This design comes from an exercise in tuning for small area on the open sky130 flow, not from production work.
RTL that was checked went through simulation tests only; none was proved equivalent to the original.
The series may have gaps, and a smaller design here may also do less where the tests do not look.
No functional check of the RTL was part of run 2.
Power is estimated from default activity; no workload was simulated.

==> design.v <==
module mac #(
    parameter WIDTH = 8
) (
    input logic [WIDTH-1 : 0] a_in, b_in,
    input logic valid_a, valid_b, reset, clk,
    output logic [WIDTH-1 : 0] a_out, b_out,
    output logic [WIDTH*4-1 : 0] acc_out,
    output logic valid_a_out, valid_b_out
);
    logic [WIDTH*2-1 : 0] x;
    always_comb begin : multiply
        x = a_in * b_in;
    end
    always_ff @(posedge clk) begin : valid_reg
        if (~reset) begin
            valid_a_out <= 0;
            valid_b_out <= 0;
        end
        else begin
            valid_a_out <= valid_a;
            valid_b_out <= valid_b;
        end
    end
    always_ff @(posedge clk) begin : accumulator
        if (~reset) begin
            a_out   <= 0;
            b_out   <= 0;
            acc_out <= 0;
        end
        else begin
            if (valid_a && valid_b) begin
                a_out <= a_in;
                b_out <= b_in;
            end
            if (valid_a && valid_b)
                acc_out <= acc_out + x;
        end
    end
endmodule
module systolic #(parameter SIZE = 4) (
    input  logic                     clk, reset,
    input  logic [SIZE*8-1:0]        a_in,
    input  logic [SIZE*8-1:0]        b_in,
    input  logic [SIZE-1:0]          valid_a,
    input  logic [SIZE-1:0]          valid_b,
    output logic [SIZE*SIZE*32-1:0]  out
    );
    logic [7:0] a_bus [SIZE][SIZE+1];
    logic       valid_a_bus [SIZE][SIZE+1];
    logic [7:0] b_bus [SIZE+1][SIZE];
    logic       valid_b_bus [SIZE+1][SIZE];
    genvar i, j;
    generate
        for (i = 0; i < SIZE; i = i + 1) begin : g_edge
            assign a_bus[i][0]       = a_in[8*i +: 8];
            assign valid_a_bus[i][0] = valid_a[i];
            assign b_bus[0][i]       = b_in[8*i +: 8];
            assign valid_b_bus[0][i] = valid_b[i];
        end
        for (i = 0; i < SIZE; i = i + 1) begin : g_systolic_row
            for (j = 0; j < SIZE; j = j + 1) begin : g_systolic_col
                mac u_mac (
                    .clk(clk),
                    .reset(reset),
                    .a_in(a_bus[i][j]),
                    .valid_a(valid_a_bus[i][j]),
                    .b_in(b_bus[i][j]),
                    .valid_b(valid_b_bus[i][j]),
                    .a_out(a_bus[i][j+1]),
                    .valid_a_out(valid_a_bus[i][j+1]),
                    .b_out(b_bus[i+1][j]),
                    .valid_b_out(valid_b_bus[i+1][j]),
                    .acc_out(out[32*(i*SIZE+j) +: 32])
                );
            end
        end
    endgenerate
endmodule
==> run.sh <==
#!/bin/bash
# synth_recipe.tcl (not shown) runs the flow's synth.tcl, then flattens the netlist and writes it again
# the make line also repeats each setting of config.mk as NAME=value (left out here)
make -C /OpenROAD-flow-scripts/flow DESIGN_CONFIG=/design/flow/config.mk WORK_HOME=/design/flow/orfs CLKGATE_MAP_FILE= SYNTH_SCRIPT=/design/flow/synth_recipe.tcl finish
==> config.mk <==
export PLATFORM = sky130hd
export DESIGN_NAME = systolic
export DESIGN_NICKNAME = systolic
export VERILOG_FILES = /design/flow/design.v
export SDC_FILE = /design/flow/constraint.sdc
export NUM_CORES = 4
export LEC_CHECK = 0
export CAP_MARGIN = 20
export CORE_MARGIN = 2
export CORE_UTILIZATION = 40
export SLEW_MARGIN = 20
==> constraint.sdc <==
create_clock -name core_clock -period 8.0 [get_ports {clk}]
set_input_delay 1.6000 -clock core_clock [delete_from_list [all_inputs] [get_ports {clk}]]
set_output_delay 1.6000 -clock core_clock [all_outputs]
set_load 0.01 [all_outputs]
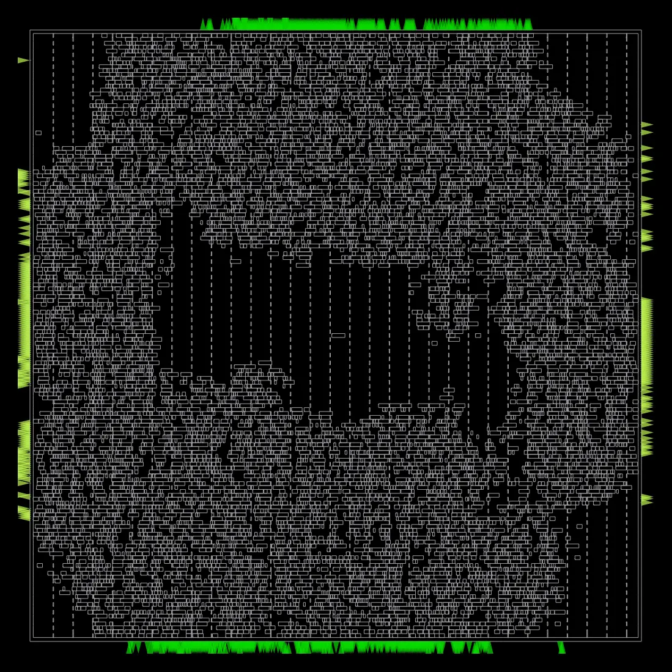
Run 1: cell outlines without signal wires
Rows: 155
tap cells: 2,355
Final Util: 46.2%
num sequential: 728
core area: 178,000 um2

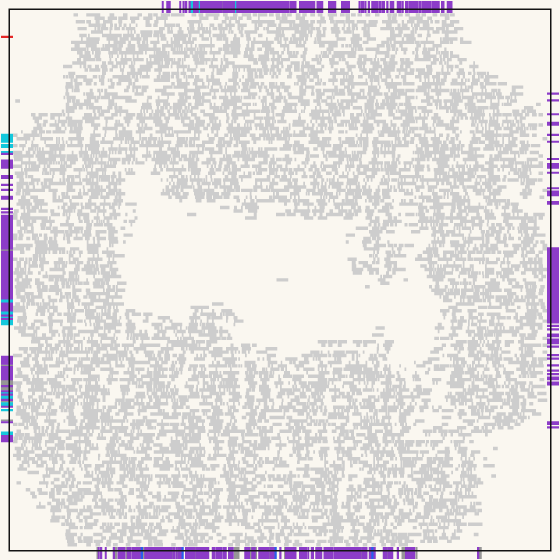
Run 1: pin placement
Pins as bars across the die edge, other pins in grey.
| port | colour | pins | direction | edge |
|---|---|---|---|---|
| valid_a | blue | 4 | input | bottom |
| out | purple | 512 | output | 171 bottom, 167 top, 92 left, 82 right |
| clk | red | 1 | input | left |
| b_in | cyan | 32 | input | 24 left, 8 top |
all pins by edge: 202 bottom, 176 top, 126 left, 82 right

==> results_dict.tcl, run 1 <==
set metrics [dict create \
    multi_input_area_um2 49600 \
    diodes 0 \
    post-place-ws_ns 1.09 \
    setup_viol 0 \
    tritoncts "done" \
    grt_pass1_vias 60300 \
    outcome "finished clean" \
    clk_pin_slew_worst_paths_ns 0.06 \
    synthMuxAreaShare_pct 1.01 \
    ctsResizeCount 0 \
    p_comb_share_pct 15.5 \
    firstDrtPassIters 6 \
    synth_area_per_cell_um2 8.17 \
    final_cell_mix "inv_1 (1,545), nand2_1 (1,392), fa_1 (800)" \
    nFillCells 17500 \
    final_common_cell "inv_1" \
    first_iter_violations 3349 \
    synth-seq-cells 728 \
    ys_seq_area_share_pct 20.4 \
    final_hold_viol_count 0 \
    finalPower_uw 9720 \
    post_cts_buffers 0 \
    worstSetupEndpointType "flop" \
    top_level_ports 586 \
    met3_usage_pct 3.04 \
    wl_per_cell_um 18.1 \
    clock_latency_ns 0.74 \
    finalSetupTns_ns 0 \
    postCtsHoldBufs 0 \
    dieArea_um2 182000 \
    skew_ns 0.0341 \
    io_buffer_count 585 \
    synth-compound-area-share_pct 11.3 \
    crit_arrival_ns 6.87 \
    drtAntennaViolNets 0 \
    internal_power_uw 6890 \
    track_usage_pct 22.8 \
    die_x_um 427 \
    grt_pass1_wl_mm 333 \
]
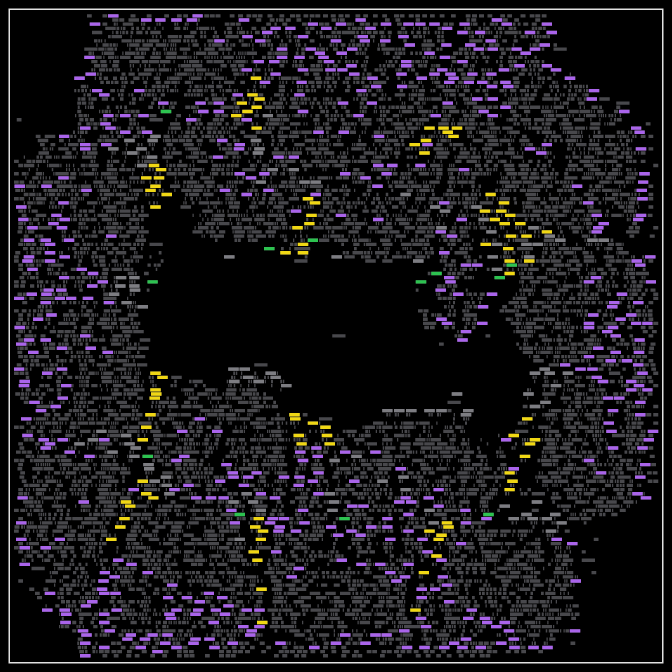
Run 1: sequential cells coloured by netlist name
Other sequential cells in the stronger grey, the rest of the logic in the fainter grey.
| name in the netlist | colour | flops |
|---|---|---|
| g_systolic_row.g_systolic_col.u_mac.acc_out | purple | 512 |
| g_systolic_row.g_systolic_col.u_mac.b_out | yellow | 96 |
| g_systolic_row.g_systolic_col.u_mac.valid_a_out | green | 12 |
not coloured: 108

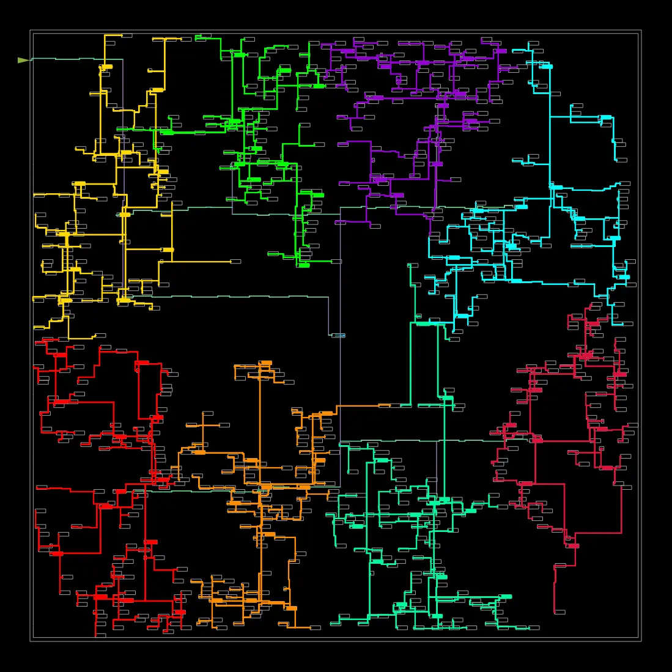
Run 1: CTS result over the die
number of CTS-inserted buffers: 95
CTS sink count: 728
root buf cell: clkbuf_16
H-tree Lvls: 3

[run 1: per-stage QoR]
step	util, %	instance area, um2	instances
after floorplan	-	71500	8755
after global placement	44.4	79100	11300
after detailed placement	44.4	79100	11300
after CTS	46.2	82300	11500
after global routing	46.2	82300	11500
final	46.2	82300	11500
[run 1: registers in the layout, indices dropped and copies added (netlist names)]
| register | cells |
|---|---|
| g_systolic_row.g_systolic_col.u_mac.acc_out | 512 |
| g_systolic_row.g_systolic_col.u_mac.a_out | 96 |
| g_systolic_row.g_systolic_col.u_mac.b_out | 96 |
| g_systolic_row.g_systolic_col.u_mac.valid_a_out | 12 |
| g_systolic_row.g_systolic_col.u_mac.valid_b_out | 12 |
[run 1: area by class of cell]
cell class | count | area share [%]
clock buffer | 127 | 3.29
multi-input combinational | 6075 | 60.3
timing repair buffer | 627 | 7.55
tap | 2355 | 3.58
clock inverter | 42 | 0.547
sequential | 728 | 17.7
inverter | 1546 | 7.06
[run 1: metal layers]
layer | vias to the layer above | wire, um
met2 | 1331 | 102000
met3 | 360 | 8730
met5 | - | 41
li1 | 28600 | -
met4 | 6 | 10300
met1 | 29400 | 87200
[run 1: worst paths after layout]
path              startpoint  endpoint  slack, ns  cells past startpoint
setup / recovery    a_in[22]      flop       1.78                     17
hold / removal          flop      flop       0.47                      2
setup reg to reg        flop      flop       2.44                     16
hold reg to reg         flop      flop       0.47                      2
[run 1: power groups by stage]
stage	clock network (uW)	logic, uW	registers (uW)
3_3_place_gp	0	1470	3850
5_1_grt	4700	1710	3780
6_report	4440	1510	3780
3_5_place_dp	0	1500	3850
4_1_cts	4560	1520	3770
2_1_floorplan	0	1050	3810
[run 1: worst max-delay path, cell delays in order]
cell and delay [ns]:
clkdlybuf4s50_1 0.71, nand2_1 0.14, fa_1 0.52, inv_1 0.05, fa_1 0.50, inv_1 0.05, fa_1 0.48, fa_1 0.49
inv_1 0.04, ha_1 0.35, o21a_1 0.24, a211oi_1 0.41, a21boi_0 0.30, o211ai_1 0.41, nand2_1 0.22, nand4_1 0.16
mux2i_1 0.18
==> run 2: a larger rewrite; changed files in full <==
==> design.v <==
module mac_e (
    input  logic [7:0]  a_in, b_in,
    input  logic        valid_a, valid_b, reset, clk,
    output logic [7:0]  a_out, b_out,
    output logic [31:0] acc_out,
    output logic        valid_a_out, valid_b_out
);
    logic en;
    logic [7:0] ag;
    logic [15:0] s0;        
    logic [15:0] lo;        
    logic c0;               
    logic [3:0] bc;        
    logic [3:0] ci;        
    logic c16;
    logic [31:0] nxt;
    logic pp0_0;
    logic pp0_1;
    logic pp0_2;
    logic pp0_3;
    logic pp0_4;
    logic pp0_5;
    logic pp0_6;
    logic pp0_7;
    logic pp1_0;
    logic pp1_1;
    logic pp1_2;
    logic pp1_3;
    logic pp1_4;
    logic pp1_5;
    logic pp1_6;
    logic pp1_7;
    logic pp2_0;
    logic pp2_1;
    logic pp2_2;
    logic pp2_3;
    logic pp2_4;
    logic pp2_5;
    logic pp2_6;
    logic pp2_7;
    logic pp3_0;
    logic pp3_1;
    logic pp3_2;
    logic pp3_3;
    logic pp3_4;
    logic pp3_5;
    logic pp3_6;
    logic pp3_7;
    logic pp4_0;
    logic pp4_1;
    logic pp4_2;
    logic pp4_3;
    logic pp4_4;
    logic pp4_5;
    logic pp4_6;
    logic pp4_7;
    logic pp5_0;
    logic pp5_1;
    logic pp5_2;
    logic pp5_3;
    logic pp5_4;
    logic pp5_5;
    logic pp5_6;
    logic pp5_7;
    logic pp6_0;
    logic pp6_1;
    logic pp6_2;
    logic pp6_3;
    logic pp6_4;
    logic pp6_5;
    logic pp6_6;
    logic pp6_7;
    logic pp7_0;
    logic pp7_1;
    logic pp7_2;
    logic pp7_3;
    logic pp7_4;
    logic pp7_5;
    logic pp7_6;
    logic pp7_7;
    logic fa1_s;
    logic fa1_c;
    logic fa2_s;
    logic fa2_c;
    logic fa3_s;
    logic fa3_c;
    logic fa4_s;
    logic fa4_c;
    logic fa5_s;
    logic fa5_c;
    logic fa6_s;
    logic fa6_c;
    logic fa7_s;
    logic fa7_c;
    logic fa8_s;
    logic fa8_c;
    logic fa9_s;
    logic fa9_c;
    logic fa10_s;
    logic fa10_c;
    logic fa11_s;
    logic fa11_c;
    logic fa12_s;
    logic fa12_c;
    logic fa13_s;
    logic fa13_c;
    logic fa14_s;
    logic fa14_c;
    logic fa15_s;
    logic fa15_c;
    logic fa16_s;
    logic fa16_c;
    logic fa17_s;
    logic fa17_c;
    logic fa18_s;
    logic fa18_c;
    logic fa19_s;
    logic fa19_c;
    logic fa20_s;
    logic fa20_c;
    logic fa21_s;
    logic fa21_c;
    logic fa22_s;
    logic fa22_c;
    logic fa23_s;
    logic fa23_c;
    logic fa24_s;
    logic fa24_c;
    logic fa25_s;
    logic fa25_c;
    logic fa26_s;
    logic fa26_c;
    logic fa27_s;
    logic fa27_c;
    logic fa28_s;
    logic fa28_c;
    logic fa29_s;
    logic fa29_c;
    logic fa30_s;
    logic fa30_c;
    logic fa31_s;
    logic fa31_c;
    logic fa32_s;
    logic fa32_c;
    logic fa33_s;
    logic fa33_c;
    logic fa34_s;
    logic fa34_c;
    logic fa35_s;
    logic fa35_c;
    logic fa36_s;
    logic fa36_c;
    logic fa37_s;
    logic fa37_c;
    logic fa38_s;
    logic fa38_c;
    logic fa39_s;
    logic fa39_c;
    logic fa40_s;
    logic fa40_c;
    logic fa41_s;
    logic fa41_c;
    logic fa42_s;
    logic fa42_c;
    logic fa43_s;
    logic fa43_c;
    logic fa44_s;
    logic fa44_c;
    logic fa45_s;
    logic fa45_c;
    logic fa46_s;
    logic fa46_c;
    logic fa47_s;
    logic fa47_c;
    logic fa48_s;
    logic fa48_c;
    logic fa49_s;
    logic fa49_c;
    logic fa50_s;
    logic fa50_c;
    logic fa51_s;
    logic fa51_c;
    logic fa52_s;
    logic fa52_c;
    logic fa53_s;
    logic fa53_c;
    logic fa54_s;
    logic fa54_c;
    logic fa55_s;
    logic fa55_c;
    logic fa56_s;
    logic fa56_c;
    logic ha1_s;
    logic ha1_c;
    logic ha2_s;
    logic ha2_c;
    logic ha3_s;
    logic ha3_c;
    logic ha4_s;
    logic ha4_c;
    logic ha5_s;
    logic ha5_c;
    logic ha6_s;
    logic ha6_c;
    logic ha7_s;
    logic ha7_c;
    logic fa57_s;
    logic fa57_c;
    logic fa58_s;
    logic fa58_c;
    logic fa59_s;
    logic fa59_c;
    logic fa60_s;
    logic fa60_c;
    logic fa61_s;
    logic fa61_c;
    assign en = valid_a & valid_b;
    assign ag = a_in & {8{en}};
    assign pp0_0 = ag[0] & b_in[0];
    assign pp0_1 = ag[0] & b_in[1];
    assign pp0_2 = ag[0] & b_in[2];
    assign pp0_3 = ag[0] & b_in[3];
    assign pp0_4 = ag[0] & b_in[4];
    assign pp0_5 = ag[0] & b_in[5];
    assign pp0_6 = ag[0] & b_in[6];
    assign pp0_7 = ag[0] & b_in[7];
    assign pp1_0 = ag[1] & b_in[0];
    assign pp1_1 = ag[1] & b_in[1];
    assign pp1_2 = ag[1] & b_in[2];
    assign pp1_3 = ag[1] & b_in[3];
    assign pp1_4 = ag[1] & b_in[4];
    assign pp1_5 = ag[1] & b_in[5];
    assign pp1_6 = ag[1] & b_in[6];
    assign pp1_7 = ag[1] & b_in[7];
    assign pp2_0 = ag[2] & b_in[0];
    assign pp2_1 = ag[2] & b_in[1];
    assign pp2_2 = ag[2] & b_in[2];
    assign pp2_3 = ag[2] & b_in[3];
    assign pp2_4 = ag[2] & b_in[4];
    assign pp2_5 = ag[2] & b_in[5];
    assign pp2_6 = ag[2] & b_in[6];
    assign pp2_7 = ag[2] & b_in[7];
    assign pp3_0 = ag[3] & b_in[0];
    assign pp3_1 = ag[3] & b_in[1];
    assign pp3_2 = ag[3] & b_in[2];
    assign pp3_3 = ag[3] & b_in[3];
    assign pp3_4 = ag[3] & b_in[4];
    assign pp3_5 = ag[3] & b_in[5];
    assign pp3_6 = ag[3] & b_in[6];
    assign pp3_7 = ag[3] & b_in[7];
    assign pp4_0 = ag[4] & b_in[0];
    assign pp4_1 = ag[4] & b_in[1];
    assign pp4_2 = ag[4] & b_in[2];
    assign pp4_3 = ag[4] & b_in[3];
    assign pp4_4 = ag[4] & b_in[4];
    assign pp4_5 = ag[4] & b_in[5];
    assign pp4_6 = ag[4] & b_in[6];
    assign pp4_7 = ag[4] & b_in[7];
    assign pp5_0 = ag[5] & b_in[0];
    assign pp5_1 = ag[5] & b_in[1];
    assign pp5_2 = ag[5] & b_in[2];
    assign pp5_3 = ag[5] & b_in[3];
    assign pp5_4 = ag[5] & b_in[4];
    assign pp5_5 = ag[5] & b_in[5];
    assign pp5_6 = ag[5] & b_in[6];
    assign pp5_7 = ag[5] & b_in[7];
    assign pp6_0 = ag[6] & b_in[0];
    assign pp6_1 = ag[6] & b_in[1];
    assign pp6_2 = ag[6] & b_in[2];
    assign pp6_3 = ag[6] & b_in[3];
    assign pp6_4 = ag[6] & b_in[4];
    assign pp6_5 = ag[6] & b_in[5];
    assign pp6_6 = ag[6] & b_in[6];
    assign pp6_7 = ag[6] & b_in[7];
    assign pp7_0 = ag[7] & b_in[0];
    assign pp7_1 = ag[7] & b_in[1];
    assign pp7_2 = ag[7] & b_in[2];
    assign pp7_3 = ag[7] & b_in[3];
    assign pp7_4 = ag[7] & b_in[4];
    assign pp7_5 = ag[7] & b_in[5];
    assign pp7_6 = ag[7] & b_in[6];
    assign pp7_7 = ag[7] & b_in[7];
    fa_cell u_fa1 (.a(acc_out[1]), .b(pp0_1), .c(pp1_0), .s(fa1_s), .co(fa1_c));
    fa_cell u_fa2 (.a(acc_out[2]), .b(pp0_2), .c(pp1_1), .s(fa2_s), .co(fa2_c));
    fa_cell u_fa3 (.a(pp2_0), .b(fa1_c), .c(fa2_s), .s(fa3_s), .co(fa3_c));
    fa_cell u_fa4 (.a(acc_out[3]), .b(pp0_3), .c(pp1_2), .s(fa4_s), .co(fa4_c));
    fa_cell u_fa5 (.a(pp2_1), .b(pp3_0), .c(fa2_c), .s(fa5_s), .co(fa5_c));
    fa_cell u_fa6 (.a(fa4_s), .b(fa5_s), .c(fa3_c), .s(fa6_s), .co(fa6_c));
    fa_cell u_fa7 (.a(acc_out[4]), .b(pp0_4), .c(pp1_3), .s(fa7_s), .co(fa7_c));
    fa_cell u_fa8 (.a(pp2_2), .b(pp3_1), .c(pp4_0), .s(fa8_s), .co(fa8_c));
    fa_cell u_fa9 (.a(fa4_c), .b(fa7_s), .c(fa8_s), .s(fa9_s), .co(fa9_c));
    fa_cell u_fa10 (.a(fa5_c), .b(fa9_s), .c(fa6_c), .s(fa10_s), .co(fa10_c));
    fa_cell u_fa11 (.a(acc_out[5]), .b(pp0_5), .c(pp1_4), .s(fa11_s), .co(fa11_c));
    fa_cell u_fa12 (.a(pp2_3), .b(pp3_2), .c(pp4_1), .s(fa12_s), .co(fa12_c));
    fa_cell u_fa13 (.a(pp5_0), .b(fa7_c), .c(fa8_c), .s(fa13_s), .co(fa13_c));
    fa_cell u_fa14 (.a(fa11_s), .b(fa12_s), .c(fa9_c), .s(fa14_s), .co(fa14_c));
    fa_cell u_fa15 (.a(fa13_s), .b(fa14_s), .c(fa10_c), .s(fa15_s), .co(fa15_c));
    fa_cell u_fa16 (.a(acc_out[6]), .b(pp0_6), .c(pp1_5), .s(fa16_s), .co(fa16_c));
    fa_cell u_fa17 (.a(pp2_4), .b(pp3_3), .c(pp4_2), .s(fa17_s), .co(fa17_c));
    fa_cell u_fa18 (.a(pp5_1), .b(pp6_0), .c(fa11_c), .s(fa18_s), .co(fa18_c));
    fa_cell u_fa19 (.a(fa12_c), .b(fa16_s), .c(fa17_s), .s(fa19_s), .co(fa19_c));
    fa_cell u_fa20 (.a(fa13_c), .b(fa18_s), .c(fa19_s), .s(fa20_s), .co(fa20_c));
    fa_cell u_fa21 (.a(fa14_c), .b(fa20_s), .c(fa15_c), .s(fa21_s), .co(fa21_c));
    fa_cell u_fa22 (.a(acc_out[7]), .b(pp0_7), .c(pp1_6), .s(fa22_s), .co(fa22_c));
    fa_cell u_fa23 (.a(pp2_5), .b(pp3_4), .c(pp4_3), .s(fa23_s), .co(fa23_c));
    fa_cell u_fa24 (.a(pp5_2), .b(pp6_1), .c(pp7_0), .s(fa24_s), .co(fa24_c));
    fa_cell u_fa25 (.a(fa16_c), .b(fa17_c), .c(fa22_s), .s(fa25_s), .co(fa25_c));
    fa_cell u_fa26 (.a(fa23_s), .b(fa24_s), .c(fa18_c), .s(fa26_s), .co(fa26_c));
    fa_cell u_fa27 (.a(fa19_c), .b(fa25_s), .c(fa26_s), .s(fa27_s), .co(fa27_c));
    fa_cell u_fa28 (.a(fa20_c), .b(fa27_s), .c(fa21_c), .s(fa28_s), .co(fa28_c));
    fa_cell u_fa29 (.a(acc_out[8]), .b(pp1_7), .c(pp2_6), .s(fa29_s), .co(fa29_c));
    fa_cell u_fa30 (.a(pp3_5), .b(pp4_4), .c(pp5_3), .s(fa30_s), .co(fa30_c));
    fa_cell u_fa31 (.a(pp6_2), .b(pp7_1), .c(fa22_c), .s(fa31_s), .co(fa31_c));
    fa_cell u_fa32 (.a(fa23_c), .b(fa24_c), .c(fa29_s), .s(fa32_s), .co(fa32_c));
    fa_cell u_fa33 (.a(fa30_s), .b(fa31_s), .c(fa25_c), .s(fa33_s), .co(fa33_c));
    fa_cell u_fa34 (.a(fa32_s), .b(fa26_c), .c(fa33_s), .s(fa34_s), .co(fa34_c));
    fa_cell u_fa35 (.a(fa27_c), .b(fa34_s), .c(fa28_c), .s(fa35_s), .co(fa35_c));
    fa_cell u_fa36 (.a(acc_out[9]), .b(pp2_7), .c(pp3_6), .s(fa36_s), .co(fa36_c));
    fa_cell u_fa37 (.a(pp4_5), .b(pp5_4), .c(pp6_3), .s(fa37_s), .co(fa37_c));
    fa_cell u_fa38 (.a(pp7_2), .b(fa29_c), .c(fa30_c), .s(fa38_s), .co(fa38_c));
    fa_cell u_fa39 (.a(fa36_s), .b(fa37_s), .c(fa31_c), .s(fa39_s), .co(fa39_c));
    fa_cell u_fa40 (.a(fa32_c), .b(fa38_s), .c(fa39_s), .s(fa40_s), .co(fa40_c));
    fa_cell u_fa41 (.a(fa33_c), .b(fa40_s), .c(fa34_c), .s(fa41_s), .co(fa41_c));
    fa_cell u_fa42 (.a(acc_out[10]), .b(pp3_7), .c(pp4_6), .s(fa42_s), .co(fa42_c));
    fa_cell u_fa43 (.a(pp5_5), .b(pp6_4), .c(pp7_3), .s(fa43_s), .co(fa43_c));
    fa_cell u_fa44 (.a(fa36_c), .b(fa37_c), .c(fa42_s), .s(fa44_s), .co(fa44_c));
    fa_cell u_fa45 (.a(fa43_s), .b(fa38_c), .c(fa44_s), .s(fa45_s), .co(fa45_c));
    fa_cell u_fa46 (.a(fa39_c), .b(fa45_s), .c(fa40_c), .s(fa46_s), .co(fa46_c));
    fa_cell u_fa47 (.a(acc_out[11]), .b(pp4_7), .c(pp5_6), .s(fa47_s), .co(fa47_c));
    fa_cell u_fa48 (.a(pp6_5), .b(pp7_4), .c(fa42_c), .s(fa48_s), .co(fa48_c));
    fa_cell u_fa49 (.a(fa43_c), .b(fa47_s), .c(fa48_s), .s(fa49_s), .co(fa49_c));
    fa_cell u_fa50 (.a(fa44_c), .b(fa49_s), .c(fa45_c), .s(fa50_s), .co(fa50_c));
    fa_cell u_fa51 (.a(acc_out[12]), .b(pp5_7), .c(pp6_6), .s(fa51_s), .co(fa51_c));
    fa_cell u_fa52 (.a(pp7_5), .b(fa47_c), .c(fa51_s), .s(fa52_s), .co(fa52_c));
    fa_cell u_fa53 (.a(fa48_c), .b(fa52_s), .c(fa49_c), .s(fa53_s), .co(fa53_c));
    fa_cell u_fa54 (.a(acc_out[13]), .b(pp6_7), .c(pp7_6), .s(fa54_s), .co(fa54_c));
    fa_cell u_fa55 (.a(fa51_c), .b(fa54_s), .c(fa52_c), .s(fa55_s), .co(fa55_c));
    fa_cell u_fa56 (.a(acc_out[14]), .b(pp7_7), .c(fa54_c), .s(fa56_s), .co(fa56_c));
    ha_cell u_ha1 (.a(acc_out[0]), .b(pp0_0), .s(ha1_s), .co(ha1_c));
    ha_cell u_ha2 (.a(fa1_s), .b(ha1_c), .s(ha2_s), .co(ha2_c));
    ha_cell u_ha3 (.a(fa3_s), .b(ha2_c), .s(ha3_s), .co(ha3_c));
    ha_cell u_ha4 (.a(fa6_s), .b(ha3_c), .s(ha4_s), .co(ha4_c));
    ha_cell u_ha5 (.a(fa10_s), .b(ha4_c), .s(ha5_s), .co(ha5_c));
    ha_cell u_ha6 (.a(fa41_s), .b(fa35_c), .s(ha6_s), .co(ha6_c));
    ha_cell u_ha7 (.a(fa46_s), .b(fa41_c), .s(ha7_s), .co(ha7_c));
    fa_cell u_fa57 (.a(fa50_s), .b(fa46_c), .c(ha7_c), .s(fa57_s), .co(fa57_c));
    fa_cell u_fa58 (.a(fa53_s), .b(fa50_c), .c(fa57_c), .s(fa58_s), .co(fa58_c));
    fa_cell u_fa59 (.a(fa55_s), .b(fa53_c), .c(fa58_c), .s(fa59_s), .co(fa59_c));
    fa_cell u_fa60 (.a(fa56_s), .b(fa55_c), .c(fa59_c), .s(fa60_s), .co(fa60_c));
    fa_cell u_fa61 (.a(acc_out[15]), .b(fa56_c), .c(fa60_c), .s(fa61_s), .co(fa61_c));
    assign s0[0] = ha1_s;
    assign s0[1] = ha2_s;
    assign s0[2] = ha3_s;
    assign s0[3] = ha4_s;
    assign s0[4] = ha5_s;
    assign s0[5] = fa15_s;
    assign s0[6] = fa21_s;
    assign s0[7] = fa28_s;
    assign s0[8] = fa35_s;
    assign s0[9] = ha6_s;
    assign s0[10] = ha7_s;
    assign s0[11] = fa57_s;
    assign s0[12] = fa58_s;
    assign s0[13] = fa59_s;
    assign s0[14] = fa60_s;
    assign s0[15] = fa61_s;
    assign c0 = fa61_c;
    assign bc[1] = ha5_c;
    assign bc[2] = ha6_c;
    assign ci[0] = 1'b0;
    assign bc[0] = 1'b0;
    assign lo[4:0] = s0[4:0];
    assign ci[1] = bc[1] | (ci[0] & (&s0[4:0]));
    for (genvar k = 5; k < 10; k++) begin : g_b1
        assign lo[k] = s0[k] ^ (ci[1] & ((k == 5) ? 1'b1 : &s0[k-1:5]));
    end
    assign ci[2] = bc[2] | (ci[1] & (&s0[9:5]));
    for (genvar k = 10; k < 16; k++) begin : g_b2
        assign lo[k] = s0[k] ^ (ci[2] & ((k == 10) ? 1'b1 : &s0[k-1:10]));
    end
    assign c16 = c0 | (ci[2] & (&s0[15:10]));
    for (genvar k = 16; k < 32; k++) begin : g_hi
        assign nxt[k] = acc_out[k] ^ (c16 & ((k == 16) ? 1'b1 : &acc_out[k-1:16]));
    end
    assign nxt[15:0] = lo;
    always_ff @(posedge clk) begin : valid_reg
        if (~reset) begin
            valid_a_out <= 0;
            valid_b_out <= 0;
        end
        else begin
            valid_a_out <= valid_a;
            valid_b_out <= valid_b;
        end
    end
    always_ff @(posedge clk) begin : accumulator
        if (~reset) begin
            a_out   <= 0;
            b_out   <= 0;
            acc_out <= 0;
        end
        else begin
            if (en) begin
                a_out <= a_in;
                b_out <= b_in;
            end
            acc_out <= nxt;
        end
    end
endmodule
module mac_i (
    input  logic [7:0]  a_in, b_in,
    input  logic        valid_a, valid_b, reset, clk,
    output logic [7:0]  a_out, b_out,
    output logic [31:0] acc_out,
    output logic        valid_a_out, valid_b_out
);
    logic en;
    logic [7:0] ag;
    logic [15:0] s0;        
    logic [15:0] lo;        
    logic c0;               
    logic [2:0] bc;        
    logic [2:0] ci;        
    logic c16;
    logic [31:0] nxt;
    logic pp0_0;
    logic pp0_1;
    logic pp0_2;
    logic pp0_3;
    logic pp0_4;
    logic pp0_5;
    logic pp0_6;
    logic pp0_7;
    logic pp1_0;
    logic pp1_1;
    logic pp1_2;
    logic pp1_3;
    logic pp1_4;
    logic pp1_5;
    logic pp1_6;
    logic pp1_7;
    logic pp2_0;
    logic pp2_1;
    logic pp2_2;
    logic pp2_3;
    logic pp2_4;
    logic pp2_5;
    logic pp2_6;
    logic pp2_7;
    logic pp3_0;
    logic pp3_1;
    logic pp3_2;
    logic pp3_3;
    logic pp3_4;
    logic pp3_5;
    logic pp3_6;
    logic pp3_7;
    logic pp4_0;
    logic pp4_1;
    logic pp4_2;
    logic pp4_3;
    logic pp4_4;
    logic pp4_5;
    logic pp4_6;
    logic pp4_7;
    logic pp5_0;
    logic pp5_1;
    logic pp5_2;
    logic pp5_3;
    logic pp5_4;
    logic pp5_5;
    logic pp5_6;
    logic pp5_7;
    logic pp6_0;
    logic pp6_1;
    logic pp6_2;
    logic pp6_3;
    logic pp6_4;
    logic pp6_5;
    logic pp6_6;
    logic pp6_7;
    logic pp7_0;
    logic pp7_1;
    logic pp7_2;
    logic pp7_3;
    logic pp7_4;
    logic pp7_5;
    logic pp7_6;
    logic pp7_7;
    logic fa1_s;
    logic fa1_c;
    logic fa2_s;
    logic fa2_c;
    logic fa3_s;
    logic fa3_c;
    logic fa4_s;
    logic fa4_c;
    logic fa5_s;
    logic fa5_c;
    logic fa6_s;
    logic fa6_c;
    logic fa7_s;
    logic fa7_c;
    logic fa8_s;
    logic fa8_c;
    logic fa9_s;
    logic fa9_c;
    logic fa10_s;
    logic fa10_c;
    logic fa11_s;
    logic fa11_c;
    logic fa12_s;
    logic fa12_c;
    logic fa13_s;
    logic fa13_c;
    logic fa14_s;
    logic fa14_c;
    logic fa15_s;
    logic fa15_c;
    logic fa16_s;
    logic fa16_c;
    logic fa17_s;
    logic fa17_c;
    logic fa18_s;
    logic fa18_c;
    logic fa19_s;
    logic fa19_c;
    logic fa20_s;
    logic fa20_c;
    logic fa21_s;
    logic fa21_c;
    logic fa22_s;
    logic fa22_c;
    logic fa23_s;
    logic fa23_c;
    logic fa24_s;
    logic fa24_c;
    logic fa25_s;
    logic fa25_c;
    logic fa26_s;
    logic fa26_c;
    logic fa27_s;
    logic fa27_c;
    logic fa28_s;
    logic fa28_c;
    logic fa29_s;
    logic fa29_c;
    logic fa30_s;
    logic fa30_c;
    logic fa31_s;
    logic fa31_c;
    logic fa32_s;
    logic fa32_c;
    logic fa33_s;
    logic fa33_c;
    logic fa34_s;
    logic fa34_c;
    logic fa35_s;
    logic fa35_c;
    logic fa36_s;
    logic fa36_c;
    logic fa37_s;
    logic fa37_c;
    logic fa38_s;
    logic fa38_c;
    logic fa39_s;
    logic fa39_c;
    logic fa40_s;
    logic fa40_c;
    logic fa41_s;
    logic fa41_c;
    logic fa42_s;
    logic fa42_c;
    logic fa43_s;
    logic fa43_c;
    logic fa44_s;
    logic fa44_c;
    logic fa45_s;
    logic fa45_c;
    logic fa46_s;
    logic fa46_c;
    logic fa47_s;
    logic fa47_c;
    logic fa48_s;
    logic fa48_c;
    logic fa49_s;
    logic fa49_c;
    logic fa50_s;
    logic fa50_c;
    logic fa51_s;
    logic fa51_c;
    logic fa52_s;
    logic fa52_c;
    logic fa53_s;
    logic fa53_c;
    logic fa54_s;
    logic fa54_c;
    logic fa55_s;
    logic fa55_c;
    logic fa56_s;
    logic fa56_c;
    logic ha1_s;
    logic ha1_c;
    logic ha2_s;
    logic ha2_c;
    logic ha3_s;
    logic ha3_c;
    logic ha4_s;
    logic ha4_c;
    logic ha5_s;
    logic ha5_c;
    logic ha6_s;
    logic ha6_c;
    logic ha7_s;
    logic ha7_c;
    logic ha8_s;
    logic ha8_c;
    logic ha9_s;
    logic ha9_c;
    logic fa57_s;
    logic fa57_c;
    logic fa58_s;
    logic fa58_c;
    logic fa59_s;
    logic fa59_c;
    logic fa60_s;
    logic fa60_c;
    logic ha10_s;
    logic ha10_c;
    logic fa61_s;
    logic fa61_c;
    logic fa62_s;
    logic fa62_c;
    assign en = valid_a & valid_b;
    assign ag = a_in & {8{en}};
    assign pp0_0 = ag[0] & b_in[0];
    assign pp0_1 = ag[0] & b_in[1];
    assign pp0_2 = ag[0] & b_in[2];
    assign pp0_3 = ag[0] & b_in[3];
    assign pp0_4 = ag[0] & b_in[4];
    assign pp0_5 = ag[0] & b_in[5];
    assign pp0_6 = ag[0] & b_in[6];
    assign pp0_7 = ag[0] & b_in[7];
    assign pp1_0 = ag[1] & b_in[0];
    assign pp1_1 = ag[1] & b_in[1];
    assign pp1_2 = ag[1] & b_in[2];
    assign pp1_3 = ag[1] & b_in[3];
    assign pp1_4 = ag[1] & b_in[4];
    assign pp1_5 = ag[1] & b_in[5];
    assign pp1_6 = ag[1] & b_in[6];
    assign pp1_7 = ag[1] & b_in[7];
    assign pp2_0 = ag[2] & b_in[0];
    assign pp2_1 = ag[2] & b_in[1];
    assign pp2_2 = ag[2] & b_in[2];
    assign pp2_3 = ag[2] & b_in[3];
    assign pp2_4 = ag[2] & b_in[4];
    assign pp2_5 = ag[2] & b_in[5];
    assign pp2_6 = ag[2] & b_in[6];
    assign pp2_7 = ag[2] & b_in[7];
    assign pp3_0 = ag[3] & b_in[0];
    assign pp3_1 = ag[3] & b_in[1];
    assign pp3_2 = ag[3] & b_in[2];
    assign pp3_3 = ag[3] & b_in[3];
    assign pp3_4 = ag[3] & b_in[4];
    assign pp3_5 = ag[3] & b_in[5];
    assign pp3_6 = ag[3] & b_in[6];
    assign pp3_7 = ag[3] & b_in[7];
    assign pp4_0 = ag[4] & b_in[0];
    assign pp4_1 = ag[4] & b_in[1];
    assign pp4_2 = ag[4] & b_in[2];
    assign pp4_3 = ag[4] & b_in[3];
    assign pp4_4 = ag[4] & b_in[4];
    assign pp4_5 = ag[4] & b_in[5];
    assign pp4_6 = ag[4] & b_in[6];
    assign pp4_7 = ag[4] & b_in[7];
    assign pp5_0 = ag[5] & b_in[0];
    assign pp5_1 = ag[5] & b_in[1];
    assign pp5_2 = ag[5] & b_in[2];
    assign pp5_3 = ag[5] & b_in[3];
    assign pp5_4 = ag[5] & b_in[4];
    assign pp5_5 = ag[5] & b_in[5];
    assign pp5_6 = ag[5] & b_in[6];
    assign pp5_7 = ag[5] & b_in[7];
    assign pp6_0 = ag[6] & b_in[0];
    assign pp6_1 = ag[6] & b_in[1];
    assign pp6_2 = ag[6] & b_in[2];
    assign pp6_3 = ag[6] & b_in[3];
    assign pp6_4 = ag[6] & b_in[4];
    assign pp6_5 = ag[6] & b_in[5];
    assign pp6_6 = ag[6] & b_in[6];
    assign pp6_7 = ag[6] & b_in[7];
    assign pp7_0 = ag[7] & b_in[0];
    assign pp7_1 = ag[7] & b_in[1];
    assign pp7_2 = ag[7] & b_in[2];
    assign pp7_3 = ag[7] & b_in[3];
    assign pp7_4 = ag[7] & b_in[4];
    assign pp7_5 = ag[7] & b_in[5];
    assign pp7_6 = ag[7] & b_in[6];
    assign pp7_7 = ag[7] & b_in[7];
    fa_cell u_fa1 (.a(acc_out[1]), .b(pp0_1), .c(pp1_0), .s(fa1_s), .co(fa1_c));
    fa_cell u_fa2 (.a(acc_out[2]), .b(pp0_2), .c(pp1_1), .s(fa2_s), .co(fa2_c));
    fa_cell u_fa3 (.a(pp2_0), .b(fa1_c), .c(fa2_s), .s(fa3_s), .co(fa3_c));
    fa_cell u_fa4 (.a(acc_out[3]), .b(pp0_3), .c(pp1_2), .s(fa4_s), .co(fa4_c));
    fa_cell u_fa5 (.a(pp2_1), .b(pp3_0), .c(fa2_c), .s(fa5_s), .co(fa5_c));
    fa_cell u_fa6 (.a(fa4_s), .b(fa3_c), .c(fa5_s), .s(fa6_s), .co(fa6_c));
    fa_cell u_fa7 (.a(acc_out[4]), .b(pp0_4), .c(pp1_3), .s(fa7_s), .co(fa7_c));
    fa_cell u_fa8 (.a(pp2_2), .b(pp3_1), .c(pp4_0), .s(fa8_s), .co(fa8_c));
    fa_cell u_fa9 (.a(fa4_c), .b(fa7_s), .c(fa8_s), .s(fa9_s), .co(fa9_c));
    fa_cell u_fa10 (.a(fa5_c), .b(fa9_s), .c(fa6_c), .s(fa10_s), .co(fa10_c));
    fa_cell u_fa11 (.a(acc_out[5]), .b(pp0_5), .c(pp1_4), .s(fa11_s), .co(fa11_c));
    fa_cell u_fa12 (.a(pp2_3), .b(pp3_2), .c(pp4_1), .s(fa12_s), .co(fa12_c));
    fa_cell u_fa13 (.a(pp5_0), .b(fa7_c), .c(fa8_c), .s(fa13_s), .co(fa13_c));
    fa_cell u_fa14 (.a(fa11_s), .b(fa12_s), .c(fa13_s), .s(fa14_s), .co(fa14_c));
    fa_cell u_fa15 (.a(fa9_c), .b(fa14_s), .c(fa10_c), .s(fa15_s), .co(fa15_c));
    fa_cell u_fa16 (.a(acc_out[6]), .b(pp0_6), .c(pp1_5), .s(fa16_s), .co(fa16_c));
    fa_cell u_fa17 (.a(pp2_4), .b(pp3_3), .c(pp4_2), .s(fa17_s), .co(fa17_c));
    fa_cell u_fa18 (.a(pp5_1), .b(pp6_0), .c(fa11_c), .s(fa18_s), .co(fa18_c));
    fa_cell u_fa19 (.a(fa12_c), .b(fa16_s), .c(fa17_s), .s(fa19_s), .co(fa19_c));
    fa_cell u_fa20 (.a(fa13_c), .b(fa18_s), .c(fa19_s), .s(fa20_s), .co(fa20_c));
    fa_cell u_fa21 (.a(fa14_c), .b(fa20_s), .c(fa15_c), .s(fa21_s), .co(fa21_c));
    fa_cell u_fa22 (.a(acc_out[7]), .b(pp0_7), .c(pp1_6), .s(fa22_s), .co(fa22_c));
    fa_cell u_fa23 (.a(pp2_5), .b(pp3_4), .c(pp4_3), .s(fa23_s), .co(fa23_c));
    fa_cell u_fa24 (.a(pp5_2), .b(pp6_1), .c(pp7_0), .s(fa24_s), .co(fa24_c));
    fa_cell u_fa25 (.a(fa16_c), .b(fa17_c), .c(fa22_s), .s(fa25_s), .co(fa25_c));
    fa_cell u_fa26 (.a(fa23_s), .b(fa24_s), .c(fa18_c), .s(fa26_s), .co(fa26_c));
    fa_cell u_fa27 (.a(fa19_c), .b(fa25_s), .c(fa26_s), .s(fa27_s), .co(fa27_c));
    fa_cell u_fa28 (.a(fa20_c), .b(fa27_s), .c(fa21_c), .s(fa28_s), .co(fa28_c));
    fa_cell u_fa29 (.a(acc_out[8]), .b(pp1_7), .c(pp2_6), .s(fa29_s), .co(fa29_c));
    fa_cell u_fa30 (.a(pp3_5), .b(pp4_4), .c(pp5_3), .s(fa30_s), .co(fa30_c));
    fa_cell u_fa31 (.a(pp6_2), .b(pp7_1), .c(fa22_c), .s(fa31_s), .co(fa31_c));
    fa_cell u_fa32 (.a(fa23_c), .b(fa24_c), .c(fa29_s), .s(fa32_s), .co(fa32_c));
    fa_cell u_fa33 (.a(fa30_s), .b(fa25_c), .c(fa31_s), .s(fa33_s), .co(fa33_c));
    fa_cell u_fa34 (.a(fa32_s), .b(fa26_c), .c(fa33_s), .s(fa34_s), .co(fa34_c));
    fa_cell u_fa35 (.a(fa27_c), .b(fa34_s), .c(fa28_c), .s(fa35_s), .co(fa35_c));
    fa_cell u_fa36 (.a(acc_out[9]), .b(pp2_7), .c(pp3_6), .s(fa36_s), .co(fa36_c));
    fa_cell u_fa37 (.a(pp4_5), .b(pp5_4), .c(pp6_3), .s(fa37_s), .co(fa37_c));
    fa_cell u_fa38 (.a(pp7_2), .b(fa29_c), .c(fa30_c), .s(fa38_s), .co(fa38_c));
    fa_cell u_fa39 (.a(fa36_s), .b(fa37_s), .c(fa31_c), .s(fa39_s), .co(fa39_c));
    fa_cell u_fa40 (.a(fa32_c), .b(fa38_s), .c(fa39_s), .s(fa40_s), .co(fa40_c));
    fa_cell u_fa41 (.a(fa33_c), .b(fa40_s), .c(fa34_c), .s(fa41_s), .co(fa41_c));
    fa_cell u_fa42 (.a(acc_out[10]), .b(pp3_7), .c(pp4_6), .s(fa42_s), .co(fa42_c));
    fa_cell u_fa43 (.a(pp5_5), .b(pp6_4), .c(pp7_3), .s(fa43_s), .co(fa43_c));
    fa_cell u_fa44 (.a(fa36_c), .b(fa37_c), .c(fa42_s), .s(fa44_s), .co(fa44_c));
    fa_cell u_fa45 (.a(fa43_s), .b(fa38_c), .c(fa44_s), .s(fa45_s), .co(fa45_c));
    fa_cell u_fa46 (.a(fa39_c), .b(fa45_s), .c(fa40_c), .s(fa46_s), .co(fa46_c));
    fa_cell u_fa47 (.a(acc_out[11]), .b(pp4_7), .c(pp5_6), .s(fa47_s), .co(fa47_c));
    fa_cell u_fa48 (.a(pp6_5), .b(pp7_4), .c(fa42_c), .s(fa48_s), .co(fa48_c));
    fa_cell u_fa49 (.a(fa43_c), .b(fa47_s), .c(fa44_c), .s(fa49_s), .co(fa49_c));
    fa_cell u_fa50 (.a(fa48_s), .b(fa45_c), .c(fa49_s), .s(fa50_s), .co(fa50_c));
    fa_cell u_fa51 (.a(acc_out[12]), .b(pp5_7), .c(pp6_6), .s(fa51_s), .co(fa51_c));
    fa_cell u_fa52 (.a(pp7_5), .b(fa47_c), .c(fa51_s), .s(fa52_s), .co(fa52_c));
    fa_cell u_fa53 (.a(fa48_c), .b(fa52_s), .c(fa49_c), .s(fa53_s), .co(fa53_c));
    fa_cell u_fa54 (.a(acc_out[13]), .b(pp6_7), .c(pp7_6), .s(fa54_s), .co(fa54_c));
    fa_cell u_fa55 (.a(fa51_c), .b(fa54_s), .c(fa52_c), .s(fa55_s), .co(fa55_c));
    fa_cell u_fa56 (.a(acc_out[14]), .b(pp7_7), .c(fa54_c), .s(fa56_s), .co(fa56_c));
    ha_cell u_ha1 (.a(acc_out[0]), .b(pp0_0), .s(ha1_s), .co(ha1_c));
    ha_cell u_ha2 (.a(fa1_s), .b(ha1_c), .s(ha2_s), .co(ha2_c));
    ha_cell u_ha3 (.a(fa3_s), .b(ha2_c), .s(ha3_s), .co(ha3_c));
    ha_cell u_ha4 (.a(fa6_s), .b(ha3_c), .s(ha4_s), .co(ha4_c));
    ha_cell u_ha5 (.a(fa10_s), .b(ha4_c), .s(ha5_s), .co(ha5_c));
    ha_cell u_ha6 (.a(fa15_s), .b(ha5_c), .s(ha6_s), .co(ha6_c));
    ha_cell u_ha7 (.a(fa21_s), .b(ha6_c), .s(ha7_s), .co(ha7_c));
    ha_cell u_ha8 (.a(fa28_s), .b(ha7_c), .s(ha8_s), .co(ha8_c));
    ha_cell u_ha9 (.a(fa35_s), .b(ha8_c), .s(ha9_s), .co(ha9_c));
    fa_cell u_fa57 (.a(fa41_s), .b(fa35_c), .c(ha9_c), .s(fa57_s), .co(fa57_c));
    fa_cell u_fa58 (.a(fa46_s), .b(fa41_c), .c(fa57_c), .s(fa58_s), .co(fa58_c));
    fa_cell u_fa59 (.a(fa50_s), .b(fa46_c), .c(fa58_c), .s(fa59_s), .co(fa59_c));
    fa_cell u_fa60 (.a(fa53_s), .b(fa50_c), .c(fa59_c), .s(fa60_s), .co(fa60_c));
    ha_cell u_ha10 (.a(fa55_s), .b(fa53_c), .s(ha10_s), .co(ha10_c));
    fa_cell u_fa61 (.a(fa56_s), .b(fa55_c), .c(ha10_c), .s(fa61_s), .co(fa61_c));
    fa_cell u_fa62 (.a(acc_out[15]), .b(fa56_c), .c(fa61_c), .s(fa62_s), .co(fa62_c));
    assign s0[0] = ha1_s;
    assign s0[1] = ha2_s;
    assign s0[2] = ha3_s;
    assign s0[3] = ha4_s;
    assign s0[4] = ha5_s;
    assign s0[5] = ha6_s;
    assign s0[6] = ha7_s;
    assign s0[7] = ha8_s;
    assign s0[8] = ha9_s;
    assign s0[9] = fa57_s;
    assign s0[10] = fa58_s;
    assign s0[11] = fa59_s;
    assign s0[12] = fa60_s;
    assign s0[13] = ha10_s;
    assign s0[14] = fa61_s;
    assign s0[15] = fa62_s;
    assign c0 = fa62_c;
    assign bc[1] = fa60_c;
    assign ci[0] = 1'b0;
    assign bc[0] = 1'b0;
    assign lo[12:0] = s0[12:0];
    assign ci[1] = bc[1] | (ci[0] & (&s0[12:0]));
    for (genvar k = 13; k < 16; k++) begin : g_b1
        assign lo[k] = s0[k] ^ (ci[1] & ((k == 13) ? 1'b1 : &s0[k-1:13]));
    end
    assign c16 = c0 | (ci[1] & (&s0[15:13]));
    for (genvar k = 16; k < 32; k++) begin : g_hi
        assign nxt[k] = acc_out[k] ^ (c16 & ((k == 16) ? 1'b1 : &acc_out[k-1:16]));
    end
    assign nxt[15:0] = lo;
    always_ff @(posedge clk) begin : valid_reg
        if (~reset) begin
            valid_a_out <= 0;
            valid_b_out <= 0;
        end
        else begin
            valid_a_out <= valid_a;
            valid_b_out <= valid_b;
        end
    end
    always_ff @(posedge clk) begin : accumulator
        if (~reset) begin
            a_out   <= 0;
            b_out   <= 0;
            acc_out <= 0;
        end
        else begin
            if (en) begin
                a_out <= a_in;
                b_out <= b_in;
            end
            acc_out <= nxt;
        end
    end
endmodule
module fa_cell (input logic a, b, c, output logic s, co);
    assign s  = a ^ b ^ c;
    assign co = (a & b) | (a & c) | (b & c);
endmodule
module ha_cell (input logic a, b, output logic s, co);
    assign s  = a ^ b;
    assign co = a & b;
endmodule
module systolic #(parameter SIZE = 4) (
    input  logic                     clk, reset,
    input  logic [SIZE*8-1:0]        a_in,
    input  logic [SIZE*8-1:0]        b_in,
    input  logic [SIZE-1:0]          valid_a,
    input  logic [SIZE-1:0]          valid_b,
    output logic [SIZE*SIZE*32-1:0]  out
    );
    logic [7:0] a_bus [SIZE][SIZE+1];
    logic       valid_a_bus [SIZE][SIZE+1];
    logic [7:0] b_bus [SIZE+1][SIZE];
    logic       valid_b_bus [SIZE+1][SIZE];
    genvar i, j;
    generate
        for (i = 0; i < SIZE; i = i + 1) begin : g_edge
            assign a_bus[i][0]       = a_in[8*i +: 8];
            assign valid_a_bus[i][0] = valid_a[i];
            assign b_bus[0][i]       = b_in[8*i +: 8];
            assign valid_b_bus[0][i] = valid_b[i];
        end
        for (i = 0; i < SIZE; i = i + 1) begin : g_systolic_row
            for (j = 0; j < SIZE; j = j + 1) begin : g_systolic_col
                if (i == 0 || j == 0) begin : g_cell
                    mac_e u_mac (
                        .clk(clk),
                        .reset(reset),
                        .a_in(a_bus[i][j]),
                        .valid_a(valid_a_bus[i][j]),
                        .b_in(b_bus[i][j]),
                        .valid_b(valid_b_bus[i][j]),
                        .a_out(a_bus[i][j+1]),
                        .valid_a_out(valid_a_bus[i][j+1]),
                        .b_out(b_bus[i+1][j]),
                        .valid_b_out(valid_b_bus[i+1][j]),
                        .acc_out(out[32*(i*SIZE+j) +: 32])
                    );
                end else begin : g_cell
                    mac_i u_mac (
                        .clk(clk),
                        .reset(reset),
                        .a_in(a_bus[i][j]),
                        .valid_a(valid_a_bus[i][j]),
                        .b_in(b_bus[i][j]),
                        .valid_b(valid_b_bus[i][j]),
                        .a_out(a_bus[i][j+1]),
                        .valid_a_out(valid_a_bus[i][j+1]),
                        .b_out(b_bus[i+1][j]),
                        .valid_b_out(valid_b_bus[i+1][j]),
                        .acc_out(out[32*(i*SIZE+j) +: 32])
                    );
                end
            end
        end
    endgenerate
endmodule
==> config.mk <==
export PLATFORM = sky130hd
export DESIGN_NAME = systolic
export DESIGN_NICKNAME = systolic
export VERILOG_FILES = /design/flow/design.v
export SDC_FILE = /design/flow/constraint.sdc
export NUM_CORES = 4
export LEC_CHECK = 0
export CAP_MARGIN = 20
export CORE_MARGIN = 2
export CORE_UTILIZATION = 40
export SLEW_MARGIN = 20
export SYNTH_HIERARCHICAL = 1
export SYNTH_MINIMUM_KEEP_SIZE = 0
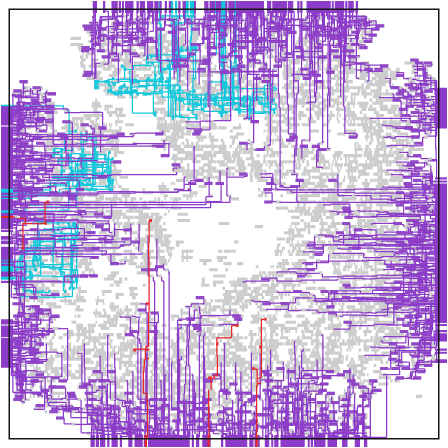
Run 2: wires at chosen ports, followed through buffers
| port | colour | direction | edge | end cells | wire |
|---|---|---|---|---|---|
| b_in | cyan | input | 16 left, 16 top | 288 | 6,260 um |
| out | purple | output | 138 bottom, 129 right, 127 top, 118 left | 512 | 36.0 mm |
| valid_a | red | input | 3 bottom, 1 left | 12 | 551 um |

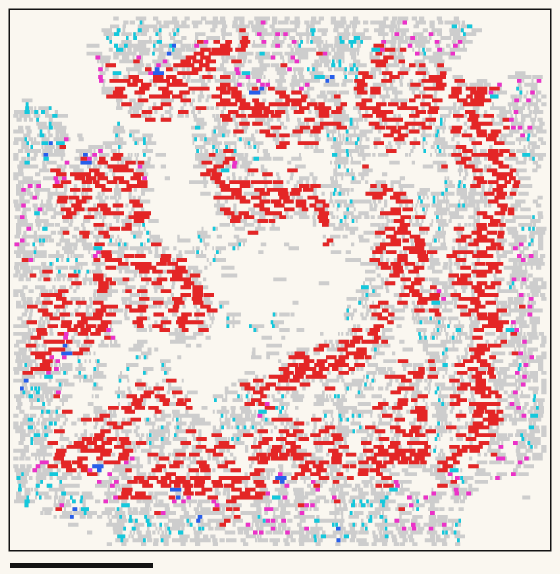
Run 2: selected gate families
Bar = 100 um.
| family | colour | cells |
|---|---|---|
| fa/ha/maj cells | red | 1,163 |
| aoi and oai cells | cyan | 448 |
| xor and xnor cells | magenta | 187 |
| non-inverting ao/oa cells | blue | 28 |

==> run 2 against run 1 <==
Against the previous run: via count down 30%; worst hold slack better by 0.016 ns; still clean on timing, DRC and antenna; setup slack lost 1.4 ns; sequential cell count did not move; sequential power decreased by 1%; critical path type unchanged; sequential share of layout area increased by 3.9 points; clock skew grew 0.0022 ns; die area decreased by 22%.
==> results_dict.tcl, run 2 <==
set metrics [dict create \
    tritoncts "done" \
    final_hold_viol_count 0 \
    final_common_cell "and3_1" \
    final_cell_mix "and3_1 (1,024), fa_1 (985), dfxtp_1 (728)" \
    met3_usage_pct 4.72 \
    nFillCells 12600 \
    startpoint "valid_a[3]" \
    dieArea_um2 142000 \
    clock_tree.root_cell "clkbuf_16" \
    postCtsHoldBufs 0 \
    htree_levels 3 \
    post_cts_buffers 0 \
    reg_top3 "g_systolic_row.g_systolic_col.g_cell.u_mac.acc_out x512, g_systolic_row.g_systolic_col.g_cell.u_mac.a_out x96, g_systolic_row.g_systolic_col.g_cell.u_mac.b_out x96" \
    cts_sinks 728 \
    clk_pin_slew_worst_paths_ns 0.06 \
    top_level_ports 586 \
    place_inst 7543 \
    outcome "finished clean" \
    finalPower_uw 8990 \
    io_buffer_count 585 \
    final_cells 7713 \
    firstDrtPassIters 5 \
    ctsResizeCount 0 \
    die_x_um 377 \
    num_rows 136 \
    setup_viol 0 \
    wl_per_cell_um 20.4 \
    reg2reg_slack_ns 0.61 \
    slowest_delay_ns 0.51 \
    synth_area_per_cell_um2 10.6 \
    skew_ns 0.0363 \
    grt_pass1_vias 44000 \
    clock_latency_ns 0.71 \
    drtAntennaViolNets 0 \
    crit_arrival_ns 8.15 \
    first_iter_violations 2558 \
    critPathSlowestCell "fa_1" \
    rr_worst_depth 20 \
    crit_top_cell "fa_1" \
    grt_pass1_wl_mm 251 \
    largest_reg_flops 512 \
]
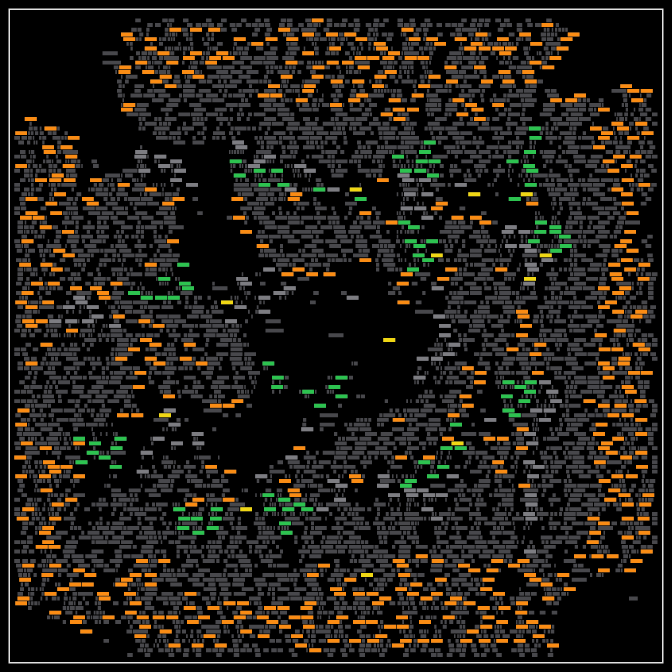
Run 2: sequential cells coloured by netlist name
Other sequential cells in the stronger grey, the rest of the logic in the fainter grey.
| name in the netlist | colour | flops |
|---|---|---|
| g_systolic_row.g_systolic_col.g_cell.u_mac.b_out | green | 96 |
| g_systolic_row.g_systolic_col.g_cell.u_mac.acc_out | orange | 512 |
| g_systolic_row.g_systolic_col.g_cell.u_mac.valid_b_out | yellow | 12 |
not coloured: 108

-- run 2: cell count changes in the layout (fill, tap and decap cells not counted), moves of 275 or more --
cell | before | now
a21oi_1 | 587 | 312
nand2_1 | 1392 | 482
ha_1 | 656 | 178
and3_1 | 73 | 1024
and2_1 | 634 | 222
inv_1 | 1545 | 29
-- run 2: per-layer routing --
metal	vias to the layer above	part of all wire (%)	routed length [um]
met1	21300	43	67300
met4	0	3.3	5240
met2	1071	48	75300
met5	-	0	0
met3	254	6.0	9350
li1	19200	-	-
-- run 2: final cells by class --
| type | instances | area, um2 | area share (%) |
|---|---|---|---|
| Tap cell | 1794 | 2240 | 3.32 |
| Clock buffer | 124 | 2600 | 3.85 |
| Sequential cell | 728 | 14600 | 21.6 |
| Clock inverter | 41 | 726 | 1.07 |
| Timing Repair Buffer | 782 | 7400 | 11.0 |
| Antenna cell | 5 | 12.5 | 0.0185 |
| Inverter | 39 | 146 | 0.217 |
| Multi-Input combinational cell | 4200 | 39900 | 59.0 |
-- run 2: stage by stage --
stage | worst slack (ns) | hold slack, ns | TNS, ns | area, um2 | utilization (%)
finish | 0.421 | 0.482 | 0 | 67600 | 49.0
global route | 0.158 | 0.510 | 0 | 67600 | 49.0
floorplan | 0.439 | 0.444 | 0 | 55700 | -
CTS | 0.506 | 0.487 | 0 | 67600 | 49.0
detailed placement | -0.283 | 0.477 | -10.74 | 64300 | 46.6
global placement | -0.190 | 0.465 | -2.82 | 64300 | 46.6
-- run 2: power by group --
group	internal [uW]	switching, uW
registers	3670	72.3
clock network	2830	1760
logic	278	374
-- run 2: worst min-delay path by stage --
| stage | from | slack, ns | cells after the start | to |
|---|---|---|---|---|
| after floorplan | flop | 0.44 | 1 | flop |
| after global placement | flop | 0.47 | 2 | flop |
| after detailed placement | flop | 0.48 | 2 | flop |
| after CTS | flop | 0.49 | 2 | flop |
| after global routing | flop | 0.51 | 2 | flop |
| final | flop | 0.48 | 2 | flop |
-- run 2: worst max-delay path: cells and delay by family --
family | cells | cell delay, ns
xor gates and xnor gates | 1 | 0.17
buffers and inverters | 3 | 0.85
adders and majority gates | 11 | 4.35
and+or+nand+nor | 4 | 0.76
AOI/OAI and AO/OA | 1 | 0.42
## Run 3: what changed since run 2
--- a/design.v
+++ b/design.v
@@ -10,8 +10,8 @@
     logic [15:0] s0;        
     logic [15:0] lo;        
     logic c0;               
-    logic [3:0] bc;        
-    logic [3:0] ci;        
+    logic [2:0] bc;        
+    logic [2:0] ci;        
     logic c16;
     logic [31:0] nxt;
     logic pp0_0;
@@ -204,8 +204,14 @@
     logic ha6_c;
     logic ha7_s;
     logic ha7_c;
+    logic ha8_s;
+    logic ha8_c;
+    logic ha9_s;
+    logic ha9_c;
     logic fa57_s;
     logic fa57_c;
+    logic ha10_s;
+    logic ha10_c;
     logic fa58_s;
     logic fa58_c;
     logic fa59_s;
@@ -214,6 +220,8 @@
     logic fa60_c;
     logic fa61_s;
     logic fa61_c;
+    logic fa62_s;
+    logic fa62_c;
     assign en = valid_a & valid_b;
     assign ag = a_in & {8{en}};
     assign pp0_0 = ag[0] & b_in[0];
@@ -341,44 +349,43 @@
     ha_cell u_ha3 (.a(fa3_s), .b(ha2_c), .s(ha3_s), .co(ha3_c));
     ha_cell u_ha4 (.a(fa6_s), .b(ha3_c), .s(ha4_s), .co(ha4_c));
     ha_cell u_ha5 (.a(fa10_s), .b(ha4_c), .s(ha5_s), .co(ha5_c));
-    ha_cell u_ha6 (.a(fa41_s), .b(fa35_c), .s(ha6_s), .co(ha6_c));
-    ha_cell u_ha7 (.a(fa46_s), .b(fa41_c), .s(ha7_s), .co(ha7_c));
-    fa_cell u_fa57 (.a(fa50_s), .b(fa46_c), .c(ha7_c), .s(fa57_s), .co(fa57_c));
-    fa_cell u_fa58 (.a(fa53_s), .b(fa50_c), .c(fa57_c), .s(fa58_s), .co(fa58_c));
-    fa_cell u_fa59 (.a(fa55_s), .b(fa53_c), .c(fa58_c), .s(fa59_s), .co(fa59_c));
-    fa_cell u_fa60 (.a(fa56_s), .b(fa55_c), .c(fa59_c), .s(fa60_s), .co(fa60_c));
-    fa_cell u_fa61 (.a(acc_out[15]), .b(fa56_c), .c(fa60_c), .s(fa61_s), .co(fa61_c));
+    ha_cell u_ha6 (.a(fa15_s), .b(ha5_c), .s(ha6_s), .co(ha6_c));
+    ha_cell u_ha7 (.a(fa21_s), .b(ha6_c), .s(ha7_s), .co(ha7_c));
+    ha_cell u_ha8 (.a(fa28_s), .b(ha7_c), .s(ha8_s), .co(ha8_c));
+    ha_cell u_ha9 (.a(fa35_s), .b(ha8_c), .s(ha9_s), .co(ha9_c));
+    fa_cell u_fa57 (.a(fa41_s), .b(fa35_c), .c(ha9_c), .s(fa57_s), .co(fa57_c));
+    ha_cell u_ha10 (.a(fa46_s), .b(fa41_c), .s(ha10_s), .co(ha10_c));
+    fa_cell u_fa58 (.a(fa50_s), .b(fa46_c), .c(ha10_c), .s(fa58_s), .co(fa58_c));
+    fa_cell u_fa59 (.a(fa53_s), .b(fa50_c), .c(fa58_c), .s(fa59_s), .co(fa59_c));
+    fa_cell u_fa60 (.a(fa55_s), .b(fa53_c), .c(fa59_c), .s(fa60_s), .co(fa60_c));
+    fa_cell u_fa61 (.a(fa56_s), .b(fa55_c), .c(fa60_c), .s(fa61_s), .co(fa61_c));
+    fa_cell u_fa62 (.a(acc_out[15]), .b(fa56_c), .c(fa61_c), .s(fa62_s), .co(fa62_c));
     assign s0[0] = ha1_s;
     assign s0[1] = ha2_s;
     assign s0[2] = ha3_s;
     assign s0[3] = ha4_s;
     assign s0[4] = ha5_s;
-    assign s0[5] = fa15_s;
-    assign s0[6] = fa21_s;
-    assign s0[7] = fa28_s;
-    assign s0[8] = fa35_s;
-    assign s0[9] = ha6_s;
-    assign s0[10] = ha7_s;
-    assign s0[11] = fa57_s;
-    assign s0[12] = fa58_s;
-    assign s0[13] = fa59_s;
-    assign s0[14] = fa60_s;
-    assign s0[15] = fa61_s;
-    assign c0 = fa61_c;
-    assign bc[1] = ha5_c;
-    assign bc[2] = ha6_c;
+    assign s0[5] = ha6_s;
+    assign s0[6] = ha7_s;
+    assign s0[7] = ha8_s;
+    assign s0[8] = ha9_s;
+    assign s0[9] = fa57_s;
+    assign s0[10] = ha10_s;
+    assign s0[11] = fa58_s;
+    assign s0[12] = fa59_s;
+    assign s0[13] = fa60_s;
+    assign s0[14] = fa61_s;
+    assign s0[15] = fa62_s;
+    assign c0 = fa62_c;
+    assign bc[1] = fa57_c;
     assign ci[0] = 1'b0;
     assign bc[0] = 1'b0;
-    assign lo[4:0] = s0[4:0];
-    assign ci[1] = bc[1] | (ci[0] & (&s0[4:0]));
-    for (genvar k = 5; k < 10; k++) begin : g_b1
-        assign lo[k] = s0[k] ^ (ci[1] & ((k == 5) ? 1'b1 : &s0[k-1:5]));
+    assign lo[9:0] = s0[9:0];
+    assign ci[1] = bc[1] | (ci[0] & (&s0[9:0]));
+    for (genvar k = 10; k < 16; k++) begin : g_b1
+        assign lo[k] = s0[k] ^ (ci[1] & ((k == 10) ? 1'b1 : &s0[k-1:10]));
     end
-    assign ci[2] = bc[2] | (ci[1] & (&s0[9:5]));
-    for (genvar k = 10; k < 16; k++) begin : g_b2
-        assign lo[k] = s0[k] ^ (ci[2] & ((k == 10) ? 1'b1 : &s0[k-1:10]));
-    end
-    assign c16 = c0 | (ci[2] & (&s0[15:10]));
+    assign c16 = c0 | (ci[1] & (&s0[15:10]));
     for (genvar k = 16; k < 32; k++) begin : g_hi
         assign nxt[k] = acc_out[k] ^ (c16 & ((k == 16) ? 1'b1 : &acc_out[k-1:16]));
     end
==> flow/run.sh (new file) <==
#!/bin/bash
# Standard layout, with the port buffers made of the smallest buffer cell.
set -e
export BUFFER_PORTS_ARGS="-buffer_cell sky130_fd_sc_hd__buf_1"
bash standard.sh > standard.log 2>&1
==> standard.sh (new file) <==
#!/bin/bash
# synth_recipe.tcl (not shown) runs the flow's synth.tcl, then flattens the netlist and writes it again
# the make line also repeats each setting of config.mk as NAME=value (left out here)
make -C /OpenROAD-flow-scripts/flow DESIGN_CONFIG=/design/flow/config.mk WORK_HOME=/design/flow/orfs CLKGATE_MAP_FILE= SYNTH_SCRIPT=/design/flow/synth_recipe.tcl "${@:-finish}"
removed: run.sh
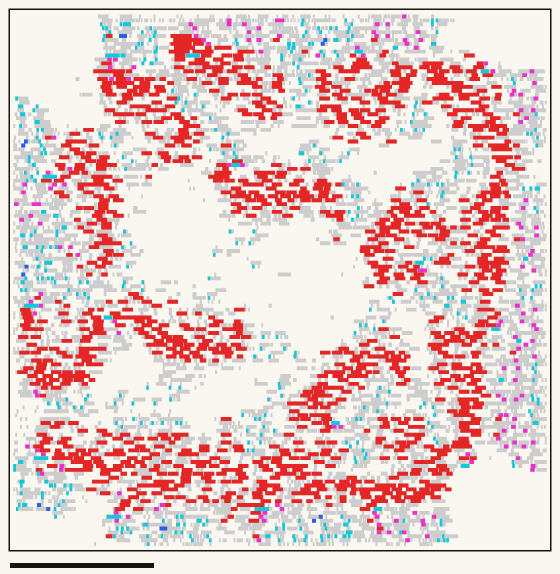
Run 3: selected gate families
Bar = 100 um.
| family | colour | cells | most used |
|---|---|---|---|
| fa/ha/maj cells | red | 1,184 | fa_1 |
| non-inverting ao/oa cells | blue | 14 | o21a_1 |
| aoi and oai cells | cyan | 462 | a21oi_1 |
| xor and xnor cells | magenta | 159 | xnor2_1 |

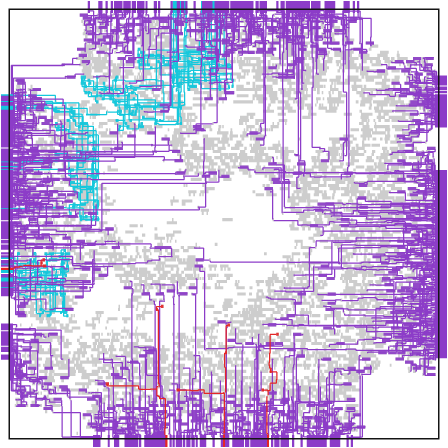
Run 3: wires at chosen ports, followed through buffers
| port | colour | direction | edge | end cells | wire |
|---|---|---|---|---|---|
| b_in | cyan | input | 17 left, 15 top | 288 | 5,840 um |
| valid_a | red | input | 3 bottom, 1 left | 12 | 486 um |
| out | purple | output | 151 right, 121 left, 120 top, 120 bottom | 512 | 34.2 mm |

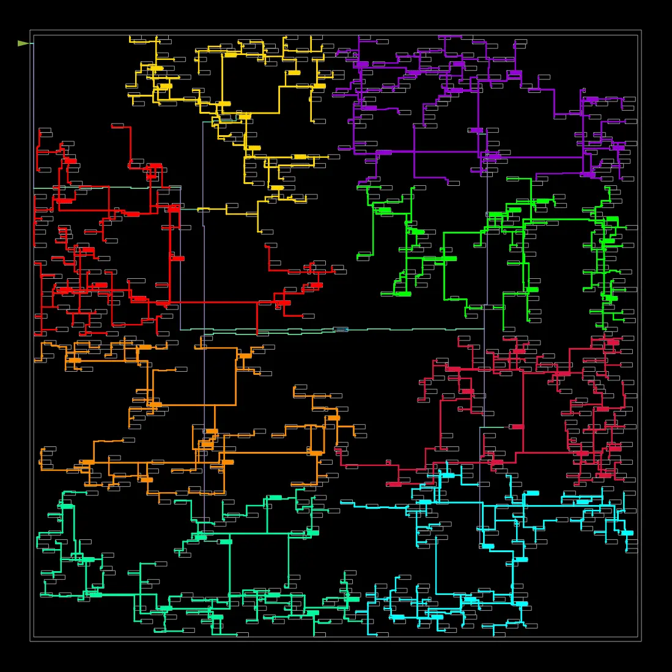
Run 3: CTS result over the die
number of CTS-inserted buffers: 92

==> run 3 against run 2 <==
Against the previous run: still clean on timing, DRC and antenna; setup slack improved by 0.24 ns; sequential power hardly changed; utilization shrank 3.4 points; synthesized area shrank 0.79%; via count is 2.3% lower; global-route usage down 0.57 points; sequential cell count unchanged; final cell count is 2.1% lower; clock skew down 0.0035 ns; register-to-register slack improved by 0.05 ns; cell area fell by 7.2%; power is 4.2% lower; highest routed layer is now met5.
==> results_dict.tcl, run 3 <==
set metrics [dict create \
    p_comb_share_pct 6.1 \
    p_sw_uw 2130 \
    place_inst 7381 \
    grt_pass1_vias 42700 \
    wl_per_cell_um 20.1 \
    crit_arrival_ns 7.87 \
    finalPower_uw 8610 \
    largest_reg_flops 512 \
    hold_depth 2 \
    finalSetupTns_ns 0 \
    reg2reg_slack_ns 0.66 \
    switching_share_pct 24.7 \
    p_seq_share_pct 43.4 \
    clock_tree.root_cell "clkbuf_16" \
    drtAntennaViolNets 0 \
    firstDrtPassIters 5 \
    htree_levels 3 \
    slowest_delay_ns 0.46 \
    num_rows 136 \
    top_level_ports 586 \
    first_iter_violations 2558 \
    cp_top_family "adder cells" \
    outcome "finished clean" \
    postCtsHoldBufs 0 \
    clk_pin_slew_worst_paths_ns 0.06 \
    power_frac_clock_pct 50.5 \
    cts_sinks 728 \
    skew_ns 0.0328 \
    rr_worst_depth 20 \
    clock_latency_ns 0.68 \
    ctsResizeCount 0 \
    crit_top_cell "fa_1" \
    io_buffer_count 585 \
    final_cells 7552 \
    die_x_um 376 \
]
-- run 3: metal layers --
metal  part of all wire [%]  GRT usage, %  vias to the layer above
met5                  0.023             0                        -
met2                     48          35.9                     1036
li1                       -             -                    18800
met1                     43          28.9                    20800
met4                    2.3          5.90                        6
met3                    6.5          4.41                      195
-- run 3: power by group through the flow --
stage | Combinational [uW] | Clock, uW | Sequential [uW]
floorplan | 309 | 0 | 3800
global placement | 511 | 0 | 3820
detailed placement | 524 | 0 | 3820
CTS | 525 | 4480 | 3740
global route | 597 | 4630 | 3740
finish | 521 | 4350 | 3740
-- run 3: worst min-delay path: stages (launching register included) --
cell     delay (ns)
dfxtp_1        0.32
o31ai_1        0.06
a21oi_1        0.05
-- run 3: worst max-delay path by stage --
stage | startpoint | end | slack, ns | depth (start not counted)
after floorplan | valid_a[0] | flop | 0.29 | 21
after global placement | valid_a[3] | flop | 0.18 | 20
after detailed placement | valid_a[2] | flop | 0.07 | 19
after CTS | flop | flop | 0.59 | 20
after global routing | flop | flop | 0.32 | 20
final | flop | flop | 0.66 | 20
-- run 3: metrics by stage --
stage,cell area [um2],hold WS [ns],setup WS [ns],utilization (%)
finish,62700,0.480,0.661,45.7
global route,62700,0.510,0.318,45.7
CTS,62700,0.485,0.593,45.7
detailed placement,59500,0.470,0.0650,43.4
global placement,59400,0.464,0.176,43.3
floorplan,55300,0.444,0.294,-
-- run 3: cell type report --
type                    instances  area [um2]
diodes                          2        5.00
clock buffers                 125        2700
clock inverters                42         464
fillers                     13000       74600
inverters                      32         120
multi-input cells            4137       39500
flip-flops and latches        728       14600
well taps                    1794        2240
repair buffers                692        3130
## Run 4: what changed since run 3
--- a/config.mk
+++ b/config.mk
@@ -7,7 +7,8 @@
 export LEC_CHECK = 0
 export CAP_MARGIN = 20
 export CORE_MARGIN = 2
-export CORE_UTILIZATION = 40
+export CORE_UTILIZATION = 55
+export CTS_BUF_LIST = sky130_fd_sc_hd__clkbuf_4 sky130_fd_sc_hd__clkbuf_8
 export SLEW_MARGIN = 20
 export SYNTH_HIERARCHICAL = 1
 export SYNTH_MINIMUM_KEEP_SIZE = 0
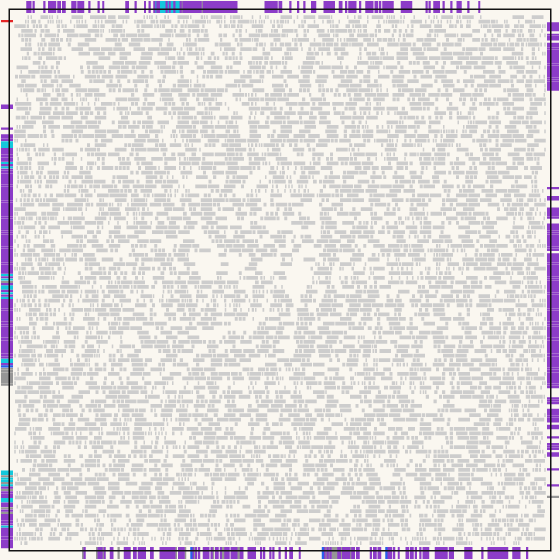
Run 4: pin placement
Pins as bars across the die edge, other pins in grey.
| port | colour | pins | direction | edge |
|---|---|---|---|---|
| b_in | cyan | 32 | input | 21 left, 11 top |
| out | purple | 512 | output | 138 bottom, 137 top, 126 right, 111 left |
| clk | red | 1 | input | left |
| valid_a | blue | 4 | input | 3 bottom, 1 left |
all pins by edge: 161 bottom, 150 top, 148 left, 127 right

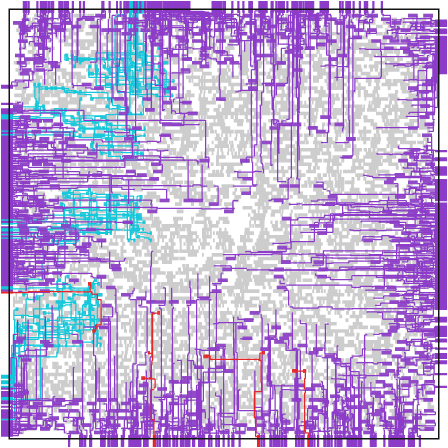
Run 4: wires at chosen ports, followed through buffers
| port | colour | direction | edge | end cells | wire |
|---|---|---|---|---|---|
| b_in | cyan | input | 21 left, 11 top | 288 | 5,770 um |
| valid_a | red | input | 3 bottom, 1 left | 12 | 410 um |
| out | purple | output | 138 bottom, 137 top, 126 right, 111 left | 512 | 30.7 mm |

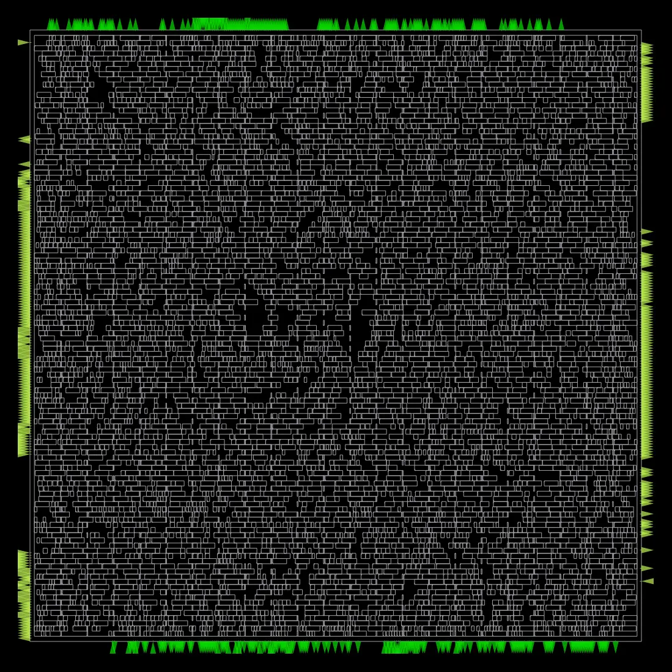
Run 4: cell outlines without signal wires
Seq/total area: 23.5%
fillers: 8,639
tap cells: 1,298
Rows: 116
Final Util: 62.1%

==> run 4 against run 3 <==
Against the previous run: global-route usage increased by 6.5 points; critical path depth unchanged; cell area down 1.2%; utilization up 16 points; critical path type unchanged; largest cell class unchanged; highest routed layer unchanged.
==> results_dict.tcl, run 4 <==
set metrics [dict create \
    grt_pass1_vias 41600 \
    outcome "finished clean" \
    finalPower_uw 8310 \
    skew_ns 0.0316 \
    ctsResizeCount 0 \
    rr_worst_depth 20 \
    p_sw_uw 2090 \
    gr-total-overflow 0 \
    htree_levels 4 \
    post-place-ws_ns 0.0924 \
    clock_tree.root_cell "clkbuf_8" \
    wl_per_cell_um 20.0 \
    tightest_slew_ns 0.904 \
    hpwl_mm 107 \
    postCtsHoldBufs 0 \
    crit_top_cell "fa_1" \
    p_seq_share_pct 45.0 \
    post-route-period-util_pct 93.5 \
    p_comb_share_pct 6.3 \
    areaGrowthSynthToFinish_pct 12.1 \
    io_buffer_count 585 \
    reg2reg_slack_ns 0.52 \
    grt_max_degree 111 \
    finalSetupTns_ns 0 \
    first_iter_violations 2525 \
    cp_top_family "adder cells" \
    slowest_delay_ns 0.54 \
    power_frac_clock_pct 48.7 \
    final_cells 7124 \
    multi_input_area_um2 39500 \
    top_level_ports 586 \
    crit_arrival_ns 8.15 \
    die_x_um 321 \
    cp.depth 20 \
    synth_area_um2 55300 \
    largest_reg_flops 512 \
    regArea_um2 14600 \
    clk_pin_slew_worst_paths_ns 0.06 \
    firstDrtPassIters 6 \
    fin_ws_ns 0.521 \
    switching_share_pct 25.1 \
    drtAntennaViolNets 0 \
    place_inst 6871 \
]
## run 4: power by group through the flow
| stage | sequential [uW] | combinational (uW) | clock [uW] |
|---|---|---|---|
| 2_1_floorplan | 3800 | 309 | 0 |
| 3_3_place_gp | 3820 | 505 | 0 |
| 3_5_place_dp | 3820 | 517 | 0 |
| 4_1_cts | 3740 | 521 | 4160 |
| 5_1_grt | 3750 | 596 | 4320 |
| 6_report | 3740 | 522 | 4050 |
## run 4: worst min-delay path, cell delays in order (launching register included)
cell and delay [ns]:
dfxtp_1 0.32, o31ai_1 0.06, a21oi_1 0.05
## run 4: cell type report
| cell class | count | area share (%) |
|---|---|---|
| Clock inverter | 36 | 0.620 |
| Timing Repair Buffer | 683 | 4.96 |
| Multi-Input combinational cell | 4137 | 63.8 |
| Tap cell | 1298 | 2.62 |
| Clock buffer | 207 | 4.33 |
| Antenna cell | 3 | 0.0121 |
| Sequential cell | 728 | 23.5 |
| Inverter | 32 | 0.194 |
## run 4: how the worst min path moves through the flow
stage / from / to / slack [ns] / depth (start not counted)
5_1_grt: flop / flop / 0.50 / 2
3_3_place_gp: flop / flop / 0.46 / 2
3_5_place_dp: flop / flop / 0.47 / 1
6_report: flop / flop / 0.48 / 2
4_1_cts: flop / flop / 0.48 / 2
2_1_floorplan: flop / flop / 0.44 / 1
## run 4: layer usage
metal	track usage, %	share of wire (%)
met5	0	0.065
met4	8.59	2.6
met3	6.69	6.8
met2	45.1	48
met1	38.1	43
## run 4: per-stage QoR
stage | hold WS [ns] | instance area (um2)
after global placement | 0.464 | 58700
after global routing | 0.504 | 62000
after CTS | 0.483 | 61800
after detailed placement | 0.471 | 58800
final | 0.482 | 62000
after floorplan | 0.444 | 55300
Run 4, sequential cells coloured by netlist name:
Other sequential cells in the stronger grey, the rest of the logic in the fainter grey.
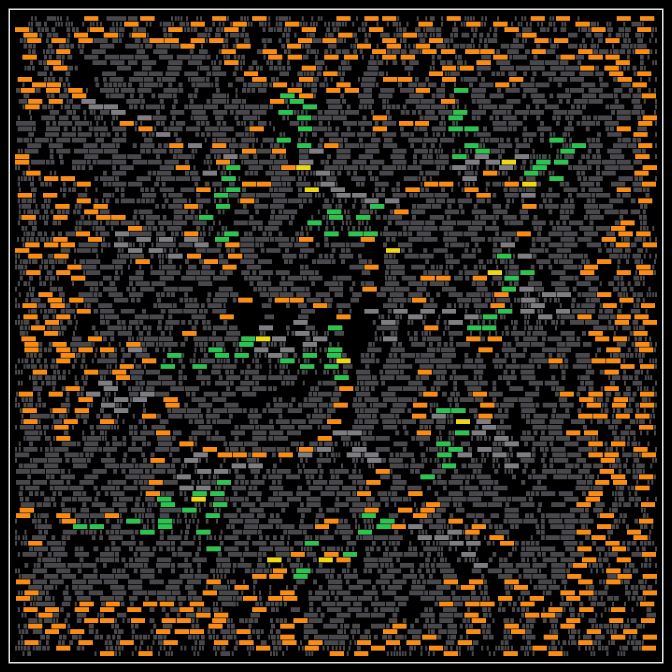

## Run 5: what changed since run 4
==> run.sh (new file) <==
#!/bin/bash
# synth_recipe.tcl (not shown) runs the flow's synth.tcl, then flattens the netlist and writes it again
# the make line also repeats each setting of config.mk as NAME=value (left out here)
make -C /OpenROAD-flow-scripts/flow DESIGN_CONFIG=/design/flow/config.mk WORK_HOME=/design/flow/orfs CLKGATE_MAP_FILE= SYNTH_SCRIPT=/design/flow/synth_recipe.tcl finish
--- a/config.mk
+++ b/config.mk
@@ -7,8 +7,7 @@
 export LEC_CHECK = 0
 export CAP_MARGIN = 20
 export CORE_MARGIN = 2
-export CORE_UTILIZATION = 55
-export CTS_BUF_LIST = sky130_fd_sc_hd__clkbuf_4 sky130_fd_sc_hd__clkbuf_8
+export CORE_UTILIZATION = 40
 export SLEW_MARGIN = 20
 export SYNTH_HIERARCHICAL = 1
 export SYNTH_MINIMUM_KEEP_SIZE = 0
removed: flow/run.sh
removed: standard.sh
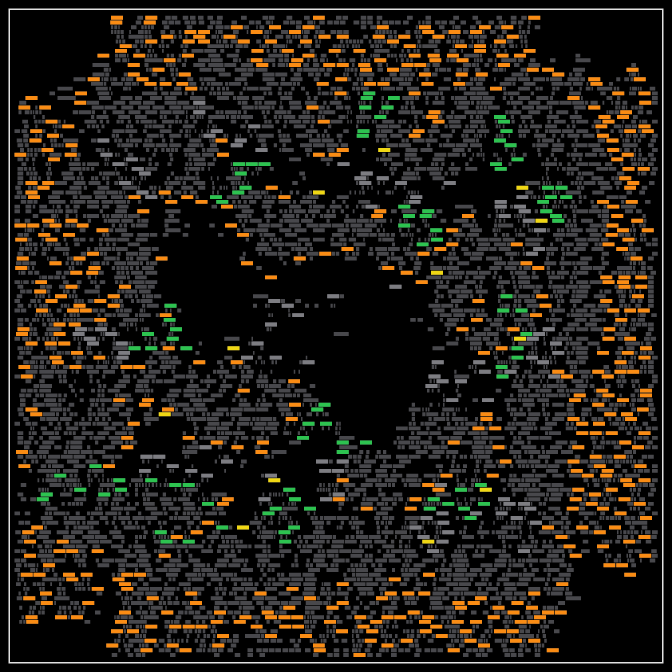
Run 5: sequential cells coloured by netlist name
Other sequential cells in the stronger grey, the rest of the logic in the fainter grey.
| name in the netlist | colour | flops |
|---|---|---|
| g_systolic_row.g_systolic_col.g_cell.u_mac.valid_b_out | yellow | 12 |
| g_systolic_row.g_systolic_col.g_cell.u_mac.b_out | green | 96 |
| g_systolic_row.g_systolic_col.g_cell.u_mac.acc_out | orange | 512 |

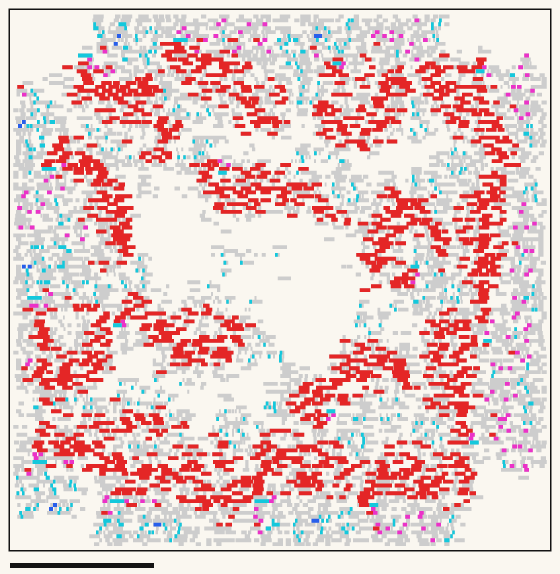
Run 5: selected gate families
Bar = 100 um.
| family | colour | cells | most used |
|---|---|---|---|
| xor and xnor cells | magenta | 159 | xnor2_1 |
| aoi and oai cells | cyan | 462 | a21oi_1 |
| non-inverting ao/oa cells | blue | 14 | o21a_1 |
| fa/ha/maj cells | red | 1,184 | fa_1 |

==> run 5 against run 4 <==
Against the previous run: clock power is 6.4% higher; cell area is 8.1% higher; clock skew is 0.0015 ns lower.
==> results_dict.tcl, run 5 <==
set metrics [dict create \
    drtAntennaViolNets 0 \
    grt_max_degree 72 \
    slew-limit-headroom_pct 32.5 \
    crit_arrival_ns 8.16 \
    reg2reg_slack_ns 0.56 \
    cp.required_ns 8.58 \
    synth_area_um2 55300 \
    drv_cap 0 \
    num_rows 136 \
    ctsResizeCount 0 \
    vias_per_cell 5.39 \
    first_iter_violations 2573 \
    slowest_delay_ns 0.57 \
    largest_reg_flops 512 \
    final_cell_mix "and3_1 (1,031), fa_1 (992), dfxtp_1 (728)" \
    outcome "finished clean" \
    areaGrowthSynthToFinish_pct 21.2 \
    vias 41200 \
    clk_pin_slew_worst_paths_ns 0.06 \
    firstDrtPassIters 7 \
    rr_worst_depth 21 \
    antenna_found_initial 3 \
    gr-total-overflow 0 \
    hold_slack_ns 0.484 \
    hpwl_mm 120 \
    syn_inst 5172 \
    clockBufferDepth 3 \
    worstSetupEndpointType "flop" \
    final_common_cell "and3_1" \
    synth_nets 6430 \
    path_cells "clkdlybuf4s50_1 > and2_1 > buf_4 > and3_1 > fa_1 > fa_1 > fa_1 > fa_1 > ha_1 > fa_1 > fa_1 > fa_1 > fa_1 > fa_1 > a41oi_4 > buf_12 > or4_1 > a21oi_1" \
    die_x_um 376 \
    largest_register "g_systolic_row.g_systolic_col.g_cell.u_mac.acc_out" \
    tightest_slew_ns 1.01 \
    yosysWarningCount 17 \
    grt_pass1_vias 43300 \
    core_area_um2 137000 \
    fin_nets 7030 \
    clock_tree.root_cell "clkbuf_16" \
    top_level_ports 586 \
    tritoncts "done" \
    postCtsHoldBufs 0 \
    dieArea_um2 141000 \
    hold_depth 1 \
    post-route-period-util_pct 94.8 \
    postLayoutCoreUtil_pct 48.8 \
    cp_top_family "adder cells" \
    htree_levels 3 \
    grt_pass1_wl_mm 251 \
    period_minus_slack_ns 7.59 \
    wl_per_cell_um 20.5 \
    crit_top_cell "fa_1" \
    powerDensity_nw_per_um2 129 \
    io_buffer_count 585 \
    skew_ns 0.0302 \
    die_y_um 376 \
]
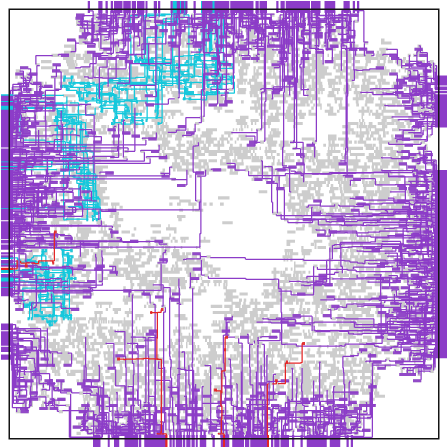
Run 5: wires at chosen ports, followed through buffers
| port | colour | direction | edge | end cells | wire |
|---|---|---|---|---|---|
| valid_a | red | input | 3 bottom, 1 left | 12 | 465 um |
| out | purple | output | 151 right, 121 left, 120 top, 120 bottom | 512 | 36.5 mm |
| b_in | cyan | input | 17 left, 15 top | 288 | 6,150 um |

run 5: cell count changes in the layout (fill, tap and decap cells not counted), sizes merged:
cell and change:
clkdlybuf4s50 +584, clkinvlp +2, clkbuf -83, buf -483, bufinv +1, diode -2, clkinv -3, inv +4
run 5: layout make-up:
cell class	instances	area [um2]
well taps	1794	2240
clock inverters	40	445
multi-input cells	4137	39500
diodes	1	2.50
repair buffers	783	7440
clock buffers	125	2660
fillers	12600	70300
flip-flops and latches	728	14600
inverters	32	120
run 5: per-layer routing:
layer / routed length [um] / GRT usage, % / vias to the layer above / share of wire [%]
met5: 27 / 0 / - / 0.017
li1: - / - / 19000 / -
met1: 67100 / 29.5 / 21000 / 43
met3: 10700 / 5.17 / 189 / 6.8
met4: 3790 / 6.23 / 4 / 2.4
met2: 75200 / 36.8 / 1004 / 48
run 5: how the worst max path moves through the flow:
stage	slack, ns	endpoint	cells after the start
2_1_floorplan	0.29	flop	21
5_1_grt	0.18	flop	18
3_3_place_gp	-0.13	flop	18
3_5_place_dp	-0.30	flop	18
4_1_cts	0.47	flop	18
6_report	0.41	flop	18
run 5: power breakdown:
| part | switching [uW] | leakage (uW) | internal, uW |
|---|---|---|---|
| combinational | 345 | 0.0261 | 264 |
| clock | 1740 | 0.00152 | 2570 |
| sequential | 67.1 | 0.00587 | 3670 |
run 5: through the flow:
stage                     instances  cell area [um2]  TNS [ns]  setup WS [ns]  total power [uW]
after floorplan                5172            55300         0          0.294              4110
after global placement         7471            63800     -3.16         -0.129              4420
after detailed placement       7472            63800    -11.84         -0.302              4420
after CTS                      7637            66900         0          0.468              8810
after global routing           7640            67000         0          0.175              9010
final                          7640            67000         0          0.413              8660
run 5: worst reg2reg max path: stages (launching register included):
cell	delay (ns)
dfxtp_1	0.41
and2_1	0.41
buf_4	0.49
and3_1	0.24
fa_1	0.44
fa_1	0.47
fa_1	0.42
fa_1	0.39
fa_1	0.39
fa_1	0.39
fa_1	0.46
ha_1	0.22
fa_1	0.38
fa_1	0.39
fa_1	0.38
fa_1	0.46
a41oi_2	0.25
buf_4	0.22
inv_1	0.09
ha_1	0.19
xnor2_1	0.16
nor2_1	0.05
Run 5, pin placement:
Pins as bars across the die edge, other pins in grey.
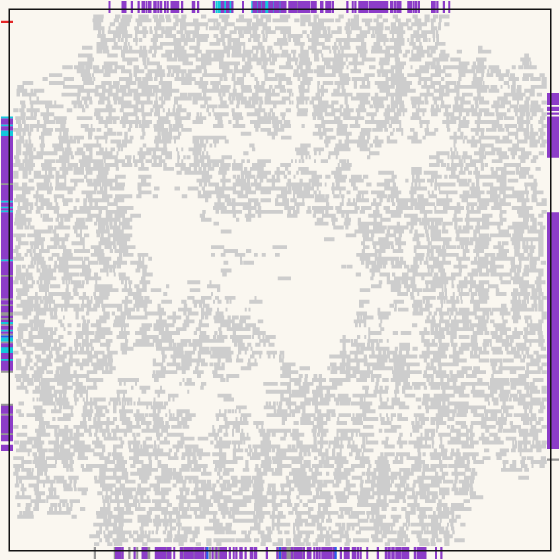

## Run 6: what changed since run 5
--- a/design.v
+++ b/design.v
@@ -210,10 +210,10 @@
     logic ha9_c;
     logic fa57_s;
     logic fa57_c;
-    logic ha10_s;
-    logic ha10_c;
     logic fa58_s;
     logic fa58_c;
+    logic ha10_s;
+    logic ha10_c;
     logic fa59_s;
     logic fa59_c;
     logic fa60_s;
@@ -354,9 +354,9 @@
     ha_cell u_ha8 (.a(fa28_s), .b(ha7_c), .s(ha8_s), .co(ha8_c));
     ha_cell u_ha9 (.a(fa35_s), .b(ha8_c), .s(ha9_s), .co(ha9_c));
     fa_cell u_fa57 (.a(fa41_s), .b(fa35_c), .c(ha9_c), .s(fa57_s), .co(fa57_c));
-    ha_cell u_ha10 (.a(fa46_s), .b(fa41_c), .s(ha10_s), .co(ha10_c));
-    fa_cell u_fa58 (.a(fa50_s), .b(fa46_c), .c(ha10_c), .s(fa58_s), .co(fa58_c));
-    fa_cell u_fa59 (.a(fa53_s), .b(fa50_c), .c(fa58_c), .s(fa59_s), .co(fa59_c));
+    fa_cell u_fa58 (.a(fa46_s), .b(fa41_c), .c(fa57_c), .s(fa58_s), .co(fa58_c));
+    ha_cell u_ha10 (.a(fa50_s), .b(fa46_c), .s(ha10_s), .co(ha10_c));
+    fa_cell u_fa59 (.a(fa53_s), .b(fa50_c), .c(ha10_c), .s(fa59_s), .co(fa59_c));
     fa_cell u_fa60 (.a(fa55_s), .b(fa53_c), .c(fa59_c), .s(fa60_s), .co(fa60_c));
     fa_cell u_fa61 (.a(fa56_s), .b(fa55_c), .c(fa60_c), .s(fa61_s), .co(fa61_c));
     fa_cell u_fa62 (.a(acc_out[15]), .b(fa56_c), .c(fa61_c), .s(fa62_s), .co(fa62_c));
@@ -370,22 +370,22 @@
     assign s0[7] = ha8_s;
     assign s0[8] = ha9_s;
     assign s0[9] = fa57_s;
-    assign s0[10] = ha10_s;
-    assign s0[11] = fa58_s;
+    assign s0[10] = fa58_s;
+    assign s0[11] = ha10_s;
     assign s0[12] = fa59_s;
     assign s0[13] = fa60_s;
     assign s0[14] = fa61_s;
     assign s0[15] = fa62_s;
     assign c0 = fa62_c;
-    assign bc[1] = fa57_c;
+    assign bc[1] = fa58_c;
     assign ci[0] = 1'b0;
     assign bc[0] = 1'b0;
-    assign lo[9:0] = s0[9:0];
-    assign ci[1] = bc[1] | (ci[0] & (&s0[9:0]));
-    for (genvar k = 10; k < 16; k++) begin : g_b1
-        assign lo[k] = s0[k] ^ (ci[1] & ((k == 10) ? 1'b1 : &s0[k-1:10]));
+    assign lo[10:0] = s0[10:0];
+    assign ci[1] = bc[1] | (ci[0] & (&s0[10:0]));
+    for (genvar k = 11; k < 16; k++) begin : g_b1
+        assign lo[k] = s0[k] ^ (ci[1] & ((k == 11) ? 1'b1 : &s0[k-1:11]));
     end
-    assign c16 = c0 | (ci[1] & (&s0[15:10]));
+    assign c16 = c0 | (ci[1] & (&s0[15:11]));
     for (genvar k = 16; k < 32; k++) begin : g_hi
         assign nxt[k] = acc_out[k] ^ (c16 & ((k == 16) ? 1'b1 : &acc_out[k-1:16]));
     end
@@ -427,8 +427,8 @@
     logic [15:0] s0;        
     logic [15:0] lo;        
     logic c0;               
-    logic [2:0] bc;        
-    logic [2:0] ci;        
+    logic [1:0] bc;        
+    logic [1:0] ci;        
     logic c16;
     logic [31:0] nxt;
     logic pp0_0;
@@ -633,12 +633,12 @@
     logic fa59_c;
     logic fa60_s;
     logic fa60_c;
-    logic ha10_s;
-    logic ha10_c;
     logic fa61_s;
     logic fa61_c;
     logic fa62_s;
     logic fa62_c;
+    logic fa63_s;
+    logic fa63_c;
     assign en = valid_a & valid_b;
     assign ag = a_in & {8{en}};
     assign pp0_0 = ag[0] & b_in[0];
@@ -774,9 +774,9 @@
     fa_cell u_fa58 (.a(fa46_s), .b(fa41_c), .c(fa57_c), .s(fa58_s), .co(fa58_c));
     fa_cell u_fa59 (.a(fa50_s), .b(fa46_c), .c(fa58_c), .s(fa59_s), .co(fa59_c));
     fa_cell u_fa60 (.a(fa53_s), .b(fa50_c), .c(fa59_c), .s(fa60_s), .co(fa60_c));
-    ha_cell u_ha10 (.a(fa55_s), .b(fa53_c), .s(ha10_s), .co(ha10_c));
-    fa_cell u_fa61 (.a(fa56_s), .b(fa55_c), .c(ha10_c), .s(fa61_s), .co(fa61_c));
-    fa_cell u_fa62 (.a(acc_out[15]), .b(fa56_c), .c(fa61_c), .s(fa62_s), .co(fa62_c));
+    fa_cell u_fa61 (.a(fa55_s), .b(fa53_c), .c(fa60_c), .s(fa61_s), .co(fa61_c));
+    fa_cell u_fa62 (.a(fa56_s), .b(fa55_c), .c(fa61_c), .s(fa62_s), .co(fa62_c));
+    fa_cell u_fa63 (.a(acc_out[15]), .b(fa56_c), .c(fa62_c), .s(fa63_s), .co(fa63_c));
     assign s0[0] = ha1_s;
     assign s0[1] = ha2_s;
     assign s0[2] = ha3_s;
@@ -790,19 +790,14 @@
     assign s0[10] = fa58_s;
     assign s0[11] = fa59_s;
     assign s0[12] = fa60_s;
-    assign s0[13] = ha10_s;
-    assign s0[14] = fa61_s;
-    assign s0[15] = fa62_s;
-    assign c0 = fa62_c;
-    assign bc[1] = fa60_c;
+    assign s0[13] = fa61_s;
+    assign s0[14] = fa62_s;
+    assign s0[15] = fa63_s;
+    assign c0 = fa63_c;
     assign ci[0] = 1'b0;
     assign bc[0] = 1'b0;
-    assign lo[12:0] = s0[12:0];
-    assign ci[1] = bc[1] | (ci[0] & (&s0[12:0]));
-    for (genvar k = 13; k < 16; k++) begin : g_b1
-        assign lo[k] = s0[k] ^ (ci[1] & ((k == 13) ? 1'b1 : &s0[k-1:13]));
-    end
-    assign c16 = c0 | (ci[1] & (&s0[15:13]));
+    assign lo[15:0] = s0[15:0];
+    assign c16 = c0;
     for (genvar k = 16; k < 32; k++) begin : g_hi
         assign nxt[k] = acc_out[k] ^ (c16 & ((k == 16) ? 1'b1 : &acc_out[k-1:16]));
     end
==> flow/run.sh (new file) <==
#!/bin/bash
# Standard layout, with the port buffers made of the smallest buffer cell.
set -e
export BUFFER_PORTS_ARGS="-buffer_cell sky130_fd_sc_hd__buf_1"
bash standard.sh > standard.log 2>&1
==> standard.sh (new file) <==
#!/bin/bash
# synth_recipe.tcl (not shown) runs the flow's synth.tcl, then flattens the netlist and writes it again
# the make line also repeats each setting of config.mk as NAME=value (left out here)
make -C /OpenROAD-flow-scripts/flow DESIGN_CONFIG=/design/flow/config.mk WORK_HOME=/design/flow/orfs CLKGATE_MAP_FILE= SYNTH_SCRIPT=/design/flow/synth_recipe.tcl "${@:-finish}"
--- a/config.mk
+++ b/config.mk
@@ -5,9 +5,11 @@
 export SDC_FILE = /design/flow/constraint.sdc
 export NUM_CORES = 4
 export LEC_CHECK = 0
+export ABC_AREA = 1
 export CAP_MARGIN = 20
 export CORE_MARGIN = 2
-export CORE_UTILIZATION = 40
+export CORE_UTILIZATION = 55
+export CTS_BUF_LIST = sky130_fd_sc_hd__clkbuf_4 sky130_fd_sc_hd__clkbuf_8
 export SLEW_MARGIN = 20
 export SYNTH_HIERARCHICAL = 1
 export SYNTH_MINIMUM_KEEP_SIZE = 0
removed: run.sh
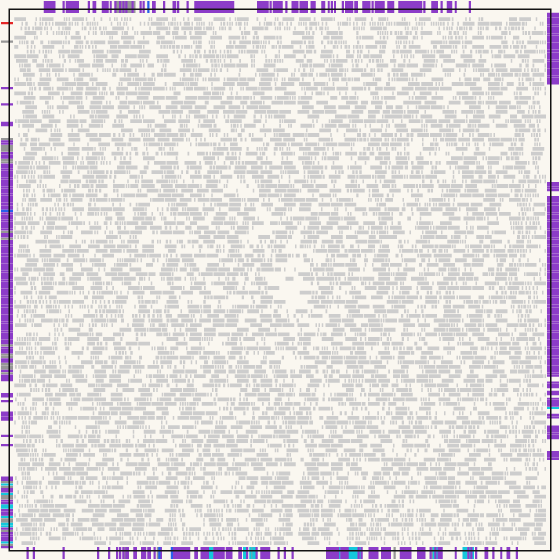
Run 6: pin placement
Pins as bars across the die edge, other pins in grey.
| port | colour | pins | direction | edge |
|---|---|---|---|---|
| out | purple | 512 | output | 145 top, 134 right, 117 left, 116 bottom |
| clk | red | 1 | input | left |
| b_in | cyan | 32 | input | 23 bottom, 8 left, 1 right |
| valid_a | blue | 4 | input | 2 bottom, 1 left, 1 top |

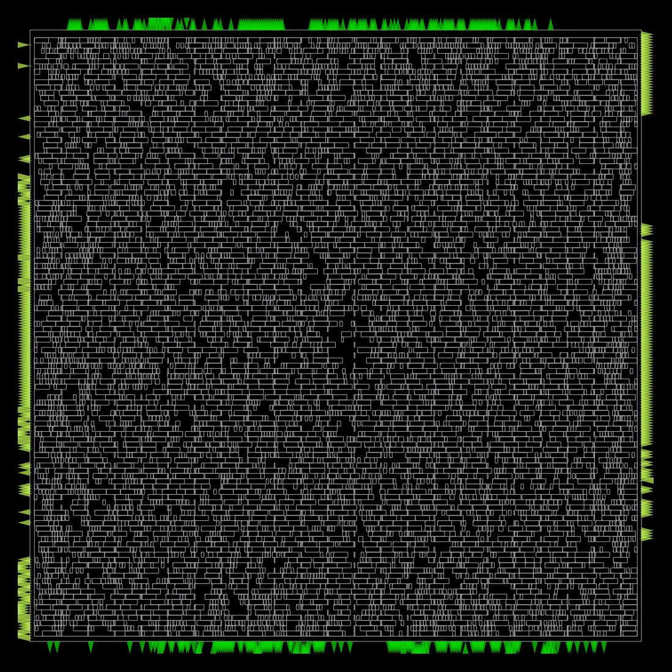
Run 6: cell outlines without signal wires
Final Util: 62.9%
Seq/total area: 23.9%

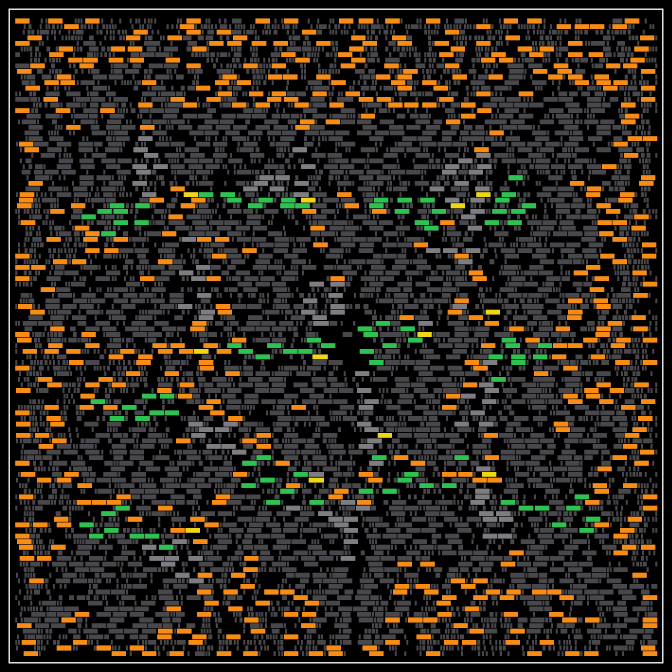
Run 6: sequential cells coloured by netlist name
Other sequential cells in the stronger grey, the rest of the logic in the fainter grey.
| name in the netlist | colour | flops |
|---|---|---|
| g_systolic_row.g_systolic_col.g_cell.u_mac.acc_out | orange | 512 |
| g_systolic_row.g_systolic_col.g_cell.u_mac.valid_b_out | yellow | 12 |
| g_systolic_row.g_systolic_col.g_cell.u_mac.b_out | green | 96 |

==> run 6 against run 5 <==
Against the previous run: still clean on timing, DRC and antenna; die area shrank 29%; fmax shrank 1.1%; clock power shrank 7.9%; power shrank 4.2%; sequential share of layout area grew 2.2 points; via count shrank 2.2%; clock-buffer cell count grew 90; cell area shrank 9.0%; wire length shrank 12%; combinational power shrank 3.4%; clock skew grew 0.0080 ns; largest power group unchanged.
==> results_dict.tcl, run 6 <==
set metrics [dict create \
    postCtsHoldBufs 0 \
    outcome "finished clean" \
    fin_nets 7708 \
    drv_cap 0 \
    power_frac_clock_pct 47.9 \
    areaGrowthSynthToFinish_pct 13.3 \
    final_common_cell "nor2_1" \
    clockBufferDepth 3 \
    synth_area_um2 53800 \
    drtAntennaViolNets 0 \
    reg2reg_slack_ns 0.33 \
    grt_pass1_vias 41600 \
    powerDensity_nw_per_um2 136 \
    clk_pin_slew_worst_paths_ns 0.06 \
    first_iter_violations 2346 \
    yosysWarningCount 17 \
    postLayoutCellArea_um2 61000 \
    hold_slack_ns 0.456 \
    cp.required_ns 8.70 \
    htree_levels 4 \
    largest_register "g_systolic_row.g_systolic_col.g_cell.u_mac.acc_out" \
    p_seq_share_pct 45.0 \
    io_buffer_count 585 \
    vias 40300 \
    finalSetupTns_ns 0 \
    slew-limit-headroom_pct 49.8 \
    worstSetupEndpointType "flop" \
    gr-total-overflow 0 \
    wl_per_cell_um 17.5 \
    syn_inst 5735 \
    dieArea_um2 100000 \
    core_area_um2 96900 \
    antenna_found_initial 5 \
    hpwl_mm 108 \
    num_rows 114 \
    synth_nets 6984 \
    p_sw_uw 2080 \
    crit_arrival_ns 8.38 \
    tritoncts "done" \
    clock_tree.root_cell "clkbuf_8" \
    hold_depth 2 \
    die_x_um 317 \
    dpl-instance-area_um2 57700 \
    tightest_slew_ns 0.754 \
    period_minus_slack_ns 7.67 \
    firstDrtPassIters 5 \
    post-route-period-util_pct 95.9 \
    vias_per_cell 5.14 \
    skew_ns 0.0381 \
    largest_reg_flops 512 \
    internal_power_uw 6210 \
]
[run 6: cell count changes in the layout (fill, tap and decap cells not counted), moves of 122 or more]
cell / delta
clkinv_1: +122
clkbuf_8: +147
inv_1: +459
clkdlybuf4s50_1: -584
buf_1: +584
nor2_1: +1125
nand2_1: +352
and3_1: -1031
and2_1: -250
nand2_2: +123
[run 6: worst max-delay path by stage]
stage | startpoint | slack [ns] | end | cells after the start
floorplan | flop | 0.39 | flop | 27
global placement | flop | 0.19 | flop | 26
detailed placement | flop | 0.02 | flop | 25
CTS | flop | 0.0003 | flop | 27
global route | flop | 0.005 | flop | 27
finish | flop | 0.33 | flop | 26
[run 6: final cells by class]
cell class	instances	area [um2]
diodes	2	5.00
clock buffers	215	2690
clock inverters	27	312
fillers	8528	35900
inverters	641	2420
multi-input cells	4244	36200
flip-flops and latches	728	14600
well taps	1276	1600
repair buffers	707	3180
[run 6: routing by layer]
layer	vias to the layer above	share of wire (%)	global-route usage [%]
met3	260	7.9	7.66
met4	6	2.6	8.49
met2	1080	48	45.9
met5	-	0.028	0
li1	19000	-	-
met1	19900	42	37.2
[run 6: stage by stage]
step	power (uW)	setup slack, ns	instances
after floorplan	4200	0.394	5735
after global placement	4400	0.188	7596
after detailed placement	4400	0.0172	7596
after CTS	8410	0.000304	7838
after global routing	8640	0.00519	7840
final	8290	0.327	7840
[run 6: critical path, cell delays in order, from the launching register on]
cell	delay (ns)
dfxtp_1	0.32
nand2_2	0.05
inv_2	0.13
nand2_2	0.12
nor2_1	0.15
fa_1	0.45
fa_1	0.41
fa_1	0.42
fa_1	0.39
fa_1	0.40
fa_1	0.39
fa_1	0.39
fa_1	0.44
ha_1	0.22
fa_1	0.38
fa_1	0.38
fa_1	0.38
fa_1	0.40
fa_1	0.39
fa_1	0.39
fa_2	0.40
nand3_2	0.11
nor2_4	0.06
nand2_1	0.17
nor2_1	0.07
nor2_1	0.10
nor2_1	0.05
[run 6: power groups by stage]
stage	Clock, uW	Combinational [uW]	Sequential (uW)
3_5_place_dp	0	591	3810
2_1_floorplan	0	390	3810
6_report	3970	588	3730
4_1_cts	4080	595	3740
5_1_grt	4230	673	3740
3_3_place_gp	0	585	3810
[run 6: timing repair]
item / 4_1_cts / 5_1_grt
hold endpoints to repair: 0 / 0
gates resized for setup: 0 / 67
setup endpoints to repair: 0 / 122
## Run 7: what changed since run 6
==> flow/run.sh (replaced) <==
#!/bin/bash
# Standard layout (standard.sh), with two changes:
# - the port buffers are the smallest buffer cell (buf_1);
# - clock tree synthesis builds larger sink clusters and inserts no dummy loads.
set -e
export BUFFER_PORTS_ARGS="-buffer_cell sky130_fd_sc_hd__buf_1"
export CTS_ARGS="-sink_clustering_enable -repair_clock_nets -dont_use_dummy_load -buf_list {sky130_fd_sc_hd__clkbuf_8 sky130_fd_sc_hd__clkbuf_16} -sink_clustering_size 20 -sink_clustering_max_diameter 100"
bash standard.sh > standard.log 2>&1
--- a/config.mk
+++ b/config.mk
@@ -8,8 +8,7 @@
 export ABC_AREA = 1
 export CAP_MARGIN = 20
 export CORE_MARGIN = 2
-export CORE_UTILIZATION = 55
-export CTS_BUF_LIST = sky130_fd_sc_hd__clkbuf_4 sky130_fd_sc_hd__clkbuf_8
+export CORE_UTILIZATION = 60
 export SLEW_MARGIN = 20
 export SYNTH_HIERARCHICAL = 1
 export SYNTH_MINIMUM_KEEP_SIZE = 0
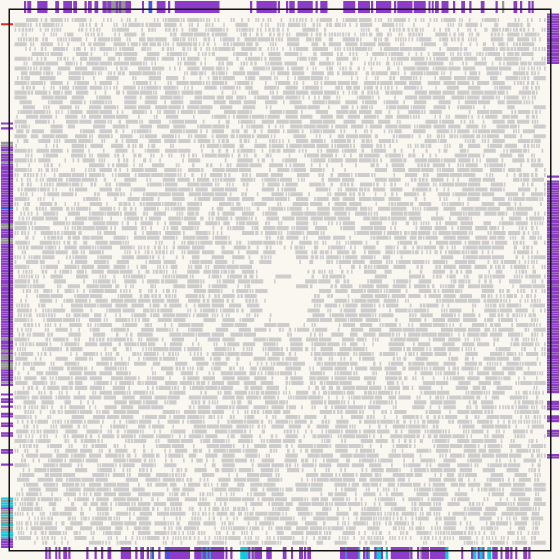
Run 7: pin placement
Pins as bars across the die edge, other pins in grey.
| port | colour | pins | direction | edge |
|---|---|---|---|---|
| clk | red | 1 | input | left |
| b_in | cyan | 32 | input | 24 bottom, 8 left |
| out | purple | 512 | output | 160 top, 126 bottom, 122 right, 104 left |
| valid_a | blue | 4 | input | 2 bottom, 1 left, 1 top |
all pins by edge: 170 top, 156 bottom, 138 left, 122 right

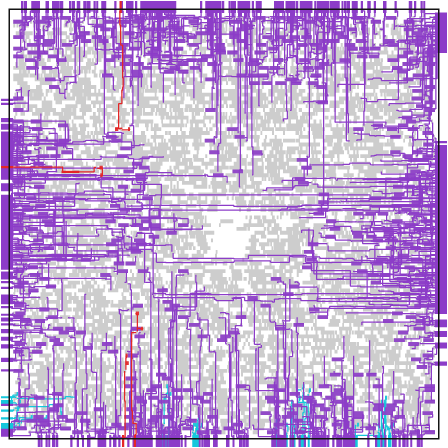
Run 7: wires at chosen ports, followed through buffers
| port | colour | direction | edge | end cells | wire |
|---|---|---|---|---|---|
| out | purple | output | 160 top, 126 bottom, 122 right, 104 left | 512 | 30.6 mm |
| b_in | cyan | input | 24 bottom, 8 left | 32 | 678 um |
| valid_a | red | input | 2 bottom, 1 left, 1 top | 8 | 341 um |

==> run 7 against run 6 <==
Against the previous run: still clean; sequential power about the same; setup slack got worse by 0.030 ns; clock power decreased by 45%; fmax decreased by 0.39%; synthesized area unchanged; sequential share of layout area increased by 0.90 points.
==> results_dict.tcl, run 7 <==
set metrics [dict create \
    firstDrtPassIters 5 \
    slew-limit-headroom_pct 40.0 \
    vias_per_cell 5.29 \
    post-place-ws_ns 0.0500 \
    vias 39700 \
    wl_per_cell_um 17.7 \
    critPathSlowestCell "fa_1" \
    die_x_um 303 \
    htree_levels 2 \
    hpwl_mm 105 \
    dieArea_um2 92100 \
    drtAntennaViolNets 0 \
    largest_register "g_systolic_row.g_systolic_col.g_cell.u_mac.acc_out" \
    grt_pass1_vias 41000 \
    core_area_um2 88600 \
    met3_usage_pct 6.71 \
    fin_ws_ns 0.297 \
    clk_pin_slew_worst_paths_ns 0.08 \
    postLayoutCellArea_um2 58700 \
    areaGrowthSynthToFinish_pct 9.16 \
    io_buffer_count 585 \
    skew_ns 0.0195 \
    crit_top_cell "fa_1" \
    first_iter_violations 2865 \
    powerDensity_nw_per_um2 111 \
    clockBufferDepth 3 \
    post-route-period-util_pct 96.3 \
    path_buf_inv 3 \
    clock_tree.root_cell "clkbuf_16" \
    gr-usage-met1_pct 39.7 \
    gr-total-overflow 0 \
    slowest_delay_ns 0.47 \
    hold_slack_ns 0.450 \
    final_common_cell "nor2_1" \
    tritoncts "done" \
    drv_cap 0 \
    worstSetupEndpointType "flop" \
    outcome "finished clean" \
]
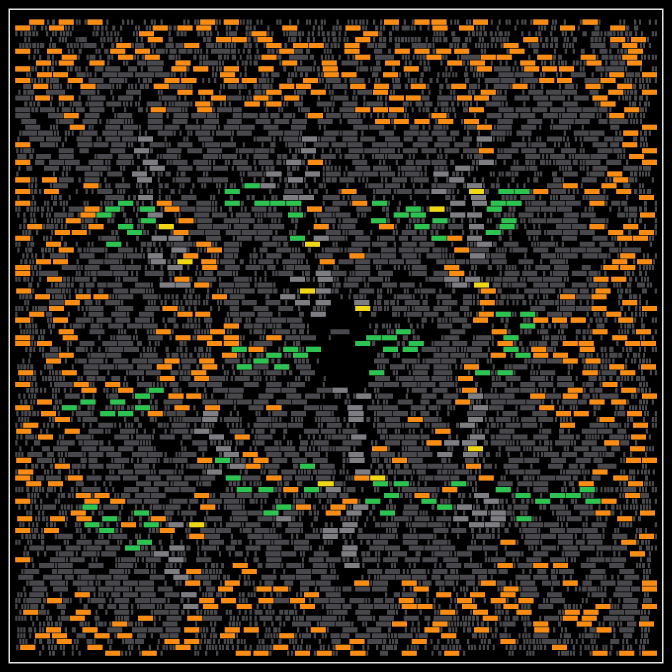
Run 7: sequential cells coloured by netlist name
Other sequential cells in the stronger grey, the rest of the logic in the fainter grey.
| name in the netlist | colour | flops |
|---|---|---|
| g_systolic_row.g_systolic_col.g_cell.u_mac.valid_b_out | yellow | 12 |
| g_systolic_row.g_systolic_col.g_cell.u_mac.b_out | green | 96 |
| g_systolic_row.g_systolic_col.g_cell.u_mac.acc_out | orange | 512 |
not coloured: 108

run 7: what timing repair did:
action                                  4_1_cts  5_1_grt
endpoints found under the setup margin        0      118
hold buffers                                  0        0
endpoints found under the hold margin         0        0
gates resized for setup                       0       58
run 7: cell type report:
class | count | area (um2)
fillers | 7572 | 29900
clock buffers | 43 | 1080
diodes | 3 | 7.51
multi-input cells | 4244 | 36200
flip-flops and latches | 728 | 14600
well taps | 1165 | 1460
inverters | 641 | 2410
repair buffers | 690 | 3040
run 7: stage by stage:
stage | std cells | setup TNS [ns]
2_1_floorplan | 5735 | 0
3_3_place_gp | 7468 | 0
3_5_place_dp | 7468 | 0
4_1_cts | 7511 | 0
5_1_grt | 7513 | -0.0157
6_report | 7514 | 0
run 7: layer usage:
| layer | part of all wire, % | vias to the layer above |
|---|---|---|
| met5 | 0.018 | - |
| met4 | 2.6 | 4 |
| met3 | 7.3 | 171 |
| met2 | 49 | 1073 |
| met1 | 41 | 19800 |
| li1 | - | 18700 |
run 7: path summary, 6_finish.rpt:
check	endpoint	slack, ns	depth (start not counted)
setup reg to reg	flop	0.30	27
hold / removal	flop	0.45	2
setup / recovery	flop	0.30	27
hold reg to reg	flop	0.45	2
run 7: worst register-to-register path, cell delays in order (launching register included):
cell and delay [ns]:
dfxtp_1 0.38, nand2_4 0.11, inv_2 0.13, buf_6 0.21
nand2_2 0.16, nor2_1 0.16, fa_1 0.45, fa_1 0.47
fa_1 0.43, fa_1 0.41, fa_1 0.40, fa_1 0.39
fa_1 0.44, ha_1 0.22, fa_1 0.39, fa_1 0.39
fa_1 0.38, fa_1 0.38, fa_1 0.38, fa_1 0.40
fa_2 0.39, inv_1 0.11, nor2_4 0.06, nand2_4 0.09
nor2_8 0.05, nand2_2 0.06, nand2_1 0.04, a21oi_1 0.14
run 7: report_power, final:
group          switching [uW]  internal, uW  leakage [uW]
Combinational             387           207        0.0226
Clock                    1240           958      0.000530
Sequential               49.5          3680       0.00588
## Run 8: what changed since run 7
==> flow/run.sh (replaced) <==
#!/bin/bash
# Standard layout (standard.sh), with two changes:
# - the port buffers are the smallest buffer cell (buf_1);
# - clock tree synthesis builds larger sink clusters and inserts no dummy loads.
set -e
export BUFFER_PORTS_ARGS="-buffer_cell sky130_fd_sc_hd__buf_1"
export CTS_ARGS="-sink_clustering_enable -repair_clock_nets -dont_use_dummy_load -buf_list {sky130_fd_sc_hd__clkbuf_4 sky130_fd_sc_hd__clkbuf_8} -sink_clustering_size 14 -sink_clustering_max_diameter 80"
bash standard.sh > standard.log 2>&1
--- a/config.mk
+++ b/config.mk
@@ -8,7 +8,7 @@
 export ABC_AREA = 1
 export CAP_MARGIN = 20
 export CORE_MARGIN = 2
-export CORE_UTILIZATION = 60
+export CORE_UTILIZATION = 70
 export SLEW_MARGIN = 20
 export SYNTH_HIERARCHICAL = 1
 export SYNTH_MINIMUM_KEEP_SIZE = 0
==> run 8 against run 7 <==
Against the previous run: final cell count is 1.6% lower; first-iteration DRC count is 10% lower; critical path depth is 2 lower; largest power group unchanged; sequential cell count stayed put; power is 5.0% lower; wire length is 2.2% lower; largest cell class unchanged; cell area is 0.76% lower.
==> results_dict.tcl, run 8 <==
set metrics [dict create \
    hold_slack_ns 0.463 \
    final_common_cell "nor2_1" \
    num_rows 101 \
    rr_worst_depth 25 \
    gr-usage-met1_pct 44.3 \
    synth_area_um2 53800 \
    grt_pass1_wl_mm 213 \
    postLayoutCellArea_um2 58300 \
    syn_inst 5735 \
    worstSetupEndpointType "flop" \
    multi_input_area_um2 36200 \
    largest_register "g_systolic_row.g_systolic_col.g_cell.u_mac.acc_out" \
    skew_ns 0.0363 \
    die_x_um 281 \
    post-route-period-util_pct 96.7 \
    outcome "finished clean" \
    hpwl_mm 103 \
    drv_cap 0 \
    period_minus_slack_ns 7.73 \
    gr-total-overflow 0 \
    drtAntennaViolNets 0 \
    vias_per_cell 5.49 \
    firstDrtPassIters 5 \
    tritoncts "done" \
    reg_top3 "g_systolic_row.g_systolic_col.g_cell.u_mac.acc_out x512, g_systolic_row.g_systolic_col.g_cell.u_mac.a_out x96, g_systolic_row.g_systolic_col.g_cell.u_mac.b_out x96" \
    irDropWorstVdd_uv 242 \
    reg2reg_slack_ns 0.27 \
    regArea_um2 14600 \
    io_buffer_count 585 \
    powerDensity_nw_per_um2 106 \
    clockBufferDepth 3 \
    grt_pass1_vias 42100 \
    htree_levels 2 \
    slew-limit-headroom_pct 55.2 \
    clock_tree.root_cell "clkbuf_8" \
    fmax_ghz 0.129 \
    met3_usage_pct 7.91 \
    clk_pin_slew_worst_paths_ns 0.10 \
    vias 40600 \
    wl_per_cell_um 17.5 \
    postCtsHoldBufs 0 \
    gp_congestion 0.923 \
    start_util_pct 70.7 \
    first_iter_violations 2571 \
    dieArea_um2 79100 \
    areaGrowthSynthToFinish_pct 8.32 \
]
==> run 8: final cells by class <==
class	count	share of cell area (%)
Clock buffer	59	1.39
Tap cell	1030	2.21
Inverter	641	4.15
Sequential cell	728	25.0
Multi-Input combinational cell	4244	62.1
Antenna cell	5	0.0215
Timing Repair Buffer	685	5.15
==> run 8: worst min path at each step <==
stage | start | end | cells past startpoint
floorplan | flop | flop | 2
global placement | flop | flop | 2
detailed placement | flop | flop | 2
CTS | flop | flop | 2
global route | flop | flop | 2
finish | flop | flop | 2
==> run 8: critical path: stages (launching register included) <==
cell	delay (ns)
dfxtp_1	0.35
nand2_2	0.07
inv_2	0.08
nand2_2	0.13
nor2_1	0.15
fa_1	0.44
fa_1	0.41
fa_1	0.42
fa_1	0.39
fa_1	0.39
fa_1	0.41
fa_1	0.40
fa_1	0.46
ha_1	0.23
fa_1	0.39
fa_1	0.39
fa_1	0.40
fa_1	0.43
fa_1	0.40
fa_1	0.41
fa_2	0.40
nand3_2	0.12
nor2_4	0.06
nand2_2	0.12
o21ai_0	0.10
nor2_1	0.14
==> run 8: what timing repair did <==
| item | 4_1_cts | 5_1_grt |
|---|---|---|
| resized for setup | 0 | 64 |
| endpoints found under the setup margin | 0 | 125 |
| setup buffers | 0 | 0 |
==> run 8: per-stage QoR <==
stage	total power (uW)	worst slack, ns	TNS [ns]	instances	utilization [%]
3_5_place_dp	4390	0.0215	0	7328	75.3
3_3_place_gp	4380	0.211	0	7328	75.3
5_1_grt	6440	-0.00700	-0.00700	7391	76.6
4_1_cts	6240	0.0134	0	7387	76.4
6_report	6190	0.268	0	7392	76.6
2_1_floorplan	4200	0.394	0	5735	-
==> run 8: report_power, final <==
| part | leakage [uW] | internal (uW) | switching (uW) |
|---|---|---|---|
| registers | 0.00588 | 3680 | 47.9 |
| clock network | 0.000424 | 655 | 1220 |
| logic | 0.0227 | 204 | 385 |
==> run 8: per-layer routing <==
layer | wire [um] | vias to the layer above
li1 | - | 18700
met1 | 51100 | 20100
met2 | 62300 | 1419
met3 | 11100 | 288
met4 | 5100 | 4
met5 | 25 | -
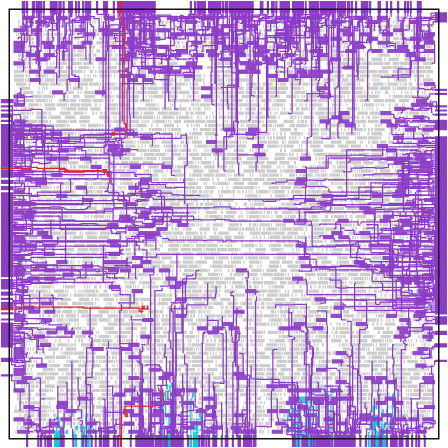
Run 8: wires at chosen ports, followed through buffers
| port | colour | direction | edge | end cells | wire |
|---|---|---|---|---|---|
| b_in | cyan | input | bottom | 32 | 630 um |
| out | purple | output | 163 top, 134 bottom, 110 right, 105 left | 512 | 29.3 mm |
| valid_a | red | input | 2 left, 1 bottom, 1 top | 8 | 326 um |

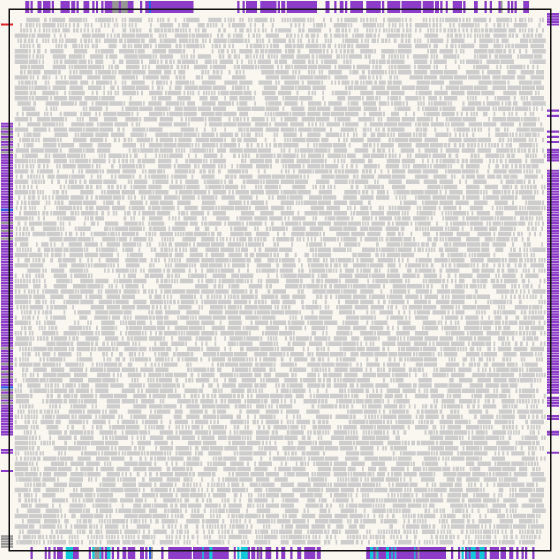
Run 8: pin placement
Pins as bars across the die edge, other pins in grey.
| port | colour | pins | direction | edge |
|---|---|---|---|---|
| out | purple | 512 | output | 163 top, 134 bottom, 110 right, 105 left |
| valid_a | blue | 4 | input | 2 left, 1 bottom, 1 top |
| b_in | cyan | 32 | input | bottom |
| clk | red | 1 | input | left |

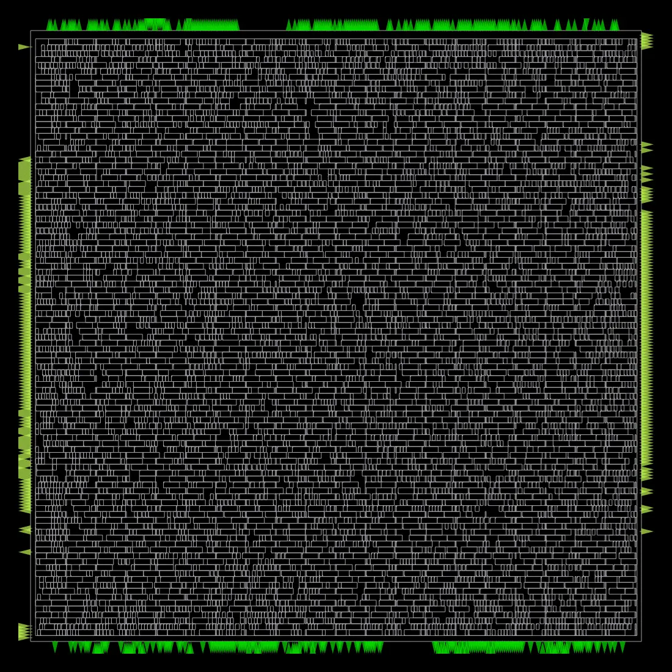
Run 8: cell outlines without signal wires
Post-Layout Cell Count: 7,392
Seq/total area: 25.0%
core area: 76,100 um2
fillers: 5,665
tap cells: 1,030

## Run 9: what changed since run 8
--- a/config.mk
+++ b/config.mk
@@ -8,7 +8,7 @@
 export ABC_AREA = 1
 export CAP_MARGIN = 20
 export CORE_MARGIN = 2
-export CORE_UTILIZATION = 70
+export CORE_UTILIZATION = 60
 export SLEW_MARGIN = 20
 export SYNTH_HIERARCHICAL = 1
 export SYNTH_MINIMUM_KEEP_SIZE = 0
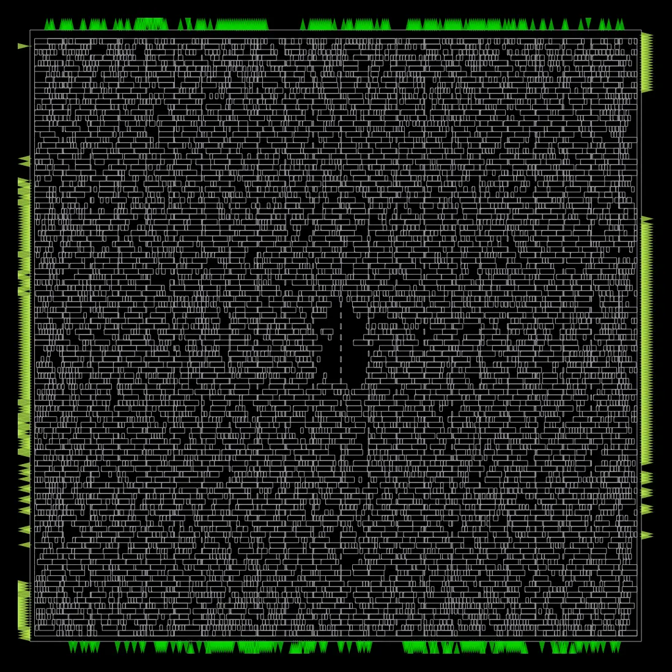
Run 9: cell outlines without signal wires
Seq/total area: 24.9%
Rows: 109
core area: 88,600 um2

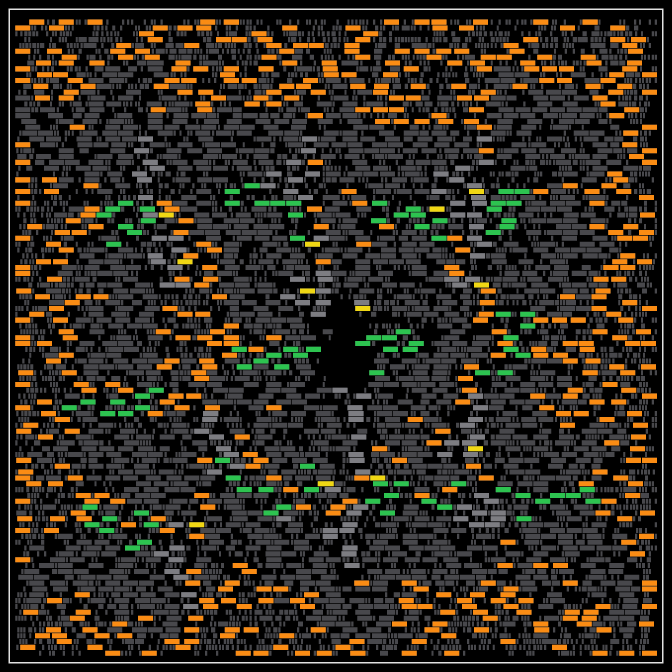
Run 9: sequential cells coloured by netlist name
Other sequential cells in the stronger grey, the rest of the logic in the fainter grey.
| name in the netlist | colour | flops |
|---|---|---|
| g_systolic_row.g_systolic_col.g_cell.u_mac.b_out | green | 96 |
| g_systolic_row.g_systolic_col.g_cell.u_mac.valid_b_out | yellow | 12 |
| g_systolic_row.g_systolic_col.g_cell.u_mac.acc_out | orange | 512 |
not coloured: 108

==> run 9 against run 8 <==
Against the previous run: clock power grew 2%; clock skew rose by 0.029 ns; non-clock buffer count rose by 5; synthesized cell count unchanged; utilization fell by 11 points; clock-buffer cell count increased by 2; sequential share of layout area down 0.094 points; sequential power hardly changed; global-route usage down 4.2 points; setup slack better by 0.031 ns; combinational power increased by 0.7%; first-iteration DRC count rose by 9.5%; largest power group unchanged.
==> results_dict.tcl, run 9 <==
set metrics [dict create \
    outcome "finished clean" \
    irDropWorstVdd_uv 117 \
    post-place-ws_ns 0.0500 \
    reg_top3 "g_systolic_row.g_systolic_col.g_cell.u_mac.acc_out x512, g_systolic_row.g_systolic_col.g_cell.u_mac.a_out x96, g_systolic_row.g_systolic_col.g_cell.u_mac.b_out x96" \
    slew-limit-headroom_pct 40.3 \
    final_common_cell "nor2_1" \
    fmax_ghz 0.130 \
    period_minus_slack_ns 7.70 \
    worstSetupEndpointType "flop" \
    reg2reg_slack_ns 0.30 \
    htree_levels 2 \
    clk_pin_slew_worst_paths_ns 0.10 \
    vias 39800 \
    postCtsHoldBufs 0 \
    tritoncts "done" \
    firstDrtPassIters 5 \
    finalPower_uw 6240 \
    post-route-period-util_pct 96.3 \
    dieArea_um2 92100 \
    io_buffer_count 585 \
    vias_per_cell 5.28 \
    rr_worst_depth 27 \
    grt_pass1_vias 41000 \
    gp_congestion 0.895 \
    wl_per_cell_um 17.7 \
    clock_tree.root_cell "clkbuf_8" \
]
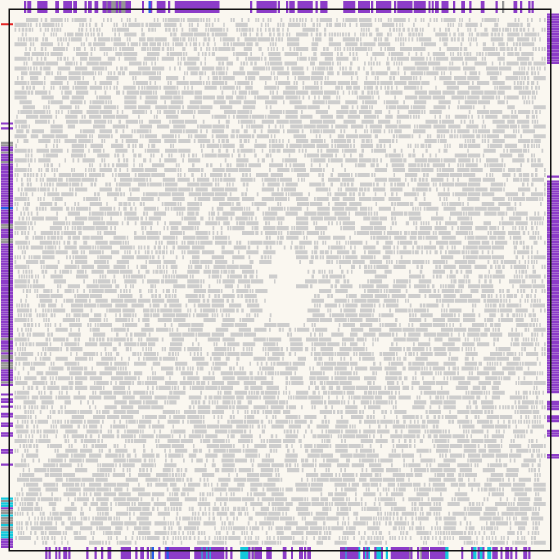
Run 9: pin placement
Pins as bars across the die edge, other pins in grey.
| port | colour | pins | direction | edge |
|---|---|---|---|---|
| out | purple | 512 | output | 160 top, 126 bottom, 122 right, 104 left |
| valid_a | blue | 4 | input | 2 bottom, 1 left, 1 top |
| clk | red | 1 | input | left |
| b_in | cyan | 32 | input | 24 bottom, 8 left |
all pins by edge: 170 top, 156 bottom, 138 left, 122 right

[run 9: cell types whose count changed in the layout (fill, tap and decap cells not counted), moves of 2 or more]
| cell | change |
|---|---|
| nor2_2 | +5 |
| nand2_4 | -5 |
| buf_4 | +4 |
| inv_2 | +2 |
| dfxtp_1 | +4 |
| nand2_2 | +5 |
| clkbuf_8 | +2 |
| diode_2 | -2 |
| dfxtp_2 | -4 |
| nor2_1 | -4 |
[run 9: report_power, final]
part	total, uW	internal (uW)	switching [uW]
Combinational	593	207	386
Sequential	3730	3680	49.8
Clock	1920	675	1250
Total	6240	4560	1680
[run 9: how the worst min path moves through the flow]
stage,to,slack (ns),cells past startpoint
floorplan,flop,0.42,2
global placement,flop,0.44,2
detailed placement,flop,0.44,2
CTS,flop,0.45,2
global route,flop,0.48,2
finish,flop,0.45,2
[run 9: metrics by stage]
step	hold slack (ns)	cell area [um2]	cells
final	0.448	58500	7532
after global routing	0.482	58500	7531
after CTS	0.447	58300	7529
after detailed placement	0.436	57500	7468
after global placement	0.442	57500	7468
after floorplan	0.419	53800	5735
[run 9: worst max-delay path, cell delays in order (launching register included)]
cell and delay (ns):
dfxtp_2 0.36, nand2_4 0.09, inv_2 0.10, nand2_2 0.13, nor2_2 0.14, fa_1 0.44, fa_1 0.40, fa_1 0.42
fa_1 0.41, fa_1 0.41, fa_1 0.40, fa_1 0.40, fa_1 0.44, ha_1 0.22, fa_1 0.38, fa_1 0.39
fa_1 0.38, fa_1 0.38, fa_1 0.38, fa_1 0.40, fa_2 0.38, inv_1 0.10, nor2_4 0.06, nand2_4 0.09
nor2_8 0.05, nand2_2 0.06, nand2_1 0.04, a21oi_1 0.14
[run 9: area by class of cell]
| cell class | count | share of cell area [%] |
|---|---|---|
| Multi-Input combinational cell | 4244 | 61.8 |
| Sequential cell | 728 | 24.9 |
| Timing Repair Buffer | 690 | 5.20 |
| Inverter | 641 | 4.12 |
| Tap cell | 1165 | 2.49 |
| Clock buffer | 61 | 1.44 |
| Antenna cell | 3 | 0.0128 |
[run 9: repair_timing]
action | CTS | global route
buffers inserted | 0 | 0
resized for setup | 0 | 56
endpoints found under the setup margin | 0 | 117
[run 9: per-layer routing]
layer	wire [um]	up-vias	track usage, %	share of wire [%]
met1	55400	19800	39.5	42
met5	24	-	0	0.018
met3	9820	194	7.20	7.4
met2	64300	1001	48.9	48
met4	3510	4	7.90	2.6
li1	-	18700	-	-

-- separate check: timing with driven ports --
How much do the figures lean on ideal ports? The routed layouts below were timed once more, with nothing changed but the port constraints. Step 1 (the two cells are an assumption about what drives the block):
set clk [get_ports {clk}]
set_driving_cell -lib_cell sky130_fd_sc_hd__clkbuf_16 $clk
set_driving_cell -lib_cell sky130_fd_sc_hd__buf_2 [delete_from_list [all_inputs] $clk]
Step 2 also shifts input and output timing later by t, the mid clock arrival at the registers, as if the neighbouring blocks saw the same clock. Three values: no drivers, after step 1, after step 2; two values: the first two.
| run | t (ns) | slack for setup (ns) | latest minus earliest clock arrival (ns) | slew at the worst register clock pin (ns) |
|---|---|---|---|---|
| run 1 | 0.806 | 1.779 / 1.837 / 1.031 | 0.038 / 0.038 | 0.07 / 0.07 |
| run 2 | 0.776 | 0.421 / 0.447 / -0.329 | 0.038 / 0.038 | 0.06 / 0.06 |
| run 3 | 0.745 | 0.661 / 0.661 / 0.026 | 0.037 / 0.038 | 0.06 / 0.06 |
| run 4 | 0.887 | 0.521 / 0.521 / 0.025 | 0.035 / 0.035 | 0.07 / 0.07 |
| run 5 | 0.756 | 0.413 / 0.438 / -0.319 | 0.033 / 0.033 | 0.07 / 0.07 |
| run 6 | 0.894 | 0.327 / 0.327 / 0.209 | 0.038 / 0.038 | 0.07 / 0.07 |
| run 7 | 0.669 | 0.297 / 0.297 / 0.193 | 0.030 / 0.030 | 0.09 / 0.09 |
| run 8 | 0.770 | 0.268 / 0.268 / 0.234 | 0.041 / 0.041 | 0.11 / 0.11 |
| run 9 | 0.806 | 0.299 / 0.299 / 0.151 | 0.066 / 0.065 | 0.11 / 0.11 |
With both steps, setup timing fails in run 2 and run 5, where it was met with ideal ports. For run 2, which loses most, drivers alone change the setup slack by +0.026 ns; drivers and shift together by -0.750 ns.
